Source: an optimization exercise on an open RTL-to-GDS flow (aim: small area). Production flows keep margins and buffers that such runs may drop.
Only simulation tests tie the RTL to the original design; equivalence was not proved.
Not every run is shown, and edits may drop behaviour that the tests do not exercise.
No activity file was given, so power comes from the tool's default toggle rates.

==> flow/design.v <==
module Segway(clk,RST_n,LED,INERT_SS_n,INERT_MOSI,
              INERT_SCLK,INERT_MISO,A2D_SS_n,A2D_MOSI,A2D_SCLK,
			  A2D_MISO,PWM_rev_rght,PWM_frwrd_rght,PWM_rev_lft,
			  PWM_frwrd_lft,piezo_n,piezo,INT,RX);
  input clk,RST_n;
  input INERT_MISO;						 
  input A2D_MISO;						 
  input INT;							 
  input RX;								 
  output [7:0] LED;						 
  output A2D_SS_n, INERT_SS_n;			 
  output A2D_MOSI, INERT_MOSI;			 
  output A2D_SCLK, INERT_SCLK;			 
  output PWM_rev_rght, PWM_frwrd_rght;   
  output PWM_rev_lft, PWM_frwrd_lft;	 
  output piezo_n,piezo;					 
  localparam fast_sim = 1;				 
  localparam BATT_LOW_THRESH = 12'h800;  
  wire rst_n;                            
  wire [11:0] lft_ld, rght_ld, batt;
  wire vld;								 
  wire [15:0] ptch;						 
  wire pwr_up;
  wire [11:0] ld_cell_diff;
  wire en_steer;
  wire rider_off;
  wire lft_rev, rght_rev;
  wire [10:0] lft_spd, rght_spd;
  wire ovr_spd;
  wire batt_low;
  assign LED = 8'h00;				 
  assign batt_low = batt < BATT_LOW_THRESH;  
  Auth_blk Auth_block(.clk(clk), .rst_n(rst_n), .rider_off(rider_off), .pwr_up(pwr_up), .RX(RX));
  inert_intf Inertial_Interface(.clk(clk), .rst_n(rst_n), .vld(vld), .ptch(ptch), .SS_n(INERT_SS_n), 
								.SCLK(INERT_SCLK), .MOSI(INERT_MOSI), .MISO(INERT_MISO), .INT(INT));
  balance_cntrl  #(.fast_sim(fast_sim)) balance_control(.clk(clk), .rst_n(rst_n), .vld(vld), .ptch(ptch), .ld_cell_diff(ld_cell_diff),
							   .lft_spd(lft_spd), .lft_rev(lft_rev), .rght_spd(rght_spd), .rght_rev(rght_rev),
							   .rider_off(rider_off), .en_steer(en_steer), .pwr_up(pwr_up), .ovr_spd(ovr_spd));
  steer_en  #(.fast_sim(fast_sim)) steer_enable(.clk(clk), .rst_n(rst_n), .lft_ld(lft_ld), .rght_ld(rght_ld), .ld_cell_diff(ld_cell_diff),
						.en_steer(en_steer), .rider_off(rider_off));
  mtr_drv motor_drive(.clk(clk), .rst_n(rst_n), .PWM_rev_lft(PWM_rev_lft), .PWM_rev_rght(PWM_rev_rght), .PWM_frwrd_rght(PWM_frwrd_rght),
					  .PWM_frwrd_lft(PWM_frwrd_lft), .lft_spd(lft_spd), .lft_rev(lft_rev), .rght_spd(rght_spd), .rght_rev(rght_rev));
  A2D_Intf A2D_interface(.clk(clk), .rst_n(rst_n), .nxt(vld), .lft_ld(lft_ld), .rght_ld(rght_ld),
						.batt(batt), .SS_n_A2D(A2D_SS_n), . SCLK_A2D(A2D_SCLK), .MOSI_A2D(A2D_MOSI),
						.MISO_A2D(A2D_MISO));
  piezo #(.fast_sim(fast_sim)) pepperoni_piezo(.clk(clk), .rst_n(rst_n), .piezo(piezo), .piezo_n(piezo_n), .batt_low(batt_low), 
						.ovr_spd(ovr_spd), .norm_mode(en_steer));
  rst_synch iRST(.clk(clk),.RST_n(RST_n),.rst_n(rst_n));
endmodule
module Auth_blk(clk, rst_n, rider_off, pwr_up, RX);
	input clk, rst_n;
	input logic RX, rider_off;
	output logic pwr_up;
	logic [7:0] rx_data;
	logic clr_rx_rdy, rx_rdy;
	localparam go = 8'h67; 				 
	localparam stop = 8'h73; 			 
	UART_rcv receiver(.clk(clk), .rst_n(rst_n), .RX(RX), .clr_rdy(clr_rx_rdy), .rdy(rx_rdy), .rx_data(rx_data));
	typedef enum reg [1:0] {OFF, PWR1, PWR2} state_t;
	state_t state, nxt_state;
	always_ff @(posedge clk, negedge rst_n) begin
		if(!rst_n) state <= OFF;
		else state <= nxt_state;
	end
	always_comb begin
		nxt_state = OFF;
		pwr_up = 0; clr_rx_rdy = 0; 									 
		case (state)
			OFF: begin 										 
				if ((rx_data == go) && (rx_rdy)) begin
					clr_rx_rdy = 1;								 
					nxt_state =  PWR1;																					
				end
			end
			PWR1: begin
				pwr_up = 1; 											 
				if((rx_data == stop) && (rx_rdy)) begin			 
						clr_rx_rdy = 1;	
						nxt_state = PWR2;						 
				end
				else nxt_state = PWR1;								 
			end
			default: begin
				pwr_up = 1;									 
				if ((rx_data == go) && (rx_rdy)) begin
					clr_rx_rdy = 1;
					nxt_state = PWR1;
				end
				else if (rider_off) nxt_state = OFF;
				else nxt_state = PWR2;
			end
		endcase
	end
endmodule
module UART_rcv(clk,rst_n,RX,rdy,rx_data,clr_rdy);
input clk,rst_n;			 
input RX;					 
input clr_rdy;			 
output rdy;				 
output [7:0] rx_data;		 
typedef enum reg {IDLE, RX_STATE} state_t;
state_t state, nxt_state;
reg [8:0] shift_reg;		 
reg [3:0] bit_cnt;			 
reg [11:0] baud_cnt;			 
reg rdy;					 
reg rx_ff1, rx_ff2;			 
logic start, set_rdy, receiving;		 
wire shift;
always_ff @(posedge clk or negedge rst_n)
  if (!rst_n)
    state <= IDLE;
  else
    state <= nxt_state;
always_ff @(posedge clk or negedge rst_n)
  if (!rst_n)
    bit_cnt <= 4'b0000;
  else if (start)
    bit_cnt <= 4'b0000;
  else if (shift)
    bit_cnt <= bit_cnt+1;
always_ff @(posedge clk or negedge rst_n)
  if (!rst_n)
    baud_cnt <= 1302;			 
  else if (start)
    baud_cnt <= 1302;			 
  else if (shift)
    baud_cnt <= 2604;			 
  else if (receiving)
    baud_cnt <= baud_cnt-1;		 
always_ff @(posedge clk)
  if (shift)
    shift_reg <= {rx_ff2,shift_reg[8:1]};    
always @(posedge clk or negedge rst_n)
  if (!rst_n)
    rdy <= 1'b0;
  else if (start || clr_rdy)
    rdy <= 1'b0;			 
  else if (set_rdy)
    rdy <= 1'b1;
always_ff @(posedge clk or negedge rst_n)
  if (!rst_n)
    begin
      rx_ff1 <= 1'b1;			 
      rx_ff2 <= 1'b1;
    end
  else
    begin
      rx_ff1 <= RX;
      rx_ff2 <= rx_ff1;
    end
always_comb
  begin
    start         = 0;
    set_rdy    = 0;
    receiving     = 0;
    nxt_state     = IDLE;	 
    case (state)
      IDLE : begin
        if (!rx_ff2)		 
          begin
            nxt_state = RX_STATE;
            start = 1;
          end
        else nxt_state = IDLE;
      end
      default : begin		 
        if (bit_cnt==4'b1010)
          begin
            set_rdy = 1;
            nxt_state = IDLE;
          end
        else
          nxt_state = RX_STATE;
        receiving = 1;
      end
    endcase
  end
assign shift = ~|baud_cnt; 						 
assign rx_data = shift_reg[7:0];				 
endmodule
module SPI_mstr16(done, rd_data, SS_n, SCLK, MOSI, MISO, wrt, clk, rst_n, cmd);
	input clk, rst_n; 							 
	input wrt;								 
	input MISO;								 
	input [15:0] cmd; 							 
	output logic [15:0] rd_data;						 
	output logic SS_n; 							 
	output logic SCLK;						   	 
	output logic MOSI,  done;						 
	logic rst_cnt;								 
	logic init;									 
	logic set_done;								 
	reg [4:0] sclk_div;							 
	logic smpl; 				 				 
	logic shft; 								 
	reg MISO_smpl;								 
	reg [15:0] shft_reg; 							 
	reg [4:0] shft_cnt; 							 
	assign SCLK = sclk_div[4]; 						 
	assign rd_data = shft_reg;						 
	assign MOSI = shft_reg[15]; 						 
	always @(posedge clk) begin
		if (rst_cnt) sclk_div <= 5'b10111;
		else sclk_div <= sclk_div  + 1;
	end
	always @(posedge clk) begin
		if (rst_cnt)  shft_cnt <= 0;				
		else if (shft) shft_cnt <= shft_cnt  + 1;
	end
	always @(posedge clk) begin
		if (smpl) MISO_smpl <= MISO;
	end
	always @(posedge clk) begin
		if (init) shft_reg <= cmd; 				 
		else if (shft) shft_reg <= {shft_reg[14:0], MISO_smpl};  
	end
	always @(posedge clk, negedge rst_n) begin
		if (!rst_n) done <= 0;										
		else if (init) done <= 0;						 
		else if (set_done) done <= 1; 							
	end
	always @(posedge clk, negedge rst_n) begin
		if (!rst_n) SS_n <= 1;										
		else if (init) SS_n <= 0;						 
		else if (set_done) SS_n <= 1; 							
	end
	typedef enum reg[1:0] {IDLE, SAMPLE_WAIT, SHIFT_WAIT, FINAL} state_t;
	state_t state, nxt_state;
	always_ff @(posedge clk, negedge rst_n) begin
		if (!rst_n) state <= IDLE;
		else state <= nxt_state;
	end
	always_comb begin
		nxt_state = IDLE;
		rst_cnt = 0; 
		set_done = 0;								 
		init = 0;
		smpl = 0;
		shft = 0;
		case (state)
			IDLE: begin
				rst_cnt = 1; 						 
				if (wrt) begin
					init = 1;					 
					nxt_state = SAMPLE_WAIT;
				end
			end
			SAMPLE_WAIT: begin 						 
				if (&sclk_div[3:0]) begin 				 
					smpl = 1;					 
					if (&shft_cnt[3:0]) begin 			 
						nxt_state = FINAL;															
					end
					else nxt_state = SHIFT_WAIT;			 
				end 
				else nxt_state = SAMPLE_WAIT;				 
			end
			SHIFT_WAIT: begin						 
				if(&sclk_div) begin					 
					shft = 1;					 
					nxt_state = SAMPLE_WAIT;
				end
				 else begin
					nxt_state = SHIFT_WAIT;
				end
			end 
			FINAL: begin
				if (&sclk_div) begin 					 
					nxt_state = IDLE;
					rst_cnt = 1;					 
					set_done = 1;					 
					shft = 1;
				end
				else begin
					nxt_state = FINAL;
				end
			end
		default: nxt_state = IDLE;
		endcase
	end
endmodule
module inertial_integrator(clk,rst_n,vld,ptch_rt,AZ,ptch);
	localparam PTCH_RT_OFFSET = 16'h03C2;
	localparam AZ_OFFSET = 16'hFE80;
	localparam FUDGE_FACTOR = $signed(12'h147);			 
	input clk,rst_n;
	input vld;											 
	input signed [15:0] ptch_rt; 						 
	input signed [15:0] AZ;								 
	output signed [15:0]ptch;							 
	logic signed [26:0]ptch_int;						 
	logic signed [26:0]fusion_ptch_offset;
	logic signed [15:0]ptch_rt_comp,AZ_comp;
	logic signed [25:0]ptch_acc_product;
	logic signed [15:0]ptch_acc;
  assign AZ_comp = AZ - AZ_OFFSET;		
  assign ptch_acc_product = AZ_comp * FUDGE_FACTOR; 						 
  assign ptch_acc = {{3{ptch_acc_product[25]}},ptch_acc_product[25:13]};  	 
  assign ptch = ptch_int[26:11];									 
  assign fusion_ptch_offset = (ptch_acc > ptch) ? 1024 : -1024;		 
  assign ptch_rt_comp = ptch_rt - PTCH_RT_OFFSET;					 
  always_ff @(posedge clk,negedge rst_n) begin
    if (!rst_n)
      ptch_int <= 0;
    else if (vld)
      ptch_int <= ptch_int - {{11{ptch_rt_comp[15]}},ptch_rt_comp} + fusion_ptch_offset;
  end
endmodule
module inert_intf(clk, rst_n,  vld, ptch, SS_n, SCLK, MOSI, MISO, INT);
	input clk, rst_n; 							 
	input  INT;									 
	output logic vld;							 
	output [15:0] ptch;							 
	input MISO;
	output SS_n, SCLK, MOSI; 
	logic [15:0] cmd;
	logic [15:0] rd_data;
	logic wrt, done;
	logic C_P_L, C_P_H, C_AZ_L, C_AZ_H; 		 
	logic [7:0] pitch_L, pitch_H, AZL, AZH; 		 
	logic INT_meta1, INT_meta2;					 
	logic [15:0] timer;
	SPI_mstr16 spi(.wrt(wrt), .cmd(cmd), .MISO(MISO), .clk(clk), .rst_n(rst_n),
			.done(done), .rd_data(rd_data), .SS_n(SS_n), .SCLK(SCLK), .MOSI(MOSI));
	inertial_integrator intgr(.clk(clk),.rst_n(rst_n), .vld(vld),
			.ptch_rt({pitch_H, pitch_L}), .AZ({AZH, AZL}), .ptch(ptch));
	always_ff @(posedge clk, negedge rst_n) begin
		if (!rst_n) pitch_L<=0;
		else if (C_P_L) pitch_L <= rd_data [7:0];
	end	
	always_ff @(posedge clk, negedge rst_n) begin
    	if (!rst_n) pitch_H<=0;
		else if (C_P_H) pitch_H <= rd_data [7:0];
	end	
	always_ff @(posedge clk, negedge rst_n) begin
		if (!rst_n) AZL<=0;
		else if (C_AZ_L) AZL <= rd_data [7:0];
	end	
	always_ff @(posedge clk, negedge rst_n) begin
		if (!rst_n) AZH<=0;
		else if (C_AZ_H) AZH <= rd_data [7:0];
	end
	always_ff @(posedge clk, negedge rst_n) begin
		if (!rst_n) begin
			INT_meta1 <= 0;
			INT_meta2 <= 0;
		end 
		else begin
			INT_meta1 <= INT;
			INT_meta2 <= INT_meta1;
		end 
	end
	always_ff @(posedge clk, negedge rst_n) begin
		if (!rst_n) timer <= 0;
		else timer <= timer + 1;
	end
	typedef enum logic [3:0] {INIT1, INIT2, INIT3, INIT4,
							WAIT, READ1, READ2, READ3, READ4, ASRT_VLD} state_t;
	state_t state, nxt_state;
	always_ff @(posedge clk, negedge rst_n) begin
		if (!rst_n) state <= INIT1;
		else state <= nxt_state;
	end
	always_comb begin
		nxt_state = INIT1;			
		cmd = 0;
		wrt = 0;
		C_P_H = 0;
		C_P_L = 0;
		C_AZ_H = 0;
		C_AZ_L = 0;
		vld = 0;
		case (state)
		  INIT1: begin
			cmd = 16'h0D02;
			if (&timer) begin
				nxt_state = INIT2;
				wrt = 1;
			end 
			else nxt_state = INIT1;
		  end
		  INIT2: begin
			cmd = 16'h1053;
			if (done) begin
				nxt_state = INIT3;
				wrt = 1;
			end 
			else nxt_state = INIT2;
		  end
		  INIT3: begin
			cmd = 16'h1150;
			if (done) begin
				nxt_state = INIT4;
				wrt = 1;
			end 
			else nxt_state = INIT3;
		  end
		  INIT4: begin
			cmd = 16'h1460;
			if (done) begin
				nxt_state = WAIT;
				wrt = 1;
			end 
			else nxt_state = INIT4;
		  end
		  WAIT: begin
                        cmd = 16'hA200;
			if (INT_meta2) begin
				nxt_state = READ1;
				wrt = 1;
			end 
			else nxt_state = WAIT;
		  end
		  READ1: begin
			cmd = 16'hA300;
			if (done) begin
				nxt_state = READ2;
				wrt = 1;
				C_P_L = 1;						 
			end
			else nxt_state = READ1;
		  end
		  READ2: begin
			cmd = 16'hAC00;
			if (done) begin
				nxt_state = READ3;
				wrt = 1;
				C_P_H = 1;
			end
			else nxt_state = READ2;
		  end
		  READ3: begin
			cmd = 16'hAD00;
			if (done) begin
				nxt_state = READ4;
				wrt = 1;
				C_AZ_L = 1;
			end 
			else nxt_state = READ3;
		  end
		  READ4: begin
			if (done) begin
				nxt_state = ASRT_VLD;
				wrt = 1;
				C_AZ_H = 1;
			end 
			else nxt_state = READ4;
		  end
		  default: begin
                     vld = 1;
                     nxt_state = WAIT;
                  end
		endcase
	end
endmodule
module balance_cntrl(clk,rst_n,vld,ptch,ld_cell_diff,lft_spd,lft_rev,
                     rght_spd,rght_rev,rider_off, en_steer, pwr_up, ovr_spd);
	parameter fast_sim = 0; 					 
  localparam most_neg10b = 10'h200; 			 
  localparam most_pos10b = 10'h1FF; 			 
  localparam most_neg7b  =  7'h40;			 
  localparam most_pos7b  =  7'h3F;			 
  localparam most_pos11b_unsigned = 11'h7FF; 		 
  localparam warningSpeed = 11'h600;			 
  input clk,rst_n;
  input vld;						 
  input signed [15:0] ptch;			 
  input signed [11:0] ld_cell_diff;	 
  input rider_off;					 
  input en_steer;
  input pwr_up;						 
  output reg [10:0] lft_spd;			 
  output lft_rev;					 
  output reg [10:0] rght_spd;			 
  output rght_rev;					 
  output ovr_spd;					 
  reg signed [17:0] integrator;
  reg [9:0] ptch_err_sat_Stored1;  
  reg [9:0] prev_ptch_err ;
  wire signed [9:0]  ptch_err_sat;
  wire signed [15:0] PID_cntrl;
  wire signed [15:0] lft_torque;
  wire signed [15:0] steerEN_lft_torque;
  wire signed [15:0] rght_torque;
  wire signed [15:0] steerEN_rght_torque;
  wire signed [15:0] lft_torque_SignMult;
  wire signed [15:0] rght_torque_SignMult;
  wire signed [15:0] lft_torque_plusMinus_MinDuty;
  wire signed [15:0] rght_torque_plusMinus_MinDuty;
  wire signed [15:0] lft_shaped_int;
  logic signed [15:0] lft_shaped;
  wire signed [15:0] rght_shaped_int;
  logic signed [15:0] rght_shaped;
  wire [15:0] abs_lft_torque;
  wire [15:0] abs_rght_torque;
  wire [15:0] abs_lft_shaped;
  wire [15:0] abs_rght_shaped;
  logic signed [14:0] ptch_P_term;
  wire signed [17:0] nxt_integrator ; 
  wire neg_overflow;
  wire pos_overflow;
  wire overflow;
  logic signed [12:0] ptch_D_term;
  wire signed [9:0] ptch_D_diff;  
  wire signed [6:0] ptch_D_diff_sat;
  localparam P_COEFF = 5'h0E;
  localparam D_COEFF = 6'h14;			 
  localparam LOW_TORQUE_BAND = 8'h46;	 
  localparam GAIN_MULTIPLIER = 6'h0F;	 
  localparam MIN_DUTY = 15'h03D4;		 
  assign ptch_err_sat = (ptch[15]) ?  
						(&ptch[15:9] ? ptch[9:0] 	 : most_neg10b) :  
						(|ptch[15:9] ? most_pos10b   : ptch[9:0]);  
  always_ff @(posedge clk, negedge rst_n) begin
    if(!rst_n) ptch_P_term <= 0;
    else ptch_P_term <= ($signed(P_COEFF)) * (ptch_err_sat);
  end
  assign nxt_integrator = integrator + {{8{ptch_err_sat[9]}}, ptch_err_sat};
  assign neg_overflow = (integrator[17] & ptch_err_sat[9])   ?   (~nxt_integrator[17]): 1'b0;  
  assign pos_overflow = (!integrator[17] & !ptch_err_sat[9]) ?   nxt_integrator[17]   : 1'b0;  
  assign overflow = (neg_overflow | pos_overflow);
  always @(posedge clk, negedge rst_n) begin
	if(!rst_n) 
		integrator <= 0;
	else if (~pwr_up)
		integrator <= 0;
	else if (rider_off) 
		integrator <= 0;
	else if ((!overflow) & vld)  
		integrator <= nxt_integrator;
  end
  always @(posedge clk, negedge rst_n) begin
	if (!rst_n) begin
		ptch_err_sat_Stored1 <= 0;
		prev_ptch_err <= 0;
	end
	else if (vld) begin
		ptch_err_sat_Stored1 <= ptch_err_sat;
		prev_ptch_err <= ptch_err_sat_Stored1;
	end
  end
  assign ptch_D_diff = ptch_err_sat - prev_ptch_err;
  assign ptch_D_diff_sat = (ptch_D_diff[9]) ?  
						   (&ptch_D_diff[9:6] ? ptch_D_diff[6:0] : most_neg7b) :  
						   (|ptch_D_diff[9:6] ? most_pos7b : ptch_D_diff[6:0]);  
  always_ff @(posedge clk, negedge rst_n) begin
    if(!rst_n) ptch_D_term <= 0;
    else ptch_D_term <= ($signed(D_COEFF)) * ptch_D_diff_sat;  
  end
	assign PID_cntrl = $signed({ptch_P_term[14], ptch_P_term} + {{3{ptch_D_term[12]}}, ptch_D_term} + (fast_sim ? integrator[17:2] : {{4{integrator[17]}}, integrator[17:6]} )); 
	assign steerEN_lft_torque = PID_cntrl[15] ? (PID_cntrl+ {{7{ld_cell_diff[11]}}, ld_cell_diff[11:3]}) : (PID_cntrl - {{7{ld_cell_diff[11]}}, ld_cell_diff[11:3]});
	assign steerEN_rght_torque = PID_cntrl[15] ? ( PID_cntrl - {{7{ld_cell_diff[11]}}, ld_cell_diff[11:3]}) : (PID_cntrl + {{7{ld_cell_diff[11]}}, ld_cell_diff[11:3]}) ;
	assign lft_torque = (en_steer) ? steerEN_lft_torque : PID_cntrl;
	assign rght_torque = (en_steer) ? steerEN_rght_torque : PID_cntrl;
  wire [10:0] lft_spd_test;
  wire [10:0] rght_spd_test;
  assign lft_torque_plusMinus_MinDuty = (lft_torque[15]) ? (lft_torque - MIN_DUTY) : (lft_torque + MIN_DUTY);  
  assign lft_torque_SignMult = ($signed(GAIN_MULTIPLIER)) * lft_torque;
  assign abs_lft_torque = lft_torque[15] ? -lft_torque : lft_torque;  
  assign lft_shaped_int  = (abs_lft_torque >= LOW_TORQUE_BAND) ? lft_torque_plusMinus_MinDuty : lft_torque_SignMult;
  assign lft_rev = lft_shaped[15];  
  assign abs_lft_shaped = lft_shaped[15] ? -lft_shaped : lft_shaped;
  assign lft_spd = pwr_up ? ((|abs_lft_shaped[15:11]) ? most_pos11b_unsigned : abs_lft_shaped[10:0]) : 11'h000;  
  always_ff @(posedge clk, negedge rst_n) begin
     if(!rst_n) lft_shaped <=0;
     else lft_shaped <= lft_shaped_int;
  end
  assign rght_torque_plusMinus_MinDuty = (rght_torque[15]) ? (rght_torque - MIN_DUTY) : (rght_torque + MIN_DUTY);  
  assign rght_torque_SignMult = ($signed(GAIN_MULTIPLIER)) * rght_torque;
  assign abs_rght_torque = rght_torque[15] ? -rght_torque : rght_torque;  
  assign rght_shaped_int = (abs_rght_torque >= LOW_TORQUE_BAND) ? rght_torque_plusMinus_MinDuty : rght_torque_SignMult;
  assign rght_rev = rght_shaped[15];  
  assign abs_rght_shaped = rght_shaped[15] ? -rght_shaped : rght_shaped;
  assign rght_spd = pwr_up ? ((|abs_rght_shaped[15:11]) ? most_pos11b_unsigned : abs_rght_shaped[10:0]) : 11'h000;  
  always_ff @(posedge clk, negedge rst_n) begin
     if(!rst_n) rght_shaped <=0;
     else rght_shaped <= rght_shaped_int;
  end
  assign ovr_spd = ((lft_spd > warningSpeed) || ( rght_spd > warningSpeed));
endmodule 
module steer_en(clk,rst_n,lft_ld,rght_ld,ld_cell_diff,en_steer,rider_off);
  localparam MIN_RIDER_WEIGHT = 12'h200;	 
  parameter fast_sim = 0; 					 
  input clk;								 
  input rst_n;								 
  input signed [11:0]lft_ld,rght_ld;
  output signed [11:0]ld_cell_diff;
  output logic en_steer;					 
  output wire rider_off;					 
  logic [25:0] waitTimer;					 
  logic tmr_full;							 
  logic clr_tmr;							 
  logic [11:0] ld_cell_diff_abs;
  logic signed [11:0] ld_cell_sum;
  logic sum_gt_min;							 
  logic diff_gt_fourth;						 
  logic diff_gt_15_16;						 
  assign ld_cell_diff = lft_ld - rght_ld;
  assign ld_cell_sum = lft_ld + rght_ld;
  assign sum_gt_min = ld_cell_sum >=  MIN_RIDER_WEIGHT;
  assign ld_cell_diff_abs = !ld_cell_diff[11] ? ld_cell_diff : -ld_cell_diff;
  assign diff_gt_fourth = ld_cell_diff_abs > {{2{ld_cell_sum[11]}},ld_cell_sum[11:2]};
  assign diff_gt_15_16 = ld_cell_diff_abs > (($signed(15))*({{4{ld_cell_sum[11]}},ld_cell_sum[11:4]}));  
  always_ff @(posedge clk,negedge rst_n) begin
    if (!rst_n) waitTimer <= 0;
	else if (clr_tmr) waitTimer <= 0;
	else waitTimer <= waitTimer + 1;
  end
  assign tmr_full = fast_sim ? (&waitTimer[14:0]) : (&waitTimer);
  typedef enum reg[1:0] {IDLE, WAIT, STEER_EN} state_t;  
  state_t state, nxt_state;		 
  always_ff @(posedge clk, negedge rst_n) begin
	if(!rst_n)
		state <= IDLE;
	else
		state <= nxt_state;
  end
  assign rider_off = (!sum_gt_min);
  always_comb  begin
	nxt_state = IDLE;  
	clr_tmr = 0;	 
	en_steer = 0;	 
	case (state)
		IDLE: begin
			if (sum_gt_min) begin                
				nxt_state = WAIT;
				clr_tmr = 1;
			end
		end
		WAIT: begin
			if (~sum_gt_min) nxt_state = IDLE;   
			else if (diff_gt_fourth) begin
				nxt_state = WAIT;				 
				clr_tmr = 1;					 
			end
			else if ( tmr_full) begin
				nxt_state = STEER_EN;
				en_steer = 1;
			end
			else nxt_state = WAIT; 				 
		end
		default: begin
			if (~sum_gt_min) nxt_state = IDLE;
			else if (diff_gt_15_16) begin 		 
				nxt_state = WAIT;
				clr_tmr = 1;
			end
			else begin							 
				nxt_state = STEER_EN;
				en_steer = 1;
			end
		end
	endcase
	end
endmodule
module PWM11 (PWM_sig, clk, rst_n, duty);
	input clk, rst_n; 		 
	input [10:0] duty; 		 
	output logic PWM_sig; 	 
	logic [10:0] count;	     
	always_ff @(posedge clk, negedge rst_n) begin
		if (!rst_n)
			count <= 11'h000;
		else 
			count <= count + 1;
	end
	always_ff @(posedge clk, negedge rst_n) begin
		if (!rst_n) 				 
			PWM_sig <= 1'b0;
		else if (count >= duty) 	 
			PWM_sig <= 1'b0;
		else if (count == 11'h0000)
			PWM_sig <= 1'b1;
	end
endmodule
module mtr_drv (PWM_rev_lft, PWM_frwrd_lft, PWM_rev_rght, PWM_frwrd_rght,
				clk, rst_n, lft_spd, lft_rev, rght_spd, rght_rev);
	output logic PWM_rev_lft, PWM_frwrd_lft, PWM_rev_rght, PWM_frwrd_rght;
	input clk, rst_n;
	input logic lft_rev, rght_rev;
	input [10:0] rght_spd, lft_spd;  
	wire lftMotor, rghtMotor;
	PWM11 lftPWM(.PWM_sig(lftMotor), .clk(clk), .rst_n(rst_n), .duty(lft_spd));
	assign PWM_rev_lft = lftMotor & lft_rev;
	assign PWM_frwrd_lft = lftMotor & ~lft_rev;
	PWM11 rghtPWM(.PWM_sig(rghtMotor), .clk(clk), .rst_n(rst_n), .duty(rght_spd));
	assign PWM_rev_rght = rghtMotor & rght_rev;
	assign PWM_frwrd_rght = rghtMotor & ~rght_rev;
endmodule
module A2D_Intf(clk,rst_n, nxt, lft_ld, rght_ld, batt, SS_n_A2D, SCLK_A2D, MOSI_A2D, MISO_A2D);
	localparam CHAN0 = 3'b000;
	localparam CHAN4 = 3'b100;
	localparam CHAN5 = 3'b101;
	input clk, rst_n; 				 
	output logic [11:0] lft_ld;    	 
	output logic [11:0] rght_ld;     
	output logic [11:0] batt;    	 
	input nxt;						 
	input logic MISO_A2D; 				 
	output logic SS_n_A2D;				 
	output logic SCLK_A2D;				 
	output logic MOSI_A2D;				 
	logic [15:0] rd_data;			 
	logic [15:0] cmd;				 
	logic wrt;						 
	logic done;						 
	logic en_0, en_4, en_5; 		 
	logic [2:0] channel ;			 
	logic [1:0] round_robin_cnt ;	 
	logic update;					 
	assign cmd = {2'b00, channel[2:0], 11'h000}; 		 
	assign en_0 = (update) && (channel == 3'b000);		 
	assign en_4 = (update) && (channel == 3'b100);
	assign en_5 = (update) && (channel == 3'b101);
	SPI_mstr16 SPI_Interface(.clk(clk), .rst_n(rst_n), .rd_data(rd_data), .SS_n(SS_n_A2D), .SCLK(SCLK_A2D), 
							 .MOSI(MOSI_A2D), .MISO(MISO_A2D), .wrt(wrt), .cmd(cmd), .done(done));
		always_comb begin
			case (round_robin_cnt) 
				2'b00 : channel = CHAN0;
				2'b01 : channel = CHAN4;
				2'b10 : channel = CHAN5;
				default : channel = CHAN0;
			endcase
		end
	 always_ff @(posedge clk, negedge rst_n) begin
		 if (!rst_n) round_robin_cnt <= 0;
		 else if(update) begin
		 	if(round_robin_cnt == 2'b10) round_robin_cnt <= 2'b00;
		   	else round_robin_cnt <= round_robin_cnt + 1;
		 end
		end
		always_ff @(posedge clk, negedge rst_n) begin
			if (!rst_n) lft_ld <= 0;
			else if (en_0) lft_ld <= rd_data[11:0];	
		end
		always_ff @(posedge clk, negedge rst_n) begin
			if (!rst_n) rght_ld <= 0;
			else if (en_4) rght_ld <= rd_data[11:0];	
		end
		always_ff @(posedge clk, negedge rst_n) begin
			if (!rst_n) batt <= 0;
			else if (en_5) batt <= rd_data[11:0];	
		end
	typedef enum reg [1:0]{IDLE,SPI_1,WAIT,SPI_2} state_t;
	state_t state,nxt_state;
	always_ff @(posedge clk,negedge rst_n) begin
		if (!rst_n) state <= IDLE;
		else state <= nxt_state;
	end
	always_comb begin
		nxt_state = IDLE;
		wrt = 0;							 
		update = 0;							 
		case(state)
			IDLE: begin				 		 
				if (nxt) begin
					wrt = 1;
					nxt_state = SPI_1;
				end
			end
			SPI_1: begin					 
				if (done) nxt_state = WAIT;
				else nxt_state = SPI_1;
			end
			WAIT: begin						 
				wrt = 1;
				nxt_state = SPI_2;
			end
			default: begin					 
				if (done) begin
					update = 1;
				end
				else nxt_state = SPI_2;
			end
		endcase
	end
endmodule
module piezo(clk, rst_n, norm_mode, ovr_spd, batt_low, piezo, piezo_n);
	input clk,rst_n;
	input norm_mode,ovr_spd,batt_low;
	output piezo,piezo_n;
	parameter fast_sim = 0;	 
	localparam SH = fast_sim ? 8 : 0;
	reg [25:0]timer;
	wire norm_mode_wave,ovr_spd_wave,batt_low_wave;
	wire norm_tone_dur,warn_tone1_dur,warn_tone2_dur; 
	always_ff @(posedge clk,negedge rst_n)
	  if (!rst_n) timer <= 0;
	  else timer <= timer + 1;
	assign norm_mode_wave = timer[16-SH];	 
	assign ovr_spd_wave = timer[14-SH];	 
	assign batt_low_wave = timer[15-SH];	 
	assign norm_tone_dur = &timer[25-SH:24-SH];	 
	assign warn_tone1_dur = timer[24-SH];	 
	assign warn_tone2_dur = timer[23-SH];	 
	assign piezo = (ovr_spd & batt_low) ? (ovr_spd_wave & warn_tone2_dur):
		       ovr_spd	 ? (ovr_spd_wave & warn_tone1_dur)  :
		       batt_low	 ? (batt_low_wave & norm_tone_dur) :
		       norm_mode ? (norm_mode_wave & norm_tone_dur):
		       0;
	assign piezo_n = ~piezo;
endmodule
module rst_synch(RST_n, clk, rst_n);
	input RST_n, clk;
	output  rst_n;
	reg reg1, rst_n;
	always @(negedge clk, negedge RST_n) begin
		if (!RST_n) begin
			reg1 <= 0;
			rst_n <= 0;
		end
		else begin
			reg1 <= 1'b1;  
			rst_n <= reg1;
		end
	end
endmodule
==> flow/config.mk <==
export PLATFORM = sky130hd
export DESIGN_NAME = Segway
export DESIGN_NICKNAME = Segway
export VERILOG_FILES = /design/flow/design.v
export SDC_FILE = /design/flow/constraint.sdc
export NUM_CORES = 4
export LEC_CHECK = 0
export CAP_MARGIN = 20
export CORE_MARGIN = 2
export CORE_UTILIZATION = 40
export PLACE_DENSITY = 0.6
export SLEW_MARGIN = 20
==> flow/run.sh <==
#!/bin/bash
# synth_recipe.tcl (not shown) runs the flow's synth.tcl, then flattens the netlist and writes it again
# the make line also repeats each setting of config.mk as NAME=value (left out here)
make -C /OpenROAD-flow-scripts/flow DESIGN_CONFIG=/design/flow/config.mk WORK_HOME=/design/flow/orfs CLKGATE_MAP_FILE= SYNTH_SCRIPT=/design/flow/synth_recipe.tcl finish
==> flow/constraint.sdc <==
create_clock -name core_clock -period 20.0 [get_ports {clk}]
set_input_delay 4.0000 -clock core_clock [delete_from_list [all_inputs] [get_ports {clk}]]
set_output_delay 4.0000 -clock core_clock [all_outputs]
set_load 0.01 [all_outputs]
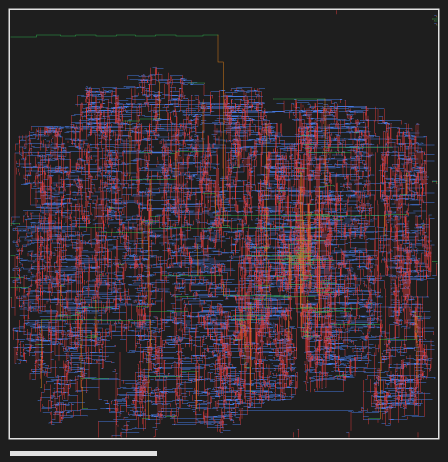
run_1/wires.png
Scale bar: 100 µm.
Red is metal 2, wire length 32.5 mm. Green is metal 3, wire length 1800 µm. Orange is metal 4, wire length 1590 µm. Blue is metal 1, wire length 31.0 mm.
vias post-DR: 24161
total track usage: 16.05%
final WL: 66.89 mm
wire per inst: 14.16 µm

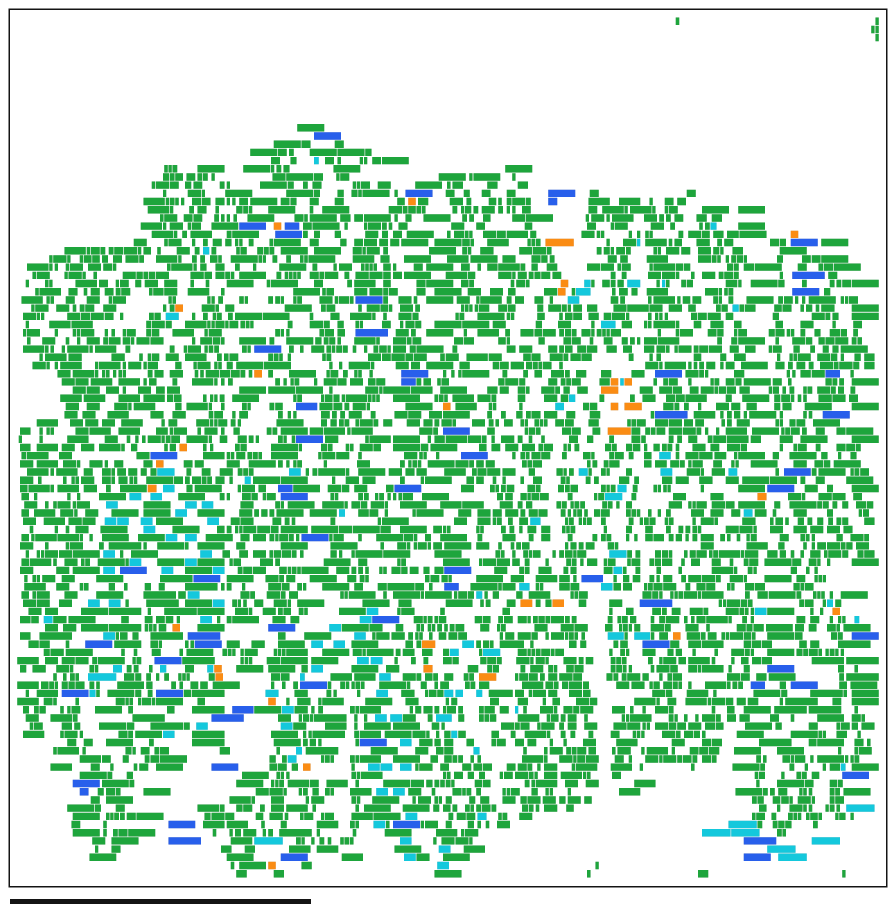
run_1/sizes.png
Scale bar: 100 µm.
Cyan is _2 cells, cells 123, most used mux2_2. Orange is _3 and _4 cells, cells 32, most used buf_4. Green is _0 and _1 cells, cells 3437, most used ha_1. Blue is _6 and larger, cells 63, most used clkbuf_16.
PnR worst setup slack: 6.385 ns
fin area: 35760 µm²
Buffers, non-clock: 36

==> out/metrics.cfg, run 1 <==
[floorplan]
die_y_um = 290.7
die_w_um = 290.7
initial_utilization_pct = 40.23
std_cell_rows = 105
dieArea_um2 = 84500
core_area_um2 = 81720

[status]
status = finished clean

[clocking]
ctsResizeCount = 0
path_clk_slew_ns = 0.05
cts_tree = done
clkLatencyLatePin_ns = 0.60
cts.hold.buffers_added = 0
cts_made_buffers = 43
clk_path_buf_depth = 3
h-tree-depth = 2
cts_root_buf = clkbuf_16
clock_sink_count = 356
post_cts_buffers = 0

[yosys]
ys_seq_elements = 356
ys.flop_type = dfrtp_1
yosysMostFrequentCell = ha_1
synth_edf_count = 30
synthTopCellsByCount = ha_1, inv_1, nand2_1
yosysWarnings = 13
synth.top_cells.by_area = dfrtp_1, ha_1, fa_1
synth_area_leader_cell = dfrtp_1
ys_async_sr_fraction_pct = 82.87
ys_types = 104
synth_top_area_share_pct = 21.62
syn_area_um2 = 32880
synth_seq_area_share_pct = 27.12
syn_inst = 3617
synth.avg_cell_area_um2 = 9.089

[hold_path]
min_delay_path_depth = 0
whs_endpoint = iRST.rst_n$_DFF_NN0_
hp-start = iRST.reg1$_DFF_NN0_
worstHoldPathType = register to register

[final_layout]
n_fill_cell = 8126
syn2layout_area_growth_pct = 8.768
instances_no_fill = 4725
largest_reg_flops = 27
num_antenna_cells = 0
drive_above_1_share_pct = 5.964
reg_top3 = Inertial_Interface.intgr.ptch_int: 27 flops, balance_control.integrator: 18 flops, pepperoni_piezo.timer: 18 flops
fin_util_pct = 43.76

[pwr]
peakVddDrop_uv = 55.85
internal_power_mw = 1.271
p_comb_share_pct = 2.7
switching_share_pct = 22.97
p_seq_share_pct = 45.9
p_leak_nw = 18.23
power.switching_mw = 0.3792
power_frac_clock_pct = 51.4
p_per_area_nw_per_um2 = 46.15

[setup_path]
r2r_cells = 52
crit_end = iRST.reg1$_DFF_NN0_
setup.worst_path.start = RST_n
path_depth = 1
path_class = primary input to async pin
crit_family = buffers and inverters
worst-r2r-setup-slack_ns = 7.78
critical_path.max_fanout = 2
critPathArrivalTime_ns = 4.49
critPathRequiredTime_ns = 10.88
end_kind = async pin
cpPeakStageDelay_ns = 0.49
critPathBufInv = 1
crit_path_start_kind = primary input
cpMaxStageDelayCell = clkdlybuf4s50_1
crit_chain = clkdlybuf4s50_1
reg2reg_to = balance_control.lft_shaped[15]$_DFF_PN0_
r2r_start = A2D_interface.rght_ld[0]$_DFFE_PN0P_

[timing]
maxSlewHeadroom_pct = 27.79
hold_viol_final = 0
skew_ns = 0.01898
setup_viol_count_final = 0
fin_setup_tns_ns = 0
rsz0062_at_grt = false
tightest_slew_ns = 1.072
slew_violations = 0

[route]
vias_per_cell = 5.113
firstDrtPassIters = 5
ant_nets = 0
drc = 0

[global_routing]
gr-total-overflow = 0
antenna_found_initial = 0
grt_max_degree = 167
grt_pass1_wl_mm = 115.5
grt_pass1_vias = 24102

[place]
place_congestion = 0.8868
post-place-ws_ns = 5.782
placedCellCount = 4646
placed_cell_area_um2 = 34200

[flow_run]
drv_cap = 0

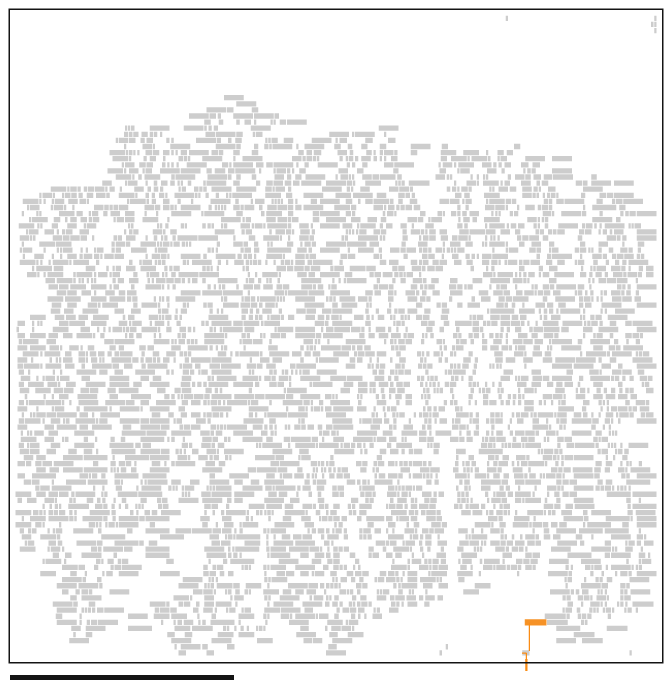
run_1/io_fan.png
Scale bar: 100 µm.
Orange is RX, direction input, end cells 1, buffers 1, wire 18.0 µm.
port bufs: 17
Ports: 26

## run 1: area by class of cell
cell class                      count  area [µm²]  area share (%)
Multi-Input combinational cell   2735       21940           61.35
Clock buffer                       56        1206           3.373
Sequential cell                   356        8915           24.93
Tap cell                         1070        1339           3.744
Clock inverter                     23       349.1          0.9762
Timing Repair Buffer               36       325.3          0.9097
Inverter                          449        1685           4.713
## run 1: cell usage in the layout, fill, tap and decap left out, types with 35 or more instances in the layout
cell,synthesis,layout
dfrtp_1,284,284
xnor2_1,210,209
a21oi_1,205,205
mux2_2,61,61
a21o_1,56,56
and3_1,35,35
xor2_1,138,138
nand3_1,89,89
inv_1,443,443
ha_1,451,451
clkbuf_16,0,44
nand2_1,300,299
o21ai_0,187,187
nor3_1,59,59
mux2i_1,69,69
nor2b_1,50,50
nor2_1,218,217
fa_1,129,129
nand2b_1,46,46
## run 1: logic make-up after synthesis
kind of cell,Yosys count,share of synthesized area [%]
mux,138,4.479
xor+xnor,350,9.408
flops,356,27.12
buf+inv,533,6.378
other cells,2,0.02284
fa+ha+maj,581,25.05
compound gates,711,13.71
simple gates,946,13.83
## run 1: per-stage QoR
stage	hold slack, ns	total power [mW]
after floorplan	0.2917	0.8050
final	0.2938	1.650
after global routing	0.3079	1.718
after CTS	0.2988	1.681
after detailed placement	0.3017	0.8178
after global placement	0.3032	0.8160
## run 1: routing by layer
metal | up-vias | wire [µm] | GRT usage [%]
li1 | 12355 | - | -
met1 | 11430 | 31000 | 20.37
met2 | 283 | 32500 | 28.53
met3 | 93 | 1799 | 1.965
met4 | 0 | 1590 | 4.575
met5 | - | 0 | 0
## run 1: power groups by stage
stage / registers (mW) / logic (mW) / clock network [mW]
floorplan: 0.776 / 0.0287 / 0
global placement: 0.771 / 0.0450 / 0
detailed placement: 0.771 / 0.0463 / 0
CTS: 0.758 / 0.0464 / 0.877
global route: 0.760 / 0.0536 / 0.904
finish: 0.758 / 0.0448 / 0.848
==> run 2: a larger rewrite; changed files in full <==
==> flow/design.v <==
module Segway(clk,RST_n,LED,INERT_SS_n,INERT_MOSI,
              INERT_SCLK,INERT_MISO,A2D_SS_n,A2D_MOSI,A2D_SCLK,
              A2D_MISO,PWM_rev_rght,PWM_frwrd_rght,PWM_rev_lft,
              PWM_frwrd_lft,piezo_n,piezo,INT,RX);
  input clk,RST_n;
  input INERT_MISO;                      
  input A2D_MISO;                        
  input INT;                             
  input RX;                              
  output [7:0] LED;
  output A2D_SS_n, INERT_SS_n;
  output A2D_MOSI, INERT_MOSI;
  output A2D_SCLK, INERT_SCLK;
  output PWM_rev_rght, PWM_frwrd_rght;
  output PWM_rev_lft, PWM_frwrd_lft;
  output piezo_n,piezo;
  wire rst_n;
  wire [11:0] lft_ld, rght_ld;
  wire batt_low;
  wire vld, upd;
  wire [15:0] ptch;
  wire pwr_up;
  wire [11:0] ld_cell_diff;
  wire en_steer, rider_off;
  wire lft_rev, rght_rev;
  wire [10:0] lft_spd, rght_spd;
  wire ovr_spd;
  assign LED = 8'h00;
  reg [17:0] tmr;
  always @(posedge clk, negedge rst_n)
    if (!rst_n) tmr <= 18'h00000;
    else tmr <= tmr + 1'b1;
  Auth_blk Auth_block(.clk(clk), .rst_n(rst_n), .rider_off(rider_off), .pwr_up(pwr_up), .RX(RX));
  inert_intf Inertial_Interface(.clk(clk), .rst_n(rst_n), .tmr_full(&tmr[15:0]), .vld(vld), .upd(upd),
                                .ptch(ptch), .SS_n(INERT_SS_n), .SCLK(INERT_SCLK), .MOSI(INERT_MOSI),
                                .MISO(INERT_MISO), .INT(INT));
  balance_cntrl balance_control(.clk(clk), .rst_n(rst_n), .vld(vld), .upd(upd), .ptch(ptch),
                                .ld_cell_diff(ld_cell_diff), .lft_spd(lft_spd), .lft_rev(lft_rev),
                                .rght_spd(rght_spd), .rght_rev(rght_rev), .rider_off(rider_off),
                                .en_steer(en_steer), .pwr_up(pwr_up), .ovr_spd(ovr_spd));
  steer_en steer_enable(.clk(clk), .rst_n(rst_n), .lft_ld(lft_ld), .rght_ld(rght_ld),
                        .ld_cell_diff(ld_cell_diff), .en_steer(en_steer), .rider_off(rider_off));
  mtr_drv motor_drive(.clk(clk), .rst_n(rst_n), .cnt(tmr[10:0]),
                      .PWM_rev_lft(PWM_rev_lft), .PWM_frwrd_lft(PWM_frwrd_lft),
                      .PWM_rev_rght(PWM_rev_rght), .PWM_frwrd_rght(PWM_frwrd_rght),
                      .lft_spd(lft_spd), .lft_rev(lft_rev), .rght_spd(rght_spd), .rght_rev(rght_rev));
  A2D_Intf A2D_interface(.clk(clk), .rst_n(rst_n), .nxt(vld), .lft_ld(lft_ld), .rght_ld(rght_ld),
                         .batt_low(batt_low), .SS_n_A2D(A2D_SS_n), .SCLK_A2D(A2D_SCLK),
                         .MOSI_A2D(A2D_MOSI), .MISO_A2D(A2D_MISO));
  piezo pepperoni_piezo(.tmr(tmr), .norm_mode(en_steer), .ovr_spd(ovr_spd), .batt_low(batt_low),
                        .piezo(piezo), .piezo_n(piezo_n));
  rst_synch iRST(.clk(clk), .RST_n(RST_n), .rst_n(rst_n));
endmodule
module Auth_blk(clk, rst_n, rider_off, pwr_up, RX);
	input clk, rst_n;
	input RX, rider_off;
	output pwr_up;
	localparam [1:0] OFF = 2'd0, PWR1 = 2'd1, PWR2 = 2'd2;
	reg [1:0] state, nxt_state;
	reg clr_rx_rdy;
	wire rx_rdy, is_g, is_s;
	UART_rcv receiver(.clk(clk), .rst_n(rst_n), .RX(RX), .clr_rdy(clr_rx_rdy), .rdy(rx_rdy),
	                  .is_g(is_g), .is_s(is_s));
	wire go = rx_rdy & is_g;
	wire stop = rx_rdy & is_s;
	assign pwr_up = (state != OFF);
	always @(posedge clk, negedge rst_n)
		if (!rst_n) state <= OFF;
		else state <= nxt_state;
	always @* begin
		nxt_state = OFF;
		clr_rx_rdy = 1'b0;
		case (state)
			OFF: if (go) begin clr_rx_rdy = 1'b1; nxt_state = PWR1; end
			PWR1: if (stop) begin clr_rx_rdy = 1'b1; nxt_state = PWR2; end
			      else nxt_state = PWR1;
			default: if (go) begin clr_rx_rdy = 1'b1; nxt_state = PWR1; end
			         else if (rider_off) nxt_state = OFF;
			         else nxt_state = PWR2;
		endcase
	end
endmodule
module UART_rcv(clk, rst_n, RX, rdy, is_g, is_s, clr_rdy);
	input clk, rst_n;
	input RX;
	input clr_rdy;
	output reg rdy;
	output reg is_g, is_s;
	localparam [7:0] G = 8'h67, S = 8'h73;
	reg state;                   
	reg [3:0] bit_cnt;
	reg [11:0] baud_cnt;
	reg rx_ff1, rx_ff2;
	wire shift = ~|baud_cnt;
	wire start = ~state & ~rx_ff2;
	wire set_rdy = state & (bit_cnt == 4'd10);
	always @(posedge clk, negedge rst_n)
		if (!rst_n) state <= 1'b0;
		else if (start) state <= 1'b1;
		else if (set_rdy) state <= 1'b0;
	always @(posedge clk, negedge rst_n)
		if (!rst_n) bit_cnt <= 4'd0;
		else if (start) bit_cnt <= 4'd0;
		else if (shift) bit_cnt <= bit_cnt + 1'b1;
	always @(posedge clk, negedge rst_n)
		if (!rst_n) baud_cnt <= 12'd1302;
		else if (start) baud_cnt <= 12'd1302;
		else if (shift) baud_cnt <= 12'd2604;
		else if (state) baud_cnt <= baud_cnt - 1'b1;
	wire [2:0] bi = bit_cnt[2:0] - 3'd1;
	wire data_bit = shift & (bit_cnt >= 4'd1) & (bit_cnt <= 4'd8);
	always @(posedge clk)
		if (start) begin
			is_g <= 1'b1;
			is_s <= 1'b1;
		end else if (data_bit) begin
			is_g <= is_g & (rx_ff2 == G[bi]);
			is_s <= is_s & (rx_ff2 == S[bi]);
		end
	always @(posedge clk, negedge rst_n)
		if (!rst_n) rdy <= 1'b0;
		else if (start | clr_rdy) rdy <= 1'b0;
		else if (set_rdy) rdy <= 1'b1;
	always @(posedge clk, negedge rst_n)
		if (!rst_n) begin
			rx_ff1 <= 1'b1;
			rx_ff2 <= 1'b1;
		end else begin
			rx_ff1 <= RX;
			rx_ff2 <= rx_ff1;
		end
endmodule
module SPI_mstr16(clk, rst_n, wrt, SS_n, SCLK, done, smpl, k);
	input clk, rst_n;
	input wrt;
	output SS_n, SCLK;
	output reg done;
	output smpl;
	output [3:0] k;
	localparam [9:0] IDLE_D = 10'b11111_10111;
	reg busy;
	reg [9:0] d;
	wire last = (d == 10'b01111_11111);
	assign smpl = busy & (d[9] ? (d[4:0] == 5'b11111)
	                           : ((d[4:0] == 5'b01111) & (|d[8:5])));
	assign k = d[9] ? 4'h0 : d[8:5];
	assign SCLK = d[4];
	assign SS_n = ~busy;
	always @(posedge clk)
		if (busy & ~last) d <= d + 1'b1;
		else d <= IDLE_D;
	always @(posedge clk, negedge rst_n)
		if (!rst_n) busy <= 1'b0;
		else if (busy) busy <= ~last;
		else busy <= wrt;
	always @(posedge clk, negedge rst_n)
		if (!rst_n) done <= 1'b0;
		else if (~busy & wrt) done <= 1'b0;
		else if (busy & last) done <= 1'b1;
endmodule
module inertial_integrator(clk, rst_n, upd, ptch_rt, AZ, ptch);
	input clk, rst_n;
	input upd;
	input signed [15:0] ptch_rt;
	input signed [15:0] AZ;
	output signed [15:0] ptch;
	reg signed [26:0] ptch_int;
	wire signed [15:0] AZ_comp = AZ + 16'sh0180;                  
	wire signed [25:0] prod = AZ_comp * $signed(11'sh147);
	wire signed [12:0] ptch_acc = prod[25:13];
	wire fus = ptch_acc > ptch;
	wire signed [15:0] ptch_rt_comp = ptch_rt - 16'sh03C2;
	assign ptch = ptch_int[26:11];
	always @(posedge clk, negedge rst_n)
		if (!rst_n) ptch_int <= 27'sd0;
		else if (upd) ptch_int <= ptch_int - {{11{ptch_rt_comp[15]}}, ptch_rt_comp} +
		                          (fus ? 27'sd1024 : -27'sd1024);
endmodule
module inert_intf(clk, rst_n, tmr_full, vld, upd, ptch, SS_n, SCLK, MOSI, MISO, INT);
	input clk, rst_n;
	input tmr_full;              
	input INT;
	input MISO;
	output vld;                  
	output upd;                  
	output [15:0] ptch;
	output SS_n, SCLK, MOSI;
	localparam [3:0] INIT1 = 4'd0, INIT2 = 4'd1, INIT3 = 4'd2, INIT4 = 4'd3,
	                 WAIT  = 4'd4, READ1 = 4'd5, READ2 = 4'd6, READ3 = 4'd7,
	                 READ4 = 4'd8, ASRT_VLD = 4'd9, VLD2 = 4'd10;
	reg [3:0] state, nxt_state;
	reg wrt;
	reg INT_meta1, INT_meta2;
	reg [3:0] ic;                
	reg [31:0] chain;
	reg [15:0] cmd;
	wire done, smpl;
	wire [3:0] k;
	SPI_mstr16 spi(.clk(clk), .rst_n(rst_n), .wrt(wrt), .SS_n(SS_n), .SCLK(SCLK),
	               .done(done), .smpl(smpl), .k(k));
	inertial_integrator intgr(.clk(clk), .rst_n(rst_n), .upd(upd),
	                          .ptch_rt({chain[23:16], chain[31:24]}),
	                          .AZ({chain[7:0], chain[15:8]}), .ptch(ptch));
	always @(posedge clk, negedge rst_n)
		if (!rst_n) begin
			INT_meta1 <= 1'b0;
			INT_meta2 <= 1'b0;
		end else begin
			INT_meta1 <= INT;
			INT_meta2 <= INT_meta1;
		end
	always @(posedge clk)
		if (smpl & k[3]) chain <= {chain[30:0], MISO};
	always @(posedge clk)
		if (SS_n & wrt) ic <= state;
	always @* begin
		case (ic)
			INIT1: cmd = 16'h0D02;
			INIT2: cmd = 16'h1053;
			INIT3: cmd = 16'h1150;
			INIT4: cmd = 16'h1460;
			WAIT, VLD2: cmd = 16'hA200;
			READ1: cmd = 16'hA300;
			READ2: cmd = 16'hAC00;
			READ3: cmd = 16'hAD00;
			default: cmd = 16'h0000;
		endcase
	end
	assign MOSI = cmd[~k];
	always @(posedge clk, negedge rst_n)
		if (!rst_n) state <= INIT1;
		else state <= nxt_state;
	assign vld = (state == ASRT_VLD);
	assign upd = (state == VLD2);
	always @* begin
		nxt_state = state;
		wrt = 1'b0;
		case (state)
			INIT1: if (tmr_full) begin nxt_state = INIT2; wrt = 1'b1; end
			INIT2: if (done) begin nxt_state = INIT3; wrt = 1'b1; end
			INIT3: if (done) begin nxt_state = INIT4; wrt = 1'b1; end
			INIT4: if (done) begin nxt_state = WAIT; wrt = 1'b1; end
			WAIT, VLD2: begin
				nxt_state = WAIT;
				if (INT_meta2) begin nxt_state = READ1; wrt = 1'b1; end
			end
			READ1: if (done) begin nxt_state = READ2; wrt = 1'b1; end
			READ2: if (done) begin nxt_state = READ3; wrt = 1'b1; end
			READ3: if (done) begin nxt_state = READ4; wrt = 1'b1; end
			READ4: if (done) begin nxt_state = ASRT_VLD; wrt = 1'b1; end
			ASRT_VLD: nxt_state = VLD2;
			default: nxt_state = WAIT;
		endcase
	end
endmodule
module balance_cntrl(clk, rst_n, vld, upd, ptch, ld_cell_diff, lft_spd, lft_rev,
                     rght_spd, rght_rev, rider_off, en_steer, pwr_up, ovr_spd);
	input clk, rst_n;
	input vld;                        
	input upd;                        
	input [15:0] ptch;
	input [11:0] ld_cell_diff;
	input rider_off, en_steer, pwr_up;
	output [10:0] lft_spd, rght_spd;
	output lft_rev, rght_rev;
	output ovr_spd;
	reg signed [17:0] integrator;
	reg [9:0] err1, err2;             
	reg [10:0] lft_mag, rght_mag;
	reg lft_sgn, rght_sgn;
	wire [9:0] err = ptch[15] ? (&ptch[14:9] ? ptch[9:0] : 10'h200)
	                          : (|ptch[14:9] ? 10'h1FF : ptch[9:0]);
	wire [17:0] nxt_integrator = integrator + {{8{err[9]}}, err};
	wire overflow = (integrator[17] == err[9]) & (nxt_integrator[17] != err[9]);
	always @(posedge clk, negedge rst_n)
		if (!rst_n) integrator <= 18'h00000;
		else if (~pwr_up | rider_off) integrator <= 18'h00000;
		else if (vld & ~overflow) integrator <= nxt_integrator;
	always @(posedge clk, negedge rst_n)
		if (!rst_n) begin
			err1 <= 10'h000;
			err2 <= 10'h000;
		end else if (upd) begin
			err1 <= err;
			err2 <= err1;
		end
	wire [9:0] d_diff = err - err2;
	wire [6:0] d_sat = d_diff[9] ? (&d_diff[8:6] ? d_diff[6:0] : 7'h40)
	                             : (|d_diff[8:6] ? 7'h3F : d_diff[6:0]);
	wire [15:0] P = {{6{err[9]}}, err} * 16'd14;
	wire [15:0] D = {{9{d_sat[6]}}, d_sat} * 16'd20;
	wire [15:0] PID = P + D + integrator[17:2];
	wire [15:0] ldd = {{7{ld_cell_diff[11]}}, ld_cell_diff[11:3]};
	wire [15:0] stv = en_steer ? (PID[15] ? ldd : -ldd) : 16'h0000;
	wire [15:0] lft_torque = PID + stv;
	wire [15:0] rght_torque = PID - stv;
	wire [10:0] lft_mag_n, rght_mag_n;
	wire lft_sgn_n, rght_sgn_n;
	shape shl(.t(lft_torque), .mag(lft_mag_n), .sgn(lft_sgn_n));
	shape shr(.t(rght_torque), .mag(rght_mag_n), .sgn(rght_sgn_n));
	always @(posedge clk, negedge rst_n)
		if (!rst_n) begin
			lft_mag <= 11'h000;
			lft_sgn <= 1'b0;
			rght_mag <= 11'h000;
			rght_sgn <= 1'b0;
		end else begin
			lft_mag <= lft_mag_n;
			lft_sgn <= lft_sgn_n;
			rght_mag <= rght_mag_n;
			rght_sgn <= rght_sgn_n;
		end
	assign lft_rev = lft_sgn;
	assign rght_rev = rght_sgn;
	assign lft_spd = pwr_up ? lft_mag : 11'h000;
	assign rght_spd = pwr_up ? rght_mag : 11'h000;
	assign ovr_spd = (lft_spd[10] & lft_spd[9] & |lft_spd[8:0]) |
	                 (rght_spd[10] & rght_spd[9] & |rght_spd[8:0]);
endmodule
module shape(t, mag, sgn);
	input [15:0] t;
	output [10:0] mag;
	output sgn;
	wire neg = t[15];
	wire [14:0] u = t[14:0] ^ {15{neg}};      
	wire sml = neg ? (u < 15'd69) : (u < 15'd70);
	wire big = neg ? (u >= 15'd1067) : (u >= 15'd1068);
	wire wrap = (u >= 15'd31788);              
	wire [6:0] a7 = u[6:0] + neg;              
	wire [10:0] m_small = {a7, 4'b0000} - {4'b0000, a7};
	wire [10:0] m_band = u[10:0] + 11'd980 + neg;
	assign mag = sml ? m_small : (big ? 11'h7FF : m_band);
	assign sgn = neg ^ (~sml & wrap);
endmodule
module steer_en(clk, rst_n, lft_ld, rght_ld, ld_cell_diff, en_steer, rider_off);
	input clk, rst_n;
	input [11:0] lft_ld, rght_ld;
	output [11:0] ld_cell_diff;
	output reg en_steer;
	output rider_off;
	localparam [1:0] IDLE = 2'd0, WAIT = 2'd1, STEER_EN = 2'd2;
	reg [1:0] state, nxt_state;
	reg [14:0] waitTimer;        
	reg clr_tmr;
	wire [11:0] sum = lft_ld + rght_ld;
	assign ld_cell_diff = lft_ld - rght_ld;
	wire [11:0] diff_abs = ld_cell_diff[11] ? -ld_cell_diff : ld_cell_diff;
	wire sum_gt_min = sum[11] | sum[10] | sum[9];
	assign rider_off = ~sum_gt_min;
	wire diff_gt_fourth = ~sum[11] & (diff_abs > {3'b000, sum[10:2]});
	wire [10:0] sum15 = {sum[10:4], 4'b0000} - {4'b0000, sum[10:4]};
	wire diff_gt_15_16 = ~sum[11] & (diff_abs > {1'b0, sum15});
	wire tmr_full = &waitTimer;
	always @(posedge clk)
		if (clr_tmr) waitTimer <= 15'h0000;
		else waitTimer <= waitTimer + 1'b1;
	always @(posedge clk, negedge rst_n)
		if (!rst_n) state <= IDLE;
		else state <= nxt_state;
	always @* begin
		nxt_state = IDLE;
		clr_tmr = 1'b0;
		en_steer = 1'b0;
		case (state)
			IDLE: if (sum_gt_min) begin nxt_state = WAIT; clr_tmr = 1'b1; end
			WAIT: begin
				if (~sum_gt_min) nxt_state = IDLE;
				else if (diff_gt_fourth) begin nxt_state = WAIT; clr_tmr = 1'b1; end
				else if (tmr_full) begin nxt_state = STEER_EN; en_steer = 1'b1; end
				else nxt_state = WAIT;
			end
			default: begin
				if (~sum_gt_min) nxt_state = IDLE;
				else if (diff_gt_15_16) begin nxt_state = WAIT; clr_tmr = 1'b1; end
				else begin nxt_state = STEER_EN; en_steer = 1'b1; end
			end
		endcase
	end
endmodule
module PWM11(PWM_sig, clk, rst_n, cnt, duty);
	input clk, rst_n;
	input [10:0] cnt;
	input [10:0] duty;
	output reg PWM_sig;
	always @(posedge clk, negedge rst_n)
		if (!rst_n)
			PWM_sig <= 1'b0;
		else if (cnt >= duty)
			PWM_sig <= 1'b0;
		else if (cnt == 11'h000)
			PWM_sig <= 1'b1;
endmodule
module mtr_drv(PWM_rev_lft, PWM_frwrd_lft, PWM_rev_rght, PWM_frwrd_rght,
               clk, rst_n, cnt, lft_spd, lft_rev, rght_spd, rght_rev);
	output PWM_rev_lft, PWM_frwrd_lft, PWM_rev_rght, PWM_frwrd_rght;
	input clk, rst_n;
	input [10:0] cnt;
	input lft_rev, rght_rev;
	input [10:0] lft_spd, rght_spd;
	wire lftMotor, rghtMotor;
	PWM11 lftPWM(.PWM_sig(lftMotor), .clk(clk), .rst_n(rst_n), .cnt(cnt), .duty(lft_spd));
	PWM11 rghtPWM(.PWM_sig(rghtMotor), .clk(clk), .rst_n(rst_n), .cnt(cnt), .duty(rght_spd));
	assign PWM_rev_lft    = lftMotor & lft_rev;
	assign PWM_frwrd_lft  = lftMotor & ~lft_rev;
	assign PWM_rev_rght   = rghtMotor & rght_rev;
	assign PWM_frwrd_rght = rghtMotor & ~rght_rev;
endmodule
module A2D_Intf(clk, rst_n, nxt, lft_ld, rght_ld, batt_low, SS_n_A2D, SCLK_A2D, MOSI_A2D, MISO_A2D);
	input clk, rst_n;
	input nxt;
	output reg [11:0] lft_ld, rght_ld;
	output batt_low;
	input MISO_A2D;
	output SS_n_A2D, SCLK_A2D, MOSI_A2D;
	localparam [1:0] IDLE = 2'd0, SPI_1 = 2'd1, WAIT = 2'd2, SPI_2 = 2'd3;
	reg [1:0] state, nxt_state;
	reg [1:0] rr;
	reg wrt, update;
	reg [11:0] rx;
	reg batt11;
	wire done, smpl;
	wire [3:0] k;
	SPI_mstr16 spi(.clk(clk), .rst_n(rst_n), .wrt(wrt), .SS_n(SS_n_A2D), .SCLK(SCLK_A2D),
	               .done(done), .smpl(smpl), .k(k));
	assign MOSI_A2D = ((k == 4'd2) & (rr != 2'd0)) | ((k == 4'd4) & (rr == 2'd2));
	always @(posedge clk)
		if (smpl) rx <= {rx[10:0], MISO_A2D};
	always @(posedge clk, negedge rst_n)
		if (!rst_n) rr <= 2'd0;
		else if (update) rr <= rr[1] ? 2'd0 : rr + 1'b1;
	always @(posedge clk, negedge rst_n)
		if (!rst_n) lft_ld <= 12'h000;
		else if (update & (rr == 2'd0)) lft_ld <= rx;
	always @(posedge clk, negedge rst_n)
		if (!rst_n) rght_ld <= 12'h000;
		else if (update & (rr == 2'd1)) rght_ld <= rx;
	always @(posedge clk, negedge rst_n)
		if (!rst_n) batt11 <= 1'b0;
		else if (update & (rr == 2'd2)) batt11 <= rx[11];
	assign batt_low = ~batt11;
	always @(posedge clk, negedge rst_n)
		if (!rst_n) state <= IDLE;
		else state <= nxt_state;
	always @* begin
		nxt_state = IDLE;
		wrt = 1'b0;
		update = 1'b0;
		case (state)
			IDLE: if (nxt) begin wrt = 1'b1; nxt_state = SPI_1; end
			SPI_1: nxt_state = done ? WAIT : SPI_1;
			WAIT: begin wrt = 1'b1; nxt_state = SPI_2; end
			default: if (done) update = 1'b1; else nxt_state = SPI_2;
		endcase
	end
endmodule
module piezo(tmr, norm_mode, ovr_spd, batt_low, piezo, piezo_n);
	input [17:0] tmr;
	input norm_mode, ovr_spd, batt_low;
	output piezo, piezo_n;
	wire norm_tone_dur = tmr[17] & tmr[16];
	assign piezo = ovr_spd ? (tmr[6] & (batt_low ? tmr[15] : tmr[16])) :
	               batt_low ? (tmr[7] & norm_tone_dur) :
	               norm_mode & tmr[8] & norm_tone_dur;
	assign piezo_n = ~piezo;
endmodule
module rst_synch(RST_n, clk, rst_n);
	input RST_n, clk;
	output rst_n;
	reg reg1, rst_n;
	always @(negedge clk, negedge RST_n) begin
		if (!RST_n) begin
			reg1 <= 0;
			rst_n <= 0;
		end
		else begin
			reg1 <= 1'b1;
			rst_n <= reg1;
		end
	end
endmodule
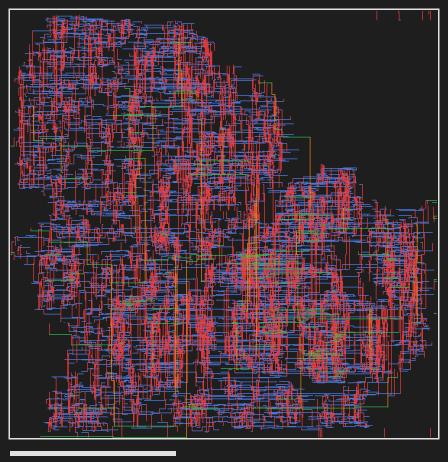
run_2/wires.png
Scale bar: 100 µm.
Blue is metal 1, wire length 28.2 mm. Red is metal 2, wire length 28.8 mm. Green is metal 3, wire length 2000 µm. Orange is metal 4, wire length 1470 µm.
final WL: 60.48 mm
vias post-DR: 20603
wire per inst: 15.82 µm
total track usage: 18.04%

==> out/metrics.cfg, run 2 <==
[global_routing]
grt_pass1_vias = 20397  ; -15%
grt_pass1_wl_mm = 100.9  ; -13%
grt_max_degree = 173  ; +3.6%
gr-total-overflow = 0  ; unchanged
antenna_found_initial = 0  ; unchanged

[floorplan]
std_cell_rows = 93  ; -11%
die_y_um = 257.8  ; -11%
ioPinCount = 26  ; unchanged

[final_layout]
syn2layout_area_growth_pct = 8.710  ; about the same
largest_reg_flops = 32  ; +19%
final_cell_mix = ha_1, inv_1, nor2_1, nand2_1, xnor2_1
reg_top3 = Inertial_Interface.chain: 32 flops, Inertial_Interface.intgr.ptch_int: 27 flops
multiInputGateArea_um2 = 17500  ; -20%
seq_area_um2 = 6745  ; -24%
design_area_um2 = 28020  ; -22%
layout_commonest_cell = ha_1
drive_above_1_share_pct = 5.795  ; -0.17 points
instances_no_fill = 3824  ; -19%

[timing]
whs_ns = 0.3136  ; +0.01981 ns
fin_setup_tns_ns = 0  ; unchanged
setup_ws_ns = 5.189  ; -1.196 ns
setup_viol_count_final = 0  ; unchanged
skew_ns = 0.01344  ; -0.005543 ns
slew_violations = 0  ; unchanged
hold_viol_final = 0  ; unchanged
tightest_slew_ns = 1.043  ; -0.02867 ns
maxSlewHeadroom_pct = 30.45  ; +2.7 points

[yosys]
synth_adder_area_share_pct = 22.38  ; -2.7 points
synth_area_leader_cell = dfrtp_1
synth_seq_area_share_pct = 26.17  ; -0.94 points
synth_edf_count = 48  ; +60%
ys_async_sr_fraction_pct = 64.68  ; -18 points
synthMuxAreaShare_pct = 2.767  ; -1.7 points
synth_top_area_share_pct = 16.02  ; -5.6 points
synth.top_cells.by_area = dfrtp_1, ha_1, xnor2_1
syn_area_um2 = 25770  ; -22%
yosysWarnings = 11  ; -2
syn_inst = 2954  ; -18%
synth.avg_cell_area_um2 = 8.725  ; -4.0%
ys.flop_type = dfrtp_1
synth_top_family_by_area = adder cells
synth_compound_area_share_pct = 16.54  ; +2.8 points
synthTopCellsByCount = ha_1, inv_1, nor2_1
ys_types = 104  ; unchanged

[place]
place_congestion = 0.9345  ; +5.4%
placedCellCount = 3761  ; -19%
portBuffers = 17  ; unchanged
placed_cell_area_um2 = 26810  ; -22%

[setup_path]
critPathBufInv = 6  ; +5
critical_path.max_fanout = 13  ; +11
end_kind = register
critPathArrivalTime_ns = 15.23  ; +10.74 ns
critPathRequiredTime_ns = 20.42  ; +9.54 ns
path_class = register to register
cpMaxStageDelayCell = o31ai_1
crit_path_start_kind = register
crit_family = compound AO/OA/AOI/OAI gates
cpPeakStageDelay_ns = 0.77  ; +0.28 ns

[clocking]
cts_tree = done
ctsResizeCount = 0  ; unchanged
post_cts_buffers = 0  ; unchanged
cts_root_buf = clkbuf_16
clock_sink_count = 269  ; -24%
cts_made_buffers = 34  ; -21%
h-tree-depth = 2  ; unchanged
clkLatencyLatePin_ns = 0.55  ; -0.05 ns
cts.hold.buffers_added = 0  ; unchanged
path_clk_slew_ns = 0.05  ; about the same

[route]
drc = 0  ; unchanged
ant_nets = 0  ; unchanged

[hold_path]
worstHoldPathType = register to register

[pwr]
p_per_area_nw_per_um2 = 45.74  ; -0.89%
peakVddDrop_uv = 45.54  ; -18%
p_comb_share_pct = 4.0  ; +1.3 points
power_frac_clock_pct = 50.4  ; -1.0 points
switching_share_pct = 22.49  ; -0.48 points
p_leak_nw = 12.53  ; -31%
p_total_mw = 1.282  ; -22%
power.switching_mw = 0.2882  ; -24%

[flow_run]
drv_cap = 0  ; unchanged

[status]
status = finished clean

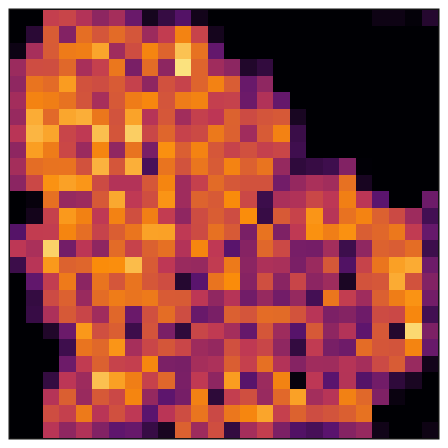
run_2/cell_density.png
26 x 26 tiles, from black (low) to pale yellow (high), 0 to 100% covered.
The fullest tile reaches 94%. 20% of the tiles are nearly empty. The mean over all tiles is 41%. 6.8% of the tiles are over 75% full.
core area: 64120 µm²
Core Util, Final: 43.70%
Initial Utilization: 40.20%

run 2: changes by cell type after synthesis, sizes merged, moves of 24 or more:
cell | previous run | this run
inv | 447 | 319
nor2 | 221 | 245
ha | 451 | 325
mux2 | 67 | 30
fa | 129 | 84
a21oi | 209 | 178
xor2 | 138 | 78
mux2i | 71 | 33
o21ai | 205 | 178
nand3 | 89 | 64
dfrtp | 284 | 165
nand2 | 301 | 220
run 2: power groups by stage:
stage                     registers (mW)  logic, mW  clock network [mW]
after global placement             0.594     0.0498                   0
final                              0.584     0.0511               0.646
after CTS                          0.584     0.0520               0.666
after detailed placement           0.594     0.0517                   0
after global routing               0.586     0.0572               0.689
after floorplan                    0.596     0.0387                   0
run 2: layout make-up:
cell class | count | area share, %
tap | 855 | 3.818
clock buffer | 49 | 3.524
multi-input combinational | 2283 | 62.45
inverter | 321 | 4.301
antenna | 1 | 0.008932
clock inverter | 12 | 0.6967
sequential | 269 | 24.08
timing repair buffer | 34 | 1.125
run 2: cell families (layout without fill, tap and decap cells):
logic type,count (synthesis),after routing
AO/OA/AOI/OAI,661,661
XOR/XNOR,291,291
adder cells (fa/ha/maj),411,411
buffers and inverters,409,416
flip-flops,269,269
multiplexers,65,65
other,2,10
AND/OR/NAND/NOR,846,846
run 2: metal layers:
| metal | global-route usage (%) | share of wire (%) | wire (µm) |
|---|---|---|---|
| met5 | 0 | 0 | 0 |
| met4 | 5.347 | 2.4 | 1466 |
| met3 | 1.924 | 3.3 | 1999 |
| met2 | 31.00 | 48 | 28840 |
| met1 | 23.91 | 47 | 28170 |
run 2: worst paths after layout:
check	cells after the start	to	slack, ns	startpoint
setup / recovery	58	balance_control.rght_mag[9]$_DFF_PN0_	5.19	Inertial_Interface.intgr.ptch_int[23]$_DFFE_PN0N_
hold / removal	0	iRST.rst_n$_DFF_NN0_	0.31	iRST.reg1$_DFF_NN0_
setup reg to reg	58	balance_control.rght_mag[9]$_DFF_PN0_	5.19	Inertial_Interface.intgr.ptch_int[23]$_DFFE_PN0N_
hold reg to reg	0	iRST.rst_n$_DFF_NN0_	0.31	iRST.reg1$_DFF_NN0_
max in group asynchronous	1	iRST.rst_n$_DFF_NN0_	6.34	RST_n
min in group asynchronous	1	Auth_block.receiver.bit_cnt[0]$_DFFE_PN0P_	10.55	iRST.rst_n$_DFF_NN0_
--- run 3 (diff from run 2) ---
--- a/flow/design.v
+++ b/flow/design.v
@@ -51,6 +51,32 @@
                         .piezo(piezo), .piezo_n(piezo_n));
   rst_synch iRST(.clk(clk), .RST_n(RST_n), .rst_n(rst_n));
 endmodule
+module rca #(parameter W = 8) (a, b, ci, s, co);
+  input [W-1:0] a, b;
+  input ci;
+  output [W-1:0] s;
+  output co;
+  wire [W:0] c;
+  assign c[0] = ci;
+  genvar i;
+  generate for (i = 0; i < W; i = i + 1) begin : g
+    assign s[i] = a[i] ^ b[i] ^ c[i];
+    assign c[i+1] = (a[i] & b[i]) | (c[i] & (a[i] ^ b[i]));
+  end endgenerate
+  assign co = c[W];
+endmodule
+module cch #(parameter W = 8) (a, b, ci, co);
+  input [W-1:0] a, b;
+  input ci;
+  output co;
+  wire [W:0] c;
+  assign c[0] = ci;
+  genvar i;
+  generate for (i = 0; i < W; i = i + 1) begin : g
+    assign c[i+1] = (a[i] & b[i]) | (c[i] & (a[i] | b[i]));
+  end endgenerate
+  assign co = c[W];
+endmodule
 module Auth_blk(clk, rst_n, rider_off, pwr_up, RX);
 	input clk, rst_n;
 	input RX, rider_off;
@@ -161,20 +187,39 @@
 module inertial_integrator(clk, rst_n, upd, ptch_rt, AZ, ptch);
 	input clk, rst_n;
 	input upd;
-	input signed [15:0] ptch_rt;
-	input signed [15:0] AZ;
-	output signed [15:0] ptch;
-	reg signed [26:0] ptch_int;
-	wire signed [15:0] AZ_comp = AZ + 16'sh0180;                  
-	wire signed [25:0] prod = AZ_comp * $signed(11'sh147);
-	wire signed [12:0] ptch_acc = prod[25:13];
-	wire fus = ptch_acc > ptch;
-	wire signed [15:0] ptch_rt_comp = ptch_rt - 16'sh03C2;
+	input [15:0] ptch_rt;
+	input [15:0] AZ;
+	output [15:0] ptch;
+	reg [26:0] ptch_int;
 	assign ptch = ptch_int[26:11];
+	wire [8:0] ah; wire x0;
+	rca #(9) u0(.a(AZ[15:7]), .b(9'h003), .ci(1'b0), .s(ah), .co(x0));
+	wire [15:0] a = {ah, AZ[6:0]};
+	wire [16:0] f5h; wire f5c;
+	rca #(17) u1(.a({{3{a[15]}}, a[15:2]}), .b({a[15], a}), .ci(1'b0), .s(f5h), .co(f5c));
+	wire [18:0] f5 = {f5h, a[1:0]};
+	wire [18:0] a19 = {{3{a[15]}}, a};
+	wire [18:0] f7; wire x2;
+	rca #(19) u2(.a({a, 3'b000}), .b(~a19), .ci(1'b1), .s(f7), .co(x2));
+	wire [19:0] mh_a = {f5[18], f5};                  
+	wire [19:0] mh_b = {{7{f7[18]}}, f7[18:6]};
+	wire c13;
+	cch #(7) u3(.a(mh_a[6:0]), .b(mh_b[6:0]), .ci(1'b0), .co(c13));
+	wire [12:0] acc; wire x3;
+	rca #(13) u4(.a(mh_a[19:7]), .b(mh_b[19:7]), .ci(c13), .s(acc), .co(x3));
+	wire [15:0] nptch = ~ptch;
+	wire cf;
+	cch #(16) u5(.a({{3{acc[12]}}, acc}), .b(nptch), .ci(1'b0), .co(cf));
+	wire fus = ~(acc[12] ^ nptch[15] ^ cf);
+	wire [15:0] rc; wire x5;
+	rca #(16) u6(.a(ptch_rt), .b(16'hFC3E), .ci(1'b0), .s(rc), .co(x5));
+	wire [26:0] n; wire x6;
+	rca #(27) u7(.a(ptch_int), .b(~{{11{rc[15]}}, rc}), .ci(1'b1), .s(n), .co(x6));
+	wire [16:0] nh; wire x7;
+	rca #(17) u8(.a(n[26:10]), .b({17{~fus}}), .ci(fus), .s(nh), .co(x7));
 	always @(posedge clk, negedge rst_n)
-		if (!rst_n) ptch_int <= 27'sd0;
-		else if (upd) ptch_int <= ptch_int - {{11{ptch_rt_comp[15]}}, ptch_rt_comp} +
-		                          (fus ? 27'sd1024 : -27'sd1024);
+		if (!rst_n) ptch_int <= 27'd0;
+		else if (upd) ptch_int <= {nh, n[9:0]};
 endmodule
 module inert_intf(clk, rst_n, tmr_full, vld, upd, ptch, SS_n, SCLK, MOSI, MISO, INT);
 	input clk, rst_n;
@@ -264,13 +309,15 @@
 	output [10:0] lft_spd, rght_spd;
 	output lft_rev, rght_rev;
 	output ovr_spd;
-	reg signed [17:0] integrator;
+	reg [17:0] integrator;
 	reg [9:0] err1, err2;             
 	reg [10:0] lft_mag, rght_mag;
 	reg lft_sgn, rght_sgn;
 	wire [9:0] err = ptch[15] ? (&ptch[14:9] ? ptch[9:0] : 10'h200)
 	                          : (|ptch[14:9] ? 10'h1FF : ptch[9:0]);
-	wire [17:0] nxt_integrator = integrator + {{8{err[9]}}, err};
+	wire [17:0] nxt_integrator;
+	wire ci0;
+	rca #(18) a_int(.a(integrator), .b({{8{err[9]}}, err}), .ci(1'b0), .s(nxt_integrator), .co(ci0));
 	wire overflow = (integrator[17] == err[9]) & (nxt_integrator[17] != err[9]);
 	always @(posedge clk, negedge rst_n)
 		if (!rst_n) integrator <= 18'h00000;
@@ -284,20 +331,10 @@
 			err1 <= err;
 			err2 <= err1;
 		end
-	wire [9:0] d_diff = err - err2;
-	wire [6:0] d_sat = d_diff[9] ? (&d_diff[8:6] ? d_diff[6:0] : 7'h40)
-	                             : (|d_diff[8:6] ? 7'h3F : d_diff[6:0]);
-	wire [15:0] P = {{6{err[9]}}, err} * 16'd14;
-	wire [15:0] D = {{9{d_sat[6]}}, d_sat} * 16'd20;
-	wire [15:0] PID = P + D + integrator[17:2];
-	wire [15:0] ldd = {{7{ld_cell_diff[11]}}, ld_cell_diff[11:3]};
-	wire [15:0] stv = en_steer ? (PID[15] ? ldd : -ldd) : 16'h0000;
-	wire [15:0] lft_torque = PID + stv;
-	wire [15:0] rght_torque = PID - stv;
 	wire [10:0] lft_mag_n, rght_mag_n;
 	wire lft_sgn_n, rght_sgn_n;
-	shape shl(.t(lft_torque), .mag(lft_mag_n), .sgn(lft_sgn_n));
-	shape shr(.t(rght_torque), .mag(rght_mag_n), .sgn(rght_sgn_n));
+	bal_dp dp(.err(err), .err2(err2), .ih(integrator[17:2]), .ld_cell_diff(ld_cell_diff), .en_steer(en_steer),
+	          .lft_mag(lft_mag_n), .lft_sgn(lft_sgn_n), .rght_mag(rght_mag_n), .rght_sgn(rght_sgn_n));
 	always @(posedge clk, negedge rst_n)
 		if (!rst_n) begin
 			lft_mag <= 11'h000;
@@ -317,18 +354,65 @@
 	assign ovr_spd = (lft_spd[10] & lft_spd[9] & |lft_spd[8:0]) |
 	                 (rght_spd[10] & rght_spd[9] & |rght_spd[8:0]);
 endmodule
+module bal_dp(err, err2, ih, ld_cell_diff, en_steer, lft_mag, lft_sgn, rght_mag, rght_sgn);
+	input [9:0] err, err2;
+	input [15:0] ih;                  
+	input [11:0] ld_cell_diff;
+	input en_steer;
+	output [10:0] lft_mag, rght_mag;
+	output lft_sgn, rght_sgn;
+	wire [9:0] d_diff;
+	wire ci1;
+	rca #(10) a_dd(.a(err), .b(~err2), .ci(1'b1), .s(d_diff), .co(ci1));
+	wire [6:0] q = d_diff[9] ? (&d_diff[8:6] ? d_diff[6:0] : 7'h40)
+	                         : (|d_diff[8:6] ? 7'h3F : d_diff[6:0]);
+	wire [12:0] e13 = {{3{err[9]}}, err};
+	wire [12:0] e7;                   
+	wire ci2;
+	rca #(13) a_e7(.a({err, 3'b000}), .b(~e13), .ci(1'b1), .s(e7), .co(ci2));
+	wire [7:0] q5h;                   
+	wire ci3;
+	rca #(8) a_q5(.a({q[6], q}), .b({{3{q[6]}}, q[6:2]}), .ci(1'b0), .s(q5h), .co(ci3));
+	wire [9:0] q5 = {q5h, q[1:0]};
+	wire [12:0] xh;                   
+	wire ci4;
+	rca #(13) a_x(.a({e7[12], e7[12:1]}), .b({{3{q5[9]}}, q5}), .ci(1'b0), .s(xh), .co(ci4));
+	wire [13:0] x = {xh, e7[0]};
+	wire [14:0] pid_h;
+	wire ci5;
+	rca #(15) a_pid(.a({x[13], x}), .b(ih[15:1]), .ci(1'b0), .s(pid_h), .co(ci5));
+	wire [15:0] PID = {pid_h, ih[0]};
+	wire [15:0] ldd = {{7{ld_cell_diff[11]}}, ld_cell_diff[11:3]} & {16{en_steer}};
+	wire inv_l = en_steer & ~PID[15];
+	wire inv_r = en_steer & PID[15];
+	wire [15:0] lft_torque, rght_torque;
+	wire ci6, ci7;
+	rca #(16) a_l(.a(PID), .b(ldd ^ {16{inv_l}}), .ci(inv_l), .s(lft_torque), .co(ci6));
+	rca #(16) a_r(.a(PID), .b(ldd ^ {16{inv_r}}), .ci(inv_r), .s(rght_torque), .co(ci7));
+	shape shl(.t(lft_torque), .mag(lft_mag), .sgn(lft_sgn));
+	shape shr(.t(rght_torque), .mag(rght_mag), .sgn(rght_sgn));
+endmodule
 module shape(t, mag, sgn);
 	input [15:0] t;
 	output [10:0] mag;
 	output sgn;
 	wire neg = t[15];
 	wire [14:0] u = t[14:0] ^ {15{neg}};      
-	wire sml = neg ? (u < 15'd69) : (u < 15'd70);
-	wire big = neg ? (u >= 15'd1067) : (u >= 15'd1068);
+	wire [10:0] m_band;
+	wire cb;
+	rca #(11) a_b(.a(u[10:0]), .b(11'd980), .ci(neg), .s(m_band), .co(cb));
+	wire big = cb | (|u[14:11]);
+	wire sml = ~(|u[14:7]) & (neg ? (u[6:0] < 7'd69) : (u[6:0] < 7'd70));
 	wire wrap = (u >= 15'd31788);              
-	wire [6:0] a7 = u[6:0] + neg;              
-	wire [10:0] m_small = {a7, 4'b0000} - {4'b0000, a7};
-	wire [10:0] m_band = u[10:0] + 11'd980 + neg;
+	wire [6:0] a7;                             
+	wire ca;
+	rca #(7) a_a(.a(u[6:0]), .b(7'd0), .ci(neg), .s(a7), .co(ca));
+	wire [6:0] m_sh;                           
+	wire [3:0] m_sl = 4'd0 - a7[3:0];
+	wire bsl = |a7[3:0];                       
+	wire cs;
+	rca #(7) a_s(.a(a7), .b(~{4'b0000, a7[6:4]}), .ci(~bsl), .s(m_sh), .co(cs));
+	wire [10:0] m_small = {m_sh, m_sl};
 	assign mag = sml ? m_small : (big ? 11'h7FF : m_band);
 	assign sgn = neg ^ (~sml & wrap);
 endmodule
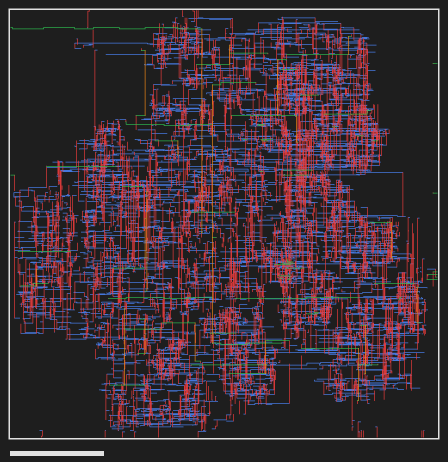
run_3/wires.png
Scale bar: 50 µm.
Blue is metal 1, wire length 18300 µm. Orange is metal 4, wire length 625 µm. Red is metal 2, wire length 19000 µm. Green is metal 3, wire length 1020 µm.
vias post-DR: 13546
wire per inst: 14.32 µm

==> out/metrics.cfg, run 3 <==
[setup_path]
worst-r2r-setup-slack_ns = 1.0  ; -4.19 ns
critPathRequiredTime_ns = 20.42  ; about the same
r2r_cells = 72  ; +24%
critical_path.max_fanout = 15  ; +2
cpPeakStageDelay_ns = 0.47  ; -0.30 ns
crit_path_start_kind = register
crit_family = adder cells
path_class = register to register
path_depth = 72  ; +24%

[final_layout]
seq_area_um2 = 6745  ; unchanged
instances_no_fill = 2722  ; -29%
final_cell_mix = inv_1, nand2_1, fa_1, dfrtp_1, ha_1
multiInputGateArea_um2 = 12290  ; -30%
fin_util_pct = 44.77  ; +1.1 points
design_area_um2 = 22370  ; -20%
drive_above_1_share_pct = 7.463  ; +1.7 points

[timing]
maxSlewHeadroom_pct = 30.48  ; about the same
setup_ws_ns = 0.9962  ; -4.192 ns
hold_viol_final = 0  ; unchanged
tightest_slew_ns = 1.043  ; -0.0003983 ns
fin_setup_tns_ns = 0  ; unchanged
whs_ns = 0.3013  ; -0.01225 ns

[global_routing]
antenna_found_initial = 0  ; unchanged
grt_pass1_vias = 14028  ; -31%
gr-total-overflow = 0  ; unchanged
track_usage_pct = 15.42  ; -2.6 points
grtUsageMet2_pct = 26.32  ; -4.7 points
grt-busiest-layer = met2

[yosys]
synth_top_area_share_pct = 20.44  ; +4.4 points
syn_area_um2 = 20200  ; -22%
synth.avg_cell_area_um2 = 10.09  ; +16%
synthTopCellsByCount = inv_1, nand2_1, fa_1
synth_area_leader_cell = dfrtp_1
synth.top_cells.by_area = dfrtp_1, fa_1, ha_1

[hold_path]
worstHoldPathType = register to register
min_delay_path_depth = 0  ; unchanged

[floorplan]
die_y_um = 228.7  ; -11%
core_area_um2 = 49970  ; -22%
ioPinCount = 26  ; unchanged
std_cell_rows = 82  ; -12%
initial_utilization_pct = 40.43  ; +0.23 points

[pwr]
p_total_mw = 1.244  ; -2.9%
p_per_area_nw_per_um2 = 55.60  ; +22%
p_comb_share_pct = 4.2  ; +0.2 points
power.switching_mw = 0.2931  ; +1.7%
switching_share_pct = 23.57  ; +1.1 points

[clocking]
h-tree-depth = 2  ; unchanged
cts_root_buf = clkbuf_16
cts.hold.buffers_added = 0  ; unchanged

[flow_run]
drv_cap = 0  ; unchanged

[route]
drc = 0  ; unchanged
wl_met1_mm = 18.32  ; -35%
ant_nets = 0  ; unchanged

[place]
place_congestion = 0.8276  ; -11%

[status]
status = finished clean

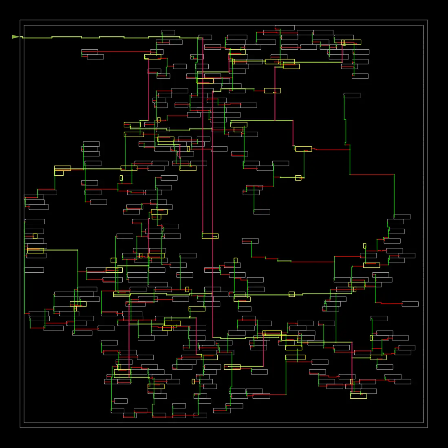
run_3/clocks.png
count of clock tree sinks: 269
skew final: 0.03376 ns
Clock Latency Late Sink: 0.56 ns
clk pwr: 0.607 mW
Num CTS Buffers: 34

run 3: cell types whose count changed after synthesis, moves of 33 or more:
cell / before / now
fa_1: 84 / 175
nor2_1: 244 / 124
inv_1: 317 / 271
nor3_1: 63 / 30
a21o_1: 48 / 13
ha_1: 325 / 158
xnor2_1: 207 / 88
o21ai_0: 173 / 85
a21oi_1: 176 / 80
run 3: final cells by class:
class                           count  area share (%)
Multi-Input combinational cell   1406           54.95
Sequential cell                   269           30.15
Inverter                          272           4.564
Clock buffer                       52           4.379
Tap cell                          672           3.759
Timing Repair Buffer               41           1.622
Clock inverter                     10          0.5705
run 3: power by group through the flow:
| stage | combinational [mW] | clock, mW | sequential (mW) |
|---|---|---|---|
| 2_1_floorplan | 0.0391 | 0 | 0.597 |
| 4_1_cts | 0.0528 | 0.630 | 0.585 |
| 3_5_place_dp | 0.0525 | 0 | 0.595 |
| 3_3_place_gp | 0.0507 | 0 | 0.595 |
| 5_1_grt | 0.0598 | 0.650 | 0.587 |
| 6_report | 0.0520 | 0.607 | 0.585 |
run 3: path summary, 6_finish.rpt:
check,endpoint,start
max in group asynchronous,iRST.reg1$_DFF_NN0_,RST_n
worst max register to register,balance_control.rght_mag[10]$_DFF_PN0_,Inertial_Interface.intgr.ptch_int[26]$_DFFE_PN0N_
min in group asynchronous,Inertial_Interface.intgr.ptch_int[22]$_DFFE_PN0N_,iRST.rst_n$_DFF_NN0_
worst min-delay path,iRST.rst_n$_DFF_NN0_,iRST.reg1$_DFF_NN0_
worst min register to register,iRST.rst_n$_DFF_NN0_,iRST.reg1$_DFF_NN0_
worst max-delay path,balance_control.rght_mag[10]$_DFF_PN0_,Inertial_Interface.intgr.ptch_int[26]$_DFFE_PN0N_
run 3: kinds of logic (layout without fill, tap and decap cells):
| logic type | Yosys count | count (layout) | share of synthesized area [%] |
|---|---|---|---|
| adder cells (fa/ha/maj) | 343 | 343 | 27.62 |
| other | 2 | 9 | 0.03718 |
| AO/OA/AOI/OAI | 300 | 300 | 9.464 |
| buffers and inverters | 335 | 375 | 6.603 |
| AND/OR/NAND/NOR | 552 | 552 | 13.07 |
| flip-flops | 269 | 269 | 33.39 |
| XOR/XNOR | 139 | 139 | 6.305 |
| multiplexers | 63 | 63 | 3.506 |
run 3: what timing repair did:
action | in CTS | in global routing
setup buffers | 0 | 11
setup endpoints to repair | 17 | 22
gates resized for setup | 1 | 13
pin swaps | 0 | 5
--- run 4 (diff from run 3) ---
--- a/flow/design.v
+++ b/flow/design.v
@@ -124,17 +124,15 @@
 		if (!rst_n) state <= 1'b0;
 		else if (start) state <= 1'b1;
 		else if (set_rdy) state <= 1'b0;
-	always @(posedge clk, negedge rst_n)
-		if (!rst_n) bit_cnt <= 4'd0;
-		else if (start) bit_cnt <= 4'd0;
+	always @(posedge clk)
+		if (~state) bit_cnt <= 4'd0;
 		else if (shift) bit_cnt <= bit_cnt + 1'b1;
-	always @(posedge clk, negedge rst_n)
-		if (!rst_n) baud_cnt <= 12'd1302;
-		else if (start) baud_cnt <= 12'd1302;
+	always @(posedge clk)
+		if (~state) baud_cnt <= 12'd1302;        
 		else if (shift) baud_cnt <= 12'd2604;
-		else if (state) baud_cnt <= baud_cnt - 1'b1;
+		else baud_cnt <= baud_cnt - 1'b1;
 	wire [2:0] bi = bit_cnt[2:0] - 3'd1;
-	wire data_bit = shift & (bit_cnt >= 4'd1) & (bit_cnt <= 4'd8);
+	wire data_bit = state & shift & (bit_cnt >= 4'd1) & (bit_cnt <= 4'd8);
 	always @(posedge clk)
 		if (start) begin
 			is_g <= 1'b1;
@@ -246,14 +244,10 @@
 	inertial_integrator intgr(.clk(clk), .rst_n(rst_n), .upd(upd),
 	                          .ptch_rt({chain[23:16], chain[31:24]}),
 	                          .AZ({chain[7:0], chain[15:8]}), .ptch(ptch));
-	always @(posedge clk, negedge rst_n)
-		if (!rst_n) begin
-			INT_meta1 <= 1'b0;
-			INT_meta2 <= 1'b0;
-		end else begin
-			INT_meta1 <= INT;
-			INT_meta2 <= INT_meta1;
-		end
+	always @(posedge clk) begin
+		INT_meta1 <= INT;
+		INT_meta2 <= INT_meta1;
+	end
 	always @(posedge clk)
 		if (smpl & k[3]) chain <= {chain[30:0], MISO};
 	always @(posedge clk)
@@ -319,9 +313,8 @@
 	wire ci0;
 	rca #(18) a_int(.a(integrator), .b({{8{err[9]}}, err}), .ci(1'b0), .s(nxt_integrator), .co(ci0));
 	wire overflow = (integrator[17] == err[9]) & (nxt_integrator[17] != err[9]);
-	always @(posedge clk, negedge rst_n)
-		if (!rst_n) integrator <= 18'h00000;
-		else if (~pwr_up | rider_off) integrator <= 18'h00000;
+	always @(posedge clk)
+		if (~pwr_up | rider_off) integrator <= 18'h00000;
 		else if (vld & ~overflow) integrator <= nxt_integrator;
 	always @(posedge clk, negedge rst_n)
 		if (!rst_n) begin
@@ -335,18 +328,12 @@
 	wire lft_sgn_n, rght_sgn_n;
 	bal_dp dp(.err(err), .err2(err2), .ih(integrator[17:2]), .ld_cell_diff(ld_cell_diff), .en_steer(en_steer),
 	          .lft_mag(lft_mag_n), .lft_sgn(lft_sgn_n), .rght_mag(rght_mag_n), .rght_sgn(rght_sgn_n));
-	always @(posedge clk, negedge rst_n)
-		if (!rst_n) begin
-			lft_mag <= 11'h000;
-			lft_sgn <= 1'b0;
-			rght_mag <= 11'h000;
-			rght_sgn <= 1'b0;
-		end else begin
-			lft_mag <= lft_mag_n;
-			lft_sgn <= lft_sgn_n;
-			rght_mag <= rght_mag_n;
-			rght_sgn <= rght_sgn_n;
-		end
+	always @(posedge clk) begin
+		lft_mag <= lft_mag_n;
+		lft_sgn <= lft_sgn_n;
+		rght_mag <= rght_mag_n;
+		rght_sgn <= rght_sgn_n;
+	end
 	assign lft_rev = lft_sgn;
 	assign rght_rev = rght_sgn;
 	assign lft_spd = pwr_up ? lft_mag : 11'h000;
@@ -426,14 +413,25 @@
 	reg [1:0] state, nxt_state;
 	reg [14:0] waitTimer;        
 	reg clr_tmr;
-	wire [11:0] sum = lft_ld + rght_ld;
-	assign ld_cell_diff = lft_ld - rght_ld;
-	wire [11:0] diff_abs = ld_cell_diff[11] ? -ld_cell_diff : ld_cell_diff;
+	wire [11:0] sum;
+	wire c0, c1;
+	rca #(12) a_s(.a(lft_ld), .b(rght_ld), .ci(1'b0), .s(sum), .co(c0));
+	rca #(12) a_d(.a(lft_ld), .b(~rght_ld), .ci(1'b1), .s(ld_cell_diff), .co(c1));
+	wire neg = ld_cell_diff[11];
+	wire [11:0] u = ld_cell_diff ^ {12{neg}};
 	wire sum_gt_min = sum[11] | sum[10] | sum[9];
 	assign rider_off = ~sum_gt_min;
-	wire diff_gt_fourth = ~sum[11] & (diff_abs > {3'b000, sum[10:2]});
-	wire [10:0] sum15 = {sum[10:4], 4'b0000} - {4'b0000, sum[10:4]};
-	wire diff_gt_15_16 = ~sum[11] & (diff_abs > {1'b0, sum15});
+	wire gt4;
+	cch #(12) c_4(.a(u), .b({3'b111, ~sum[10:2]}), .ci(neg), .co(gt4));
+	wire diff_gt_fourth = ~sum[11] & gt4;
+	wire [6:0] s4 = sum[10:4];
+	wire [3:0] m_l = 4'd0 - s4[3:0];
+	wire [6:0] m_h;
+	wire c2;
+	rca #(7) a_m(.a(s4), .b(~{4'b0000, s4[6:4]}), .ci(~|s4[3:0]), .s(m_h), .co(c2));
+	wire gt15;
+	cch #(12) c_15(.a(u), .b(~{1'b0, m_h, m_l}), .ci(neg), .co(gt15));
+	wire diff_gt_15_16 = ~sum[11] & gt15;
 	wire tmr_full = &waitTimer;
 	always @(posedge clk)
 		if (clr_tmr) waitTimer <= 15'h0000;
@@ -466,10 +464,8 @@
 	input [10:0] cnt;
 	input [10:0] duty;
 	output reg PWM_sig;
-	always @(posedge clk, negedge rst_n)
-		if (!rst_n)
-			PWM_sig <= 1'b0;
-		else if (cnt >= duty)
+	always @(posedge clk)
+		if (cnt >= duty)
 			PWM_sig <= 1'b0;
 		else if (cnt == 11'h000)
 			PWM_sig <= 1'b1;
--- a/flow/config.mk
+++ b/flow/config.mk
@@ -8,5 +8,8 @@
 export CAP_MARGIN = 20
 export CORE_MARGIN = 2
 export CORE_UTILIZATION = 40
+export CTS_BUF_LIST = sky130_fd_sc_hd__clkbuf_8
+export CTS_CLUSTER_DIAMETER = 60
+export CTS_CLUSTER_SIZE = 20
 export PLACE_DENSITY = 0.6
 export SLEW_MARGIN = 20
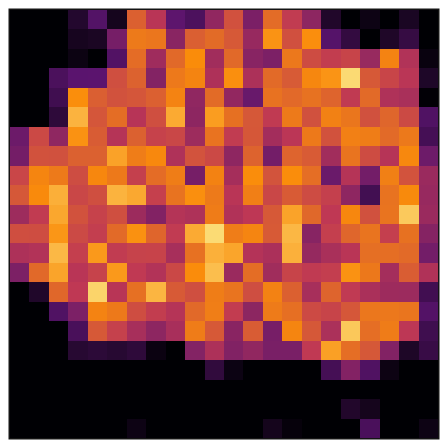
run_4/cell_density.png
22 x 22 tiles, from black (low) to pale yellow (high), 0 to 100% covered.
The mean over all tiles is 41%. 8.1% of the tiles are over 75% full. The fullest tile reaches 92%. The emptiest ninth of the die: lower left.
Core Util, Final: 43.92%
core area: 47450 µm²
Initial Utilization: 40.22%

==> out/metrics.cfg, run 4 <==
[final_layout]
flops_and_latches = 269  ; unchanged
final_cell_mix = inv_1, fa_1, nand2_1, ha_1, dfxtp_1
sh_seq_area_pct = 30.85  ; +0.70 points
buf_share_pct = 1.609  ; -0.013 points
drive_above_1_share_pct = 8.063  ; +0.60 points
multi_input_area_share_pct = 55.05  ; +0.10 points
seq_area_um2 = 6429  ; -4.7%
num-nonclk-inverters = 293  ; +7.7%
multiInputGateArea_um2 = 11470  ; -6.7%
multi_input_gates = 1257  ; -11%
top_area_cell_class = multi-input combinational cells
clk_share_pct = 3.513  ; -1.4 points
clkbuf_count = 29  ; -44%

[floorplan]
ioPinCount = 26  ; unchanged
taps = 615  ; -8.5%

[yosys]
synth_area_leader_cell = fa_1
synthTopCellsByCount = inv_1, fa_1, nand2_1
synth.avg_cell_area_um2 = 10.23  ; +1.5%
synth.top_cells.by_area = fa_1, dfrtp_1, dfxtp_1

[timing]
whs_ns = 0.2969  ; -0.004412 ns
skew_ns = 0.05615  ; +0.02239 ns

[setup_path]
reg2reg_to = balance_control.lft_mag[10]$_DFF_P_
crit_path_start_kind = register
critical_path.max_fanout = 7  ; -8
worst-r2r-setup-slack_ns = 0.96  ; -0.03 ns
r2r_start = Inertial_Interface.intgr.ptch_int[25]$_DFFE_PN0N_
r2r_cells = 73  ; +1.4%

[place]
place_congestion = 0.8270  ; about the same

[pwr]
p_per_area_nw_per_um2 = 50.05  ; -10%

[flow_run]
drv_cap = 0  ; unchanged

[hold_path]
whs_endpoint = iRST.rst_n$_DFF_NN0_
worstHoldPathType = register to register
min_delay_path_depth = 0  ; unchanged

[status]
status = finished clean

[route]
wl_per_cell_um = 14.33  ; about the same
ant_nets = 0  ; unchanged
vias = 12535  ; -7.5%

[clocking]
clock_sink_count = 269  ; unchanged
clkLatencyLatePin_ns = 0.64  ; +0.08 ns
cts_root_buf = clkbuf_8
cts_made_buffers = 28  ; -18%

[global_routing]
antenna_found_initial = 0  ; unchanged
grtUsageMet2_pct = 26.90  ; +0.58 points

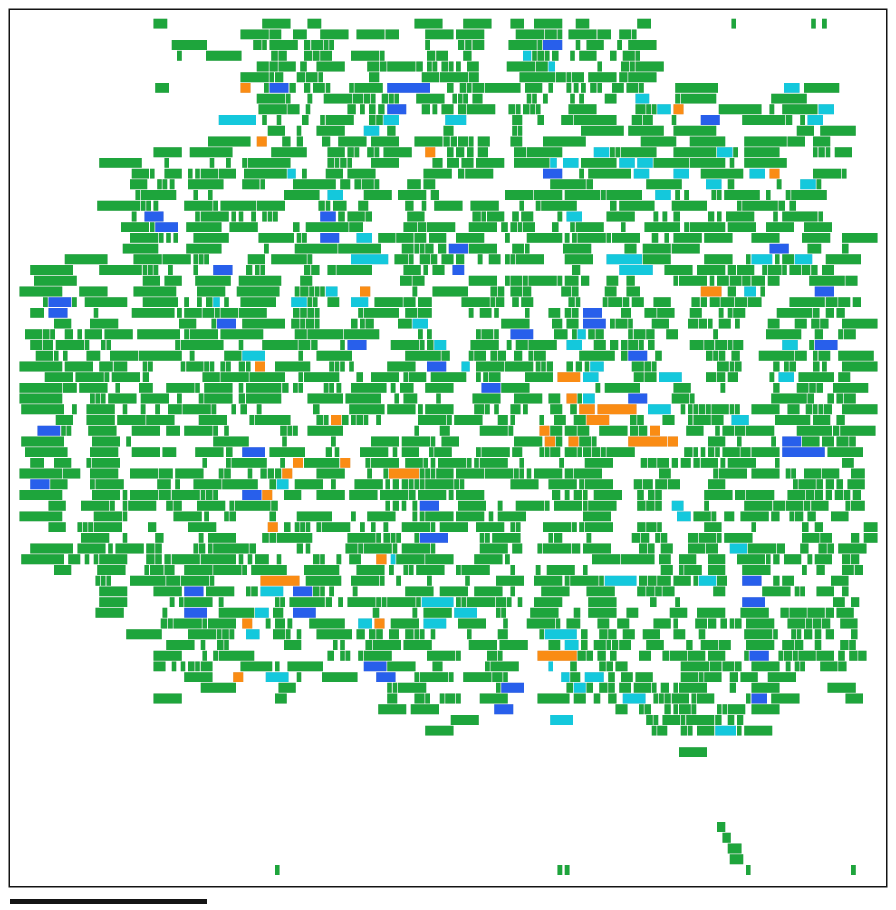
run_4/sizes.png
Scale bar: 50 µm.
Green is _0 and _1 cells, cells 1756, most used inv_1. Orange is _3 and _4 cells, cells 32, most used buf_4. Blue is _6 and larger, cells 47, most used clkbuf_8. Cyan is _2 cells, cells 75, most used mux2_2.
fin area: 20840 µm²
PnR worst setup slack: 0.9617 ns
Buffers, non-clock: 39
P&R area growth vs syn: 9.186%

## run 4: changes by cell type after synthesis, moves of 21 or more
| cell | previous run | this run |
|---|---|---|
| nand2_1 | 197 | 168 |
| dfrtp_1 | 165 | 108 |
| inv_1 | 271 | 293 |
| dfxtp_1 | 47 | 109 |
| ha_1 | 158 | 118 |
| fa_1 | 175 | 196 |
| nor2_1 | 124 | 101 |
## run 4: per-stage QoR
stage	area (µm²)	setup slack, ns	TNS [ns]	instances	power [mW]
after global routing	20840	-0.03126	-0.06063	2525	1.089
after detailed placement	19950	0.1019	0	2468	0.6191
after CTS	20680	0.05952	0	2520	1.062
final	20840	0.9617	0	2525	1.043
after floorplan	19110	0.2402	0	1872	0.6112
after global placement	19950	0.5102	0	2468	0.6174
## run 4: cells by family (layout without fill, tap and decap cells)
family	count (synthesis)	after routing	share of synthesized area, %
simple gates	493	494	12.59
xor+xnor	130	130	6.648
buf+inv	347	384	7.173
flops	269	269	33.69
mux	34	34	1.954
other cells	2	9	0.03935
fa+ha+maj	332	332	29.24
compound gates	258	258	8.668
## run 4: worst max-delay path by stage
stage,from,endpoint,slack (ns),cells after the start
after floorplan,Inertial_Interface.intgr.ptch_int[22]$_DFFE_PN0N_,balance_control.rght_mag[10]$_DFF_P_,0.24,73
after global placement,Inertial_Interface.intgr.ptch_int[22]$_DFFE_PN0N_,balance_control.lft_mag[10]$_DFF_P_,0.51,73
after detailed placement,Inertial_Interface.intgr.ptch_int[22]$_DFFE_PN0N_,balance_control.lft_mag[10]$_DFF_P_,0.10,73
after CTS,Inertial_Interface.intgr.ptch_int[22]$_DFFE_PN0N_,balance_control.lft_mag[10]$_DFF_P_,0.06,73
after global routing,Inertial_Interface.intgr.ptch_int[25]$_DFFE_PN0N_,balance_control.rght_mag[7]$_DFF_P_,-0.03,80
final,Inertial_Interface.intgr.ptch_int[25]$_DFFE_PN0N_,balance_control.lft_mag[10]$_DFF_P_,0.96,73
## run 4: what timing repair did
action / in CTS / in global routing
hold endpoints to repair: 0 / 0
buffers inserted: 0 / 4
endpoints found under the setup margin: 0 / 22
resized for setup: 0 / 21
## run 4: power breakdown
part	leakage, nW	internal (mW)	total [mW]	switching (mW)
registers	2.76	0.565	0.576	0.0110
logic	5.79	0.0150	0.0308	0.0158
clock network	0.365	0.187	0.436	0.250
--- run 5 (diff from run 4) ---
--- a/flow/config.mk
+++ b/flow/config.mk
@@ -8,8 +8,5 @@
 export CAP_MARGIN = 20
 export CORE_MARGIN = 2
 export CORE_UTILIZATION = 40
-export CTS_BUF_LIST = sky130_fd_sc_hd__clkbuf_8
-export CTS_CLUSTER_DIAMETER = 60
-export CTS_CLUSTER_SIZE = 20
 export PLACE_DENSITY = 0.6
 export SLEW_MARGIN = 20
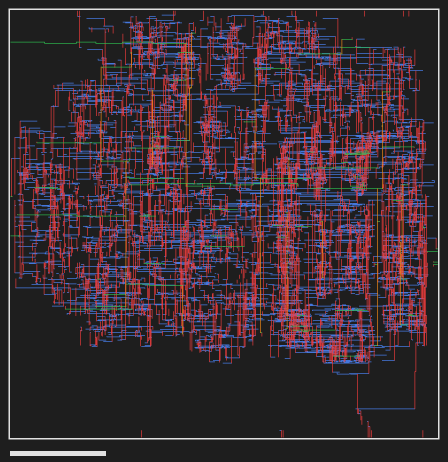
run_5/wires.png
Scale bar: 50 µm.
Blue is metal 1, wire length 16300 µm. Red is metal 2, wire length 18300 µm. Orange is metal 4, wire length 795 µm. Green is metal 3, wire length 957 µm.
vias post-DR: 12555
final WL: 36.40 mm
wire per inst: 14.40 µm
total track usage: 15.15%

==> out/metrics.cfg, run 5 <==
[yosys]
yosysWarnings = 11
ys.flop_type = dfxtp_1
ys_types = 93
synth.avg_cell_area_um2 = 10.23  ; unchanged
yosysMostFrequentCell = inv_1
synthTopCellsByCount = inv_1, fa_1, nand2_1
synth_edf_count = 48
synth.top_cells.by_area = fa_1, dfrtp_1, dfxtp_1
syn_inst = 1865
synth_seq_area_share_pct = 33.69
ys_async_sr_fraction_pct = 41.64
ys_seq_elements = 269
synth_area_leader_cell = fa_1
syn_area_um2 = 19080
synth_top_area_share_pct = 20.56

[hold_path]
min_delay_path_depth = 0  ; unchanged
hp-start = iRST.reg1$_DFF_NN0_
worstHoldPathType = register to register
whs_endpoint = iRST.rst_n$_DFF_NN0_

[place]
portBuffers = 17
placed_cell_area_um2 = 19950  ; unchanged
dp_hpwl_mm = 27.74
place_congestion = 0.8270  ; unchanged
post-place-ws_ns = 0.1019  ; unchanged

[floorplan]
initial_utilization_pct = 40.22  ; unchanged
dieArea_um2 = 49470
std_cell_rows = 80
die_w_um = 222.4
die_y_um = 222.4
ioPinCount = 26  ; unchanged
core_area_um2 = 47450  ; unchanged

[timing]
setup_viol_count_final = 0
maxSlewHeadroom_pct = 43.73
slew_violations = 0
skew_ns = 0.01382  ; -0.04233 ns
max_freq_ghz = 0.05254
hold_viol_final = 0
layout_min_cycle_time_ns = 19.03
setup_ws_ns = 0.9671  ; +0.005379 ns
tightest_slew_ns = 0.8409
fin_crit_sh_pct = 95.16
whs_ns = 0.2961  ; -0.0008420 ns

[final_layout]
num_antenna_cells = 0
design_area_um2 = 21130  ; +1.4%
syn2layout_area_growth_pct = 10.72
reg_top3 = Inertial_Interface.chain: 32 flops, Inertial_Interface.intgr.ptch_int: 27 flops
drive_above_1_share_pct = 7.946  ; -0.12 points
num-nets-final = 2210
final_cell_mix = inv_1, fa_1, nand2_1, ha_1, dfxtp_1
fin_util_pct = 44.53  ; +0.62 points
n_fill_cell = 4434
largest_reg_flops = 32
layout_commonest_cell = inv_1
top_register = Inertial_Interface.chain

[global_routing]
grtUsageMet3_pct = 1.891
antenna_found_initial = 0  ; unchanged
grt_pass1_vias = 13035
gr-total-overflow = 0
grtUsageMet2_pct = 27.26  ; +0.36 points
met1_usage_pct = 19.51
grt-busiest-layer = met2
grt_max_degree = 58
grt_pass1_wl_mm = 62.83

[pwr]
p_per_area_nw_per_um2 = 55.78  ; +11%
peakVddDrop_uv = 62.57
p_leak_nw = 9.065

[clocking]
h-tree-depth = 1
ctsResizeCount = 0  ; unchanged
clk_path_buf_depth = 3
post_cts_buffers = 0  ; unchanged
cts_made_buffers = 30  ; +7.1%
cts.hold.buffers_added = 0
clock_sink_count = 269  ; unchanged
cts_tree = done
clkLatencyLatePin_ns = 0.57  ; -0.07 ns
path_clk_slew_ns = 0.06
cts_root_buf = clkbuf_16

[setup_path]
crit_top_cell = fa_1
reg2reg_to = balance_control.lft_mag[10]$_DFF_P_
path_class = register to register
end_kind = register
critPathArrivalTime_ns = 19.46
worst-r2r-setup-slack_ns = 0.97  ; about the same
r2r_start = Inertial_Interface.intgr.ptch_int[25]$_DFFE_PN0N_
critPathRequiredTime_ns = 20.43
cpPeakStageDelay_ns = 0.48
cpMaxStageDelayCell = fa_1
crit_path_start_kind = register
r2r_cells = 73  ; unchanged
critical_path.max_fanout = 7  ; unchanged

[flow_run]
drv_cap = 0  ; unchanged

[route]
drc = 0
wl_met1_mm = 16.30
wl_met2_mm = 18.35
drtIter0Drc = 723
ant_nets = 0  ; unchanged
vias_per_cell = 4.966
firstDrtPassIters = 5
wl_met3_um = 956
top_layer = met4

[status]
status = finished clean

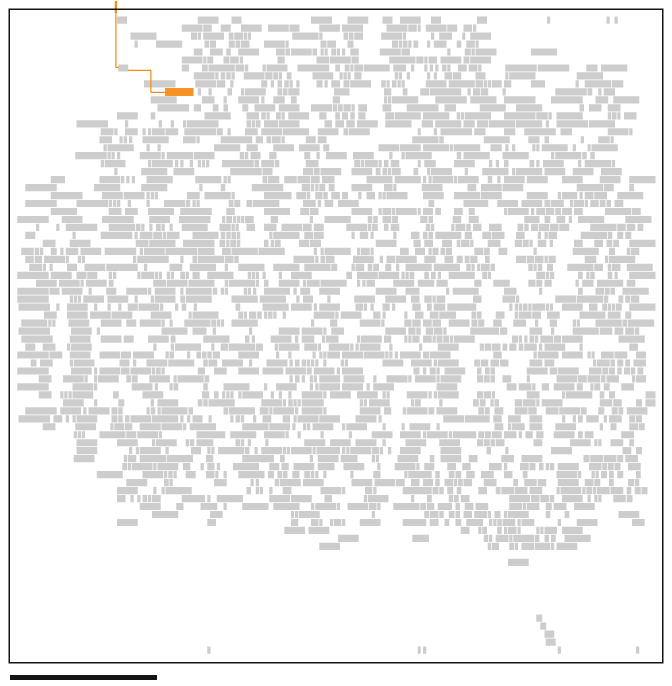
run_5/io_fan.png
Scale bar: 50 µm.
Orange is RX, direction input, end cells 1, buffers 1, wire 42.3 µm.

-- run 5: cell counts after synthesis --
Identical to the previous run, type by type.
-- run 5: kinds of logic after synthesis --
logic type,after synthesis,synth area share (%)
flip-flops,269,33.69
AO/OA/AOI/OAI,258,8.668
buffers and inverters,347,7.173
adder cells (fa/ha/maj),332,29.24
other,2,0.03935
multiplexers,34,1.954
XOR/XNOR,130,6.648
AND/OR/NAND/NOR,493,12.59
-- run 5: power by group --
part           total [mW]  switching, mW  internal [mW]
clock network       0.571          0.228          0.343
registers           0.577         0.0110          0.566
logic              0.0309         0.0159         0.0151
total                1.18          0.255          0.923
-- run 5: worst max path at each step --
stage | slack, ns | from | to
after floorplan | 0.24 | Inertial_Interface.intgr.ptch_int[22]$_DFFE_PN0N_ | balance_control.rght_mag[10]$_DFF_P_
after global placement | 0.51 | Inertial_Interface.intgr.ptch_int[22]$_DFFE_PN0N_ | balance_control.lft_mag[10]$_DFF_P_
after detailed placement | 0.10 | Inertial_Interface.intgr.ptch_int[22]$_DFFE_PN0N_ | balance_control.lft_mag[10]$_DFF_P_
after CTS | 0.05 | Inertial_Interface.intgr.ptch_int[22]$_DFFE_PN0N_ | balance_control.lft_mag[10]$_DFF_P_
after global routing | -0.008 | Inertial_Interface.intgr.ptch_int[23]$_DFFE_PN0N_ | balance_control.rght_mag[7]$_DFF_P_
final | 0.97 | Inertial_Interface.intgr.ptch_int[25]$_DFFE_PN0N_ | balance_control.lft_mag[10]$_DFF_P_
-- run 5: area by class of cell --
class	instances	area, µm²	area share (%)
timing repair buffer	39	335.3	1.587
sequential	269	6429	30.43
tap	615	769.5	3.642
clock buffer	43	913.4	4.323
clock inverter	12	122.6	0.5803
multi-input combinational	1257	11460	54.24
inverter	293	1100	5.205
-- run 5: stage by stage --
| stage | total power [mW] | cells | TNS [ns] |
|---|---|---|---|
| after floorplan | 0.6112 | 1872 | 0 |
| after global placement | 0.6174 | 2468 | 0 |
| after detailed placement | 0.6191 | 2468 | 0 |
| after CTS | 1.200 | 2523 | 0 |
| after global routing | 1.228 | 2528 | -0.01932 |
| final | 1.179 | 2528 | 0 |
-- run 5: worst max-delay path, delay by kind of cell, from the launching register on --
family | cells | cell delay, ns
compound gates | 4 | 0.90
buf+inv | 12 | 1.09
fa+ha+maj | 45 | 14.78
simple gates | 5 | 0.58
xor+xnor | 7 | 1.12
flops | 1 | 0.40
--- run 6 (diff from run 5) ---
--- a/flow/design.v
+++ b/flow/design.v
@@ -128,9 +128,9 @@
 		if (~state) bit_cnt <= 4'd0;
 		else if (shift) bit_cnt <= bit_cnt + 1'b1;
 	always @(posedge clk)
-		if (~state) baud_cnt <= 12'd1302;        
-		else if (shift) baud_cnt <= 12'd2604;
-		else baud_cnt <= baud_cnt - 1'b1;
+		if (~state) baud_cnt <= 12'h69E;
+		else if (shift) baud_cnt <= 12'hEFE;
+		else baud_cnt <= {baud_cnt[10:0], ~(baud_cnt[11] ^ baud_cnt[5] ^ baud_cnt[3] ^ baud_cnt[0])};
 	wire [2:0] bi = bit_cnt[2:0] - 3'd1;
 	wire data_bit = state & shift & (bit_cnt >= 4'd1) & (bit_cnt <= 4'd8);
 	always @(posedge clk)
@@ -158,7 +158,7 @@
 	input clk, rst_n;
 	input wrt;
 	output SS_n, SCLK;
-	output reg done;
+	output done;
 	output smpl;
 	output [3:0] k;
 	localparam [9:0] IDLE_D = 10'b11111_10111;
@@ -177,10 +177,7 @@
 		if (!rst_n) busy <= 1'b0;
 		else if (busy) busy <= ~last;
 		else busy <= wrt;
-	always @(posedge clk, negedge rst_n)
-		if (!rst_n) done <= 1'b0;
-		else if (~busy & wrt) done <= 1'b0;
-		else if (busy & last) done <= 1'b1;
+	assign done = ~busy;
 endmodule
 module inertial_integrator(clk, rst_n, upd, ptch_rt, AZ, ptch);
 	input clk, rst_n;
@@ -411,7 +408,7 @@
 	output rider_off;
 	localparam [1:0] IDLE = 2'd0, WAIT = 2'd1, STEER_EN = 2'd2;
 	reg [1:0] state, nxt_state;
-	reg [14:0] waitTimer;        
+	reg [15:0] waitTimer;
 	reg clr_tmr;
 	wire [11:0] sum;
 	wire c0, c1;
@@ -432,10 +429,10 @@
 	wire gt15;
 	cch #(12) c_15(.a(u), .b(~{1'b0, m_h, m_l}), .ci(neg), .co(gt15));
 	wire diff_gt_15_16 = ~sum[11] & gt15;
-	wire tmr_full = &waitTimer;
+	wire tmr_full = (waitTimer == 16'hD577);
 	always @(posedge clk)
-		if (clr_tmr) waitTimer <= 15'h0000;
-		else waitTimer <= waitTimer + 1'b1;
+		if (clr_tmr) waitTimer <= 16'h0000;
+		else waitTimer <= {waitTimer[14:0], ~(waitTimer[15] ^ waitTimer[14] ^ waitTimer[12] ^ waitTimer[3])};
 	always @(posedge clk, negedge rst_n)
 		if (!rst_n) state <= IDLE;
 		else state <= nxt_state;
--- a/flow/config.mk
+++ b/flow/config.mk
@@ -8,5 +8,8 @@
 export CAP_MARGIN = 20
 export CORE_MARGIN = 2
 export CORE_UTILIZATION = 40
+export CTS_BUF_LIST = sky130_fd_sc_hd__clkbuf_4
+export CTS_CLUSTER_DIAMETER = 40
+export CTS_CLUSTER_SIZE = 10
 export PLACE_DENSITY = 0.6
 export SLEW_MARGIN = 20
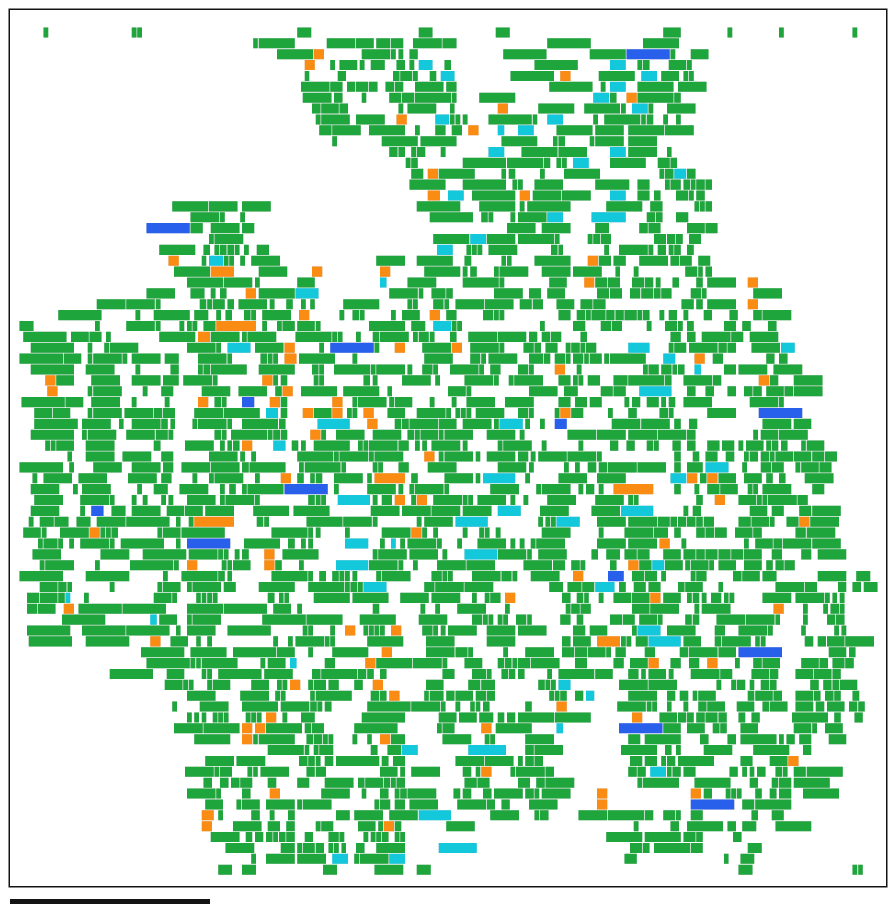
run_6/sizes.png
Scale bar: 50 µm.
Orange is _3 and _4 cells, cells 95, most used clkbuf_4. Blue is _6 and larger, cells 13, most used bufinv_16. Cyan is _2 cells, cells 65, most used mux2_2. Green is _0 and _1 cells, cells 1703, most used inv_1.
P&R area growth vs syn: 10.41%
PnR worst setup slack: 0.8593 ns

==> out/metrics.cfg, run 6 <==
[status]
status = finished clean

[yosys]
synth_area_leader_cell = fa_1
synthMuxAreaShare_pct = 1.980  ; +0.026 points
synth_seq_area_share_pct = 34.56  ; +0.88 points
ys_types = 79  ; -15%
synth_top_family_by_area = adder cells
synthTopCellsByCount = inv_1, fa_1, nand2_1
synth_top_area_share_pct = 21.19  ; +0.63 points
synth_adder_area_share_pct = 29.64  ; +0.40 points
syn_area_um2 = 18510  ; -3.0%
synth-simple-area-share_pct = 12.00  ; -0.59 points
ys_seq_elements = 268  ; -0.37%
synth_edf_count = 48  ; unchanged
syn_inst = 1794  ; -3.8%
ys_async_sr_fraction_pct = 41.04  ; -0.59 points
yosysWarnings = 11  ; unchanged
synth-xor-area-share_pct = 5.589  ; -1.1 points
synth.top_cells.by_area = fa_1, dfrtp_1, dfxtp_1
synth_compound_area_share_pct = 8.955  ; +0.29 points
synth.avg_cell_area_um2 = 10.32  ; +0.85%
yosysMostFrequentCell = inv_1

[clocking]
path_clk_slew_ns = 0.09  ; +0.03 ns
clk_path_buf_depth = 3  ; unchanged
cts_tree = done
clock_sink_count = 268  ; -0.37%
cts_made_buffers = 47  ; +57%
h-tree-depth = 2  ; +1
cts_root_buf = clkbuf_4
cts.hold.buffers_added = 0  ; unchanged

[setup_path]
path_depth = 72  ; -1.4%
crit_family = adder cells
critPathRequiredTime_ns = 20.63  ; +0.20 ns
reg2reg_to = balance_control.lft_mag[10]$_DFF_P_
end_kind = register
setup.worst_path.start = Inertial_Interface.intgr.ptch_int[23]$_DFFE_PN0N_
path_class = register to register
critPathArrivalTime_ns = 19.77  ; +0.31 ns
critical_path.max_fanout = 7  ; unchanged
crit_path_start_kind = register
crit_top_cell = fa_1
critPathBufInv = 10  ; -2
crit_end = balance_control.lft_mag[10]$_DFF_P_
cpPeakStageDelay_ns = 0.50  ; +0.02 ns
worst-r2r-setup-slack_ns = 0.86  ; -0.11 ns
cpMaxStageDelayCell = o41ai_4
r2r_start = Inertial_Interface.intgr.ptch_int[23]$_DFFE_PN0N_

[route]
top_layer = met4
firstDrtPassIters = 5  ; unchanged
wl_met3_um = 951  ; -0.52%
wl_met2_mm = 17.19  ; -6.3%
drtIter0Drc = 471  ; -35%
vias_per_cell = 4.859  ; -2.2%
ant_nets = 0  ; unchanged
drc = 0  ; unchanged
wl_met1_mm = 15.99  ; -2.0%

[timing]
maxSlewHeadroom_pct = 34.63  ; -9.1 points
layout_min_cycle_time_ns = 19.14  ; +0.1078 ns
whs_ns = 0.3002  ; +0.004122 ns
max_freq_ghz = 0.05224  ; -0.56%
hold_viol_final = 0  ; unchanged
fin_crit_sh_pct = 95.70  ; +0.54 points
tightest_slew_ns = 0.9752  ; +0.1343 ns
slew_violations = 0  ; unchanged
setup_viol_count_final = 0  ; unchanged
skew_ns = 0.09064  ; +0.07682 ns

[place]
placed_cell_area_um2 = 19420  ; -2.7%
portBuffers = 17  ; unchanged
post-place-ws_ns = -0.08728  ; -0.1892 ns
place_congestion = 0.8357  ; +1.1%

[pwr]
power_frac_clock_pct = 44.5  ; -4.0 points
power.switching_mw = 0.2512  ; -1.6%
internal_power_mw = 0.8334  ; -9.7%
p_seq_mw = 0.573  ; -0.7%
peakVddDrop_uv = 32.02  ; -49%
p_per_area_nw_per_um2 = 53.06  ; -4.9%
p_seq_share_pct = 52.8  ; +3.9 points
power.group.top = sequential cells
p_comb_share_pct = 2.6  ; about the same
switching_share_pct = 23.16  ; +1.5 points
pg_clk_mw = 0.483  ; -15%
p_leak_nw = 8.994  ; -0.78%

[flow_run]
drv_cap = 0  ; unchanged

[final_layout]
num-nets-final = 2157  ; -2.4%
layout_commonest_cell = inv_1
drive_above_1_share_pct = 9.222  ; +1.3 points
largest_reg_flops = 32  ; unchanged
multiInputGateArea_um2 = 11000  ; -4.1%
reg_top3 = Inertial_Interface.chain: 32 flops, Inertial_Interface.intgr.ptch_int: 27 flops
design_area_um2 = 20440  ; -3.3%
seq_area_um2 = 6399  ; -0.47%
n_fill_cell = 4282  ; -3.4%

[global_routing]
gr-total-overflow = 0  ; unchanged
antenna_found_initial = 1  ; +1
grt_max_degree = 69  ; +19%
grt_pass1_wl_mm = 60.18  ; -4.2%
grt_pass1_vias = 12555  ; -3.7%

[floorplan]
core_area_um2 = 45580  ; -3.9%
die_w_um = 219.1  ; -1.5%
dieArea_um2 = 48020  ; -2.9%
initial_utilization_pct = 40.62  ; +0.40 points
std_cell_rows = 78  ; -2.5%

[hold_path]
worstHoldPathType = register to register

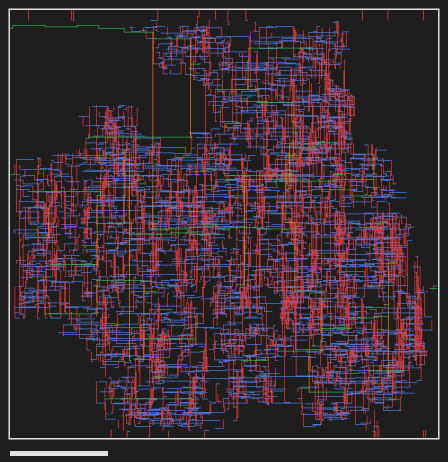
run_6/wires.png
Scale bar: 50 µm.
Orange is metal 4, wire length 738 µm. Green is metal 3, wire length 952 µm. Red is metal 2, wire length 17200 µm. Blue is metal 1, wire length 16000 µm.
total track usage: 15.34%
final WL: 34.87 mm
wire per inst: 14.08 µm
vias post-DR: 12035

## run 6: changes by cell type in the layout (fill, tap and decap cells not counted), moves of 8 or more
| cell | delta |
|---|---|
| nor3_1 | -11 |
| a21oi_1 | -13 |
| nand3_1 | -21 |
| xnor2_1 | -11 |
| clkbuf_16 | -33 |
| clkbuf_4 | +54 |
| nand2_1 | -9 |
| nor2_1 | -18 |
| and2_1 | +17 |
| clkinv_1 | +8 |
| maj3_1 | -8 |
## run 6: cell families (layout without fill, tap and decap cells)
logic type,after synthesis,after routing
muxes,33,33
buffers and inverters,346,421
xor gates and xnor gates,113,113
and+or+nand+nor,452,452
adders and majority gates,323,323
other,2,10
DFF,268,268
AOI/OAI and AO/OA,257,257
## run 6: timing repair
action / 4_1_cts / 5_1_grt
resized for setup: 3 / 26
endpoints found under the setup margin: 2 / 22
pin swaps: 0 / 8
setup buffers: 0 / 6
## run 6: stage by stage
step	util (%)	setup TNS, ns	total power [mW]	std cells
finish	44.85	0	1.085	2477
global route	44.85	-0.05479	1.132	2477
CTS	44.45	0	1.107	2470
detailed placement	42.61	-0.1551	0.6137	2383
global placement	42.61	0	0.6126	2383
floorplan	-	0	0.6069	1801
## run 6: area by class of cell
class	count	area share [%]
inverters	287	5.271
multi-input cells	1187	53.80
diodes	1	0.01224
clock inverters	33	2.008
flip-flops and latches	268	31.31
clock buffers	54	1.983
repair buffers	47	1.953
well taps	600	3.673
## run 6: metal layers
| metal | track usage, % | vias up |
|---|---|---|
| met4 | 5.068 | 0 |
| li1 | - | 5990 |
| met1 | 19.70 | 5880 |
| met5 | 0 | - |
| met3 | 2.495 | 54 |
| met2 | 26.35 | 111 |
## run 6: how the worst min path moves through the flow
stage                                    from              endpoint  slack, ns  depth (start not counted)
after floorplan           iRST.reg1$_DFF_NN0_  iRST.rst_n$_DFF_NN0_       0.29                          0
after global placement    iRST.reg1$_DFF_NN0_  iRST.rst_n$_DFF_NN0_       0.29                          0
after detailed placement  iRST.reg1$_DFF_NN0_  iRST.rst_n$_DFF_NN0_       0.30                          0
after CTS                 iRST.reg1$_DFF_NN0_  iRST.rst_n$_DFF_NN0_       0.30                          0
after global routing      iRST.reg1$_DFF_NN0_  iRST.rst_n$_DFF_NN0_       0.31                          0
final                     iRST.reg1$_DFF_NN0_  iRST.rst_n$_DFF_NN0_       0.30                          0

## Gallery

The clock network.
Plate I
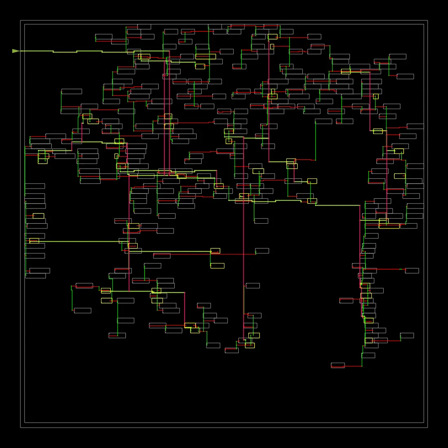
Plate II
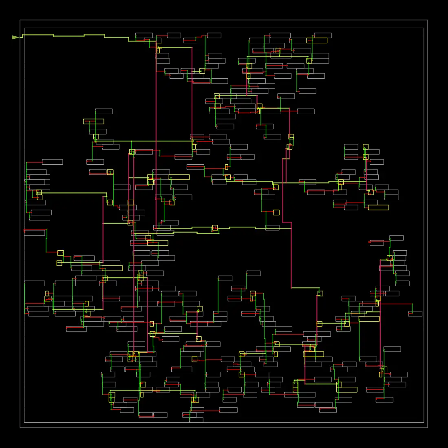
Plate III
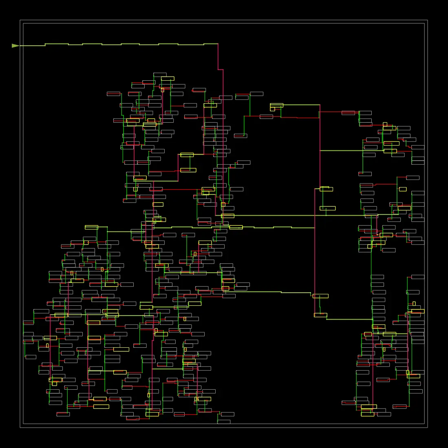
Plate IV
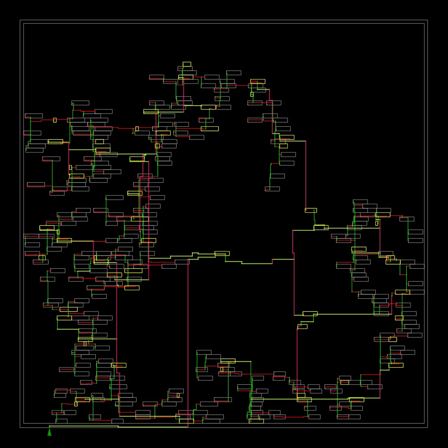
run 1 -> Plate III
run 2 -> Plate IV
run 4 -> Plate I
run 6 -> Plate II


==> gallery <==
Cell area per tile.
(a)
22 x 22 tiles, from black (low) to pale yellow (high), 0 to 100% covered.
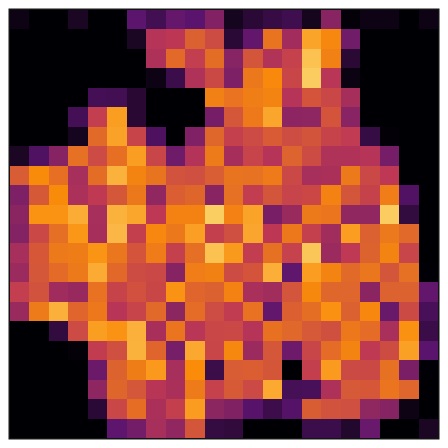
(b)
23 x 23 tiles, from black (low) to pale yellow (high), 0 to 100% covered.
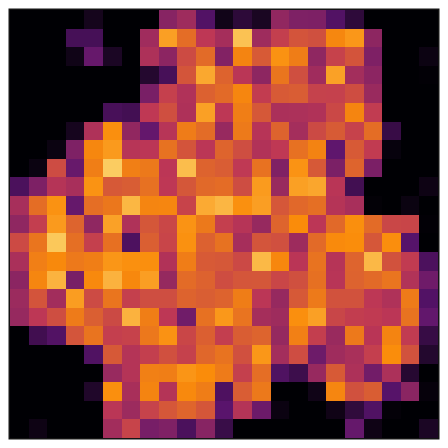
(c)
29 x 29 tiles, from black (low) to pale yellow (high), 0 to 100% covered.
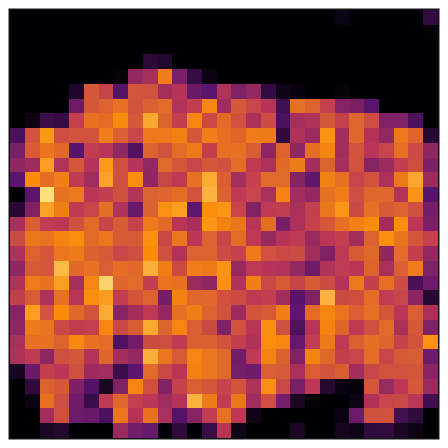
(d)
22 x 22 tiles, from black (low) to pale yellow (high), 0 to 100% covered.
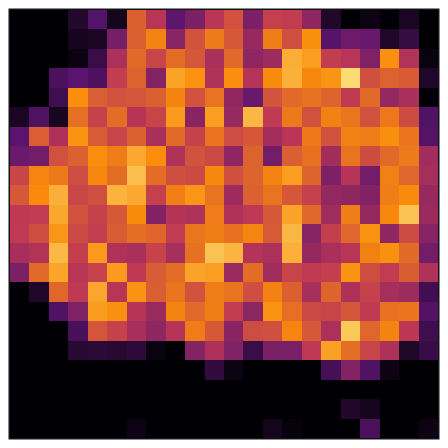
- run 5 = (d)
- run 6 = (a)
- run 3 = (b)
- run 1 = (c)

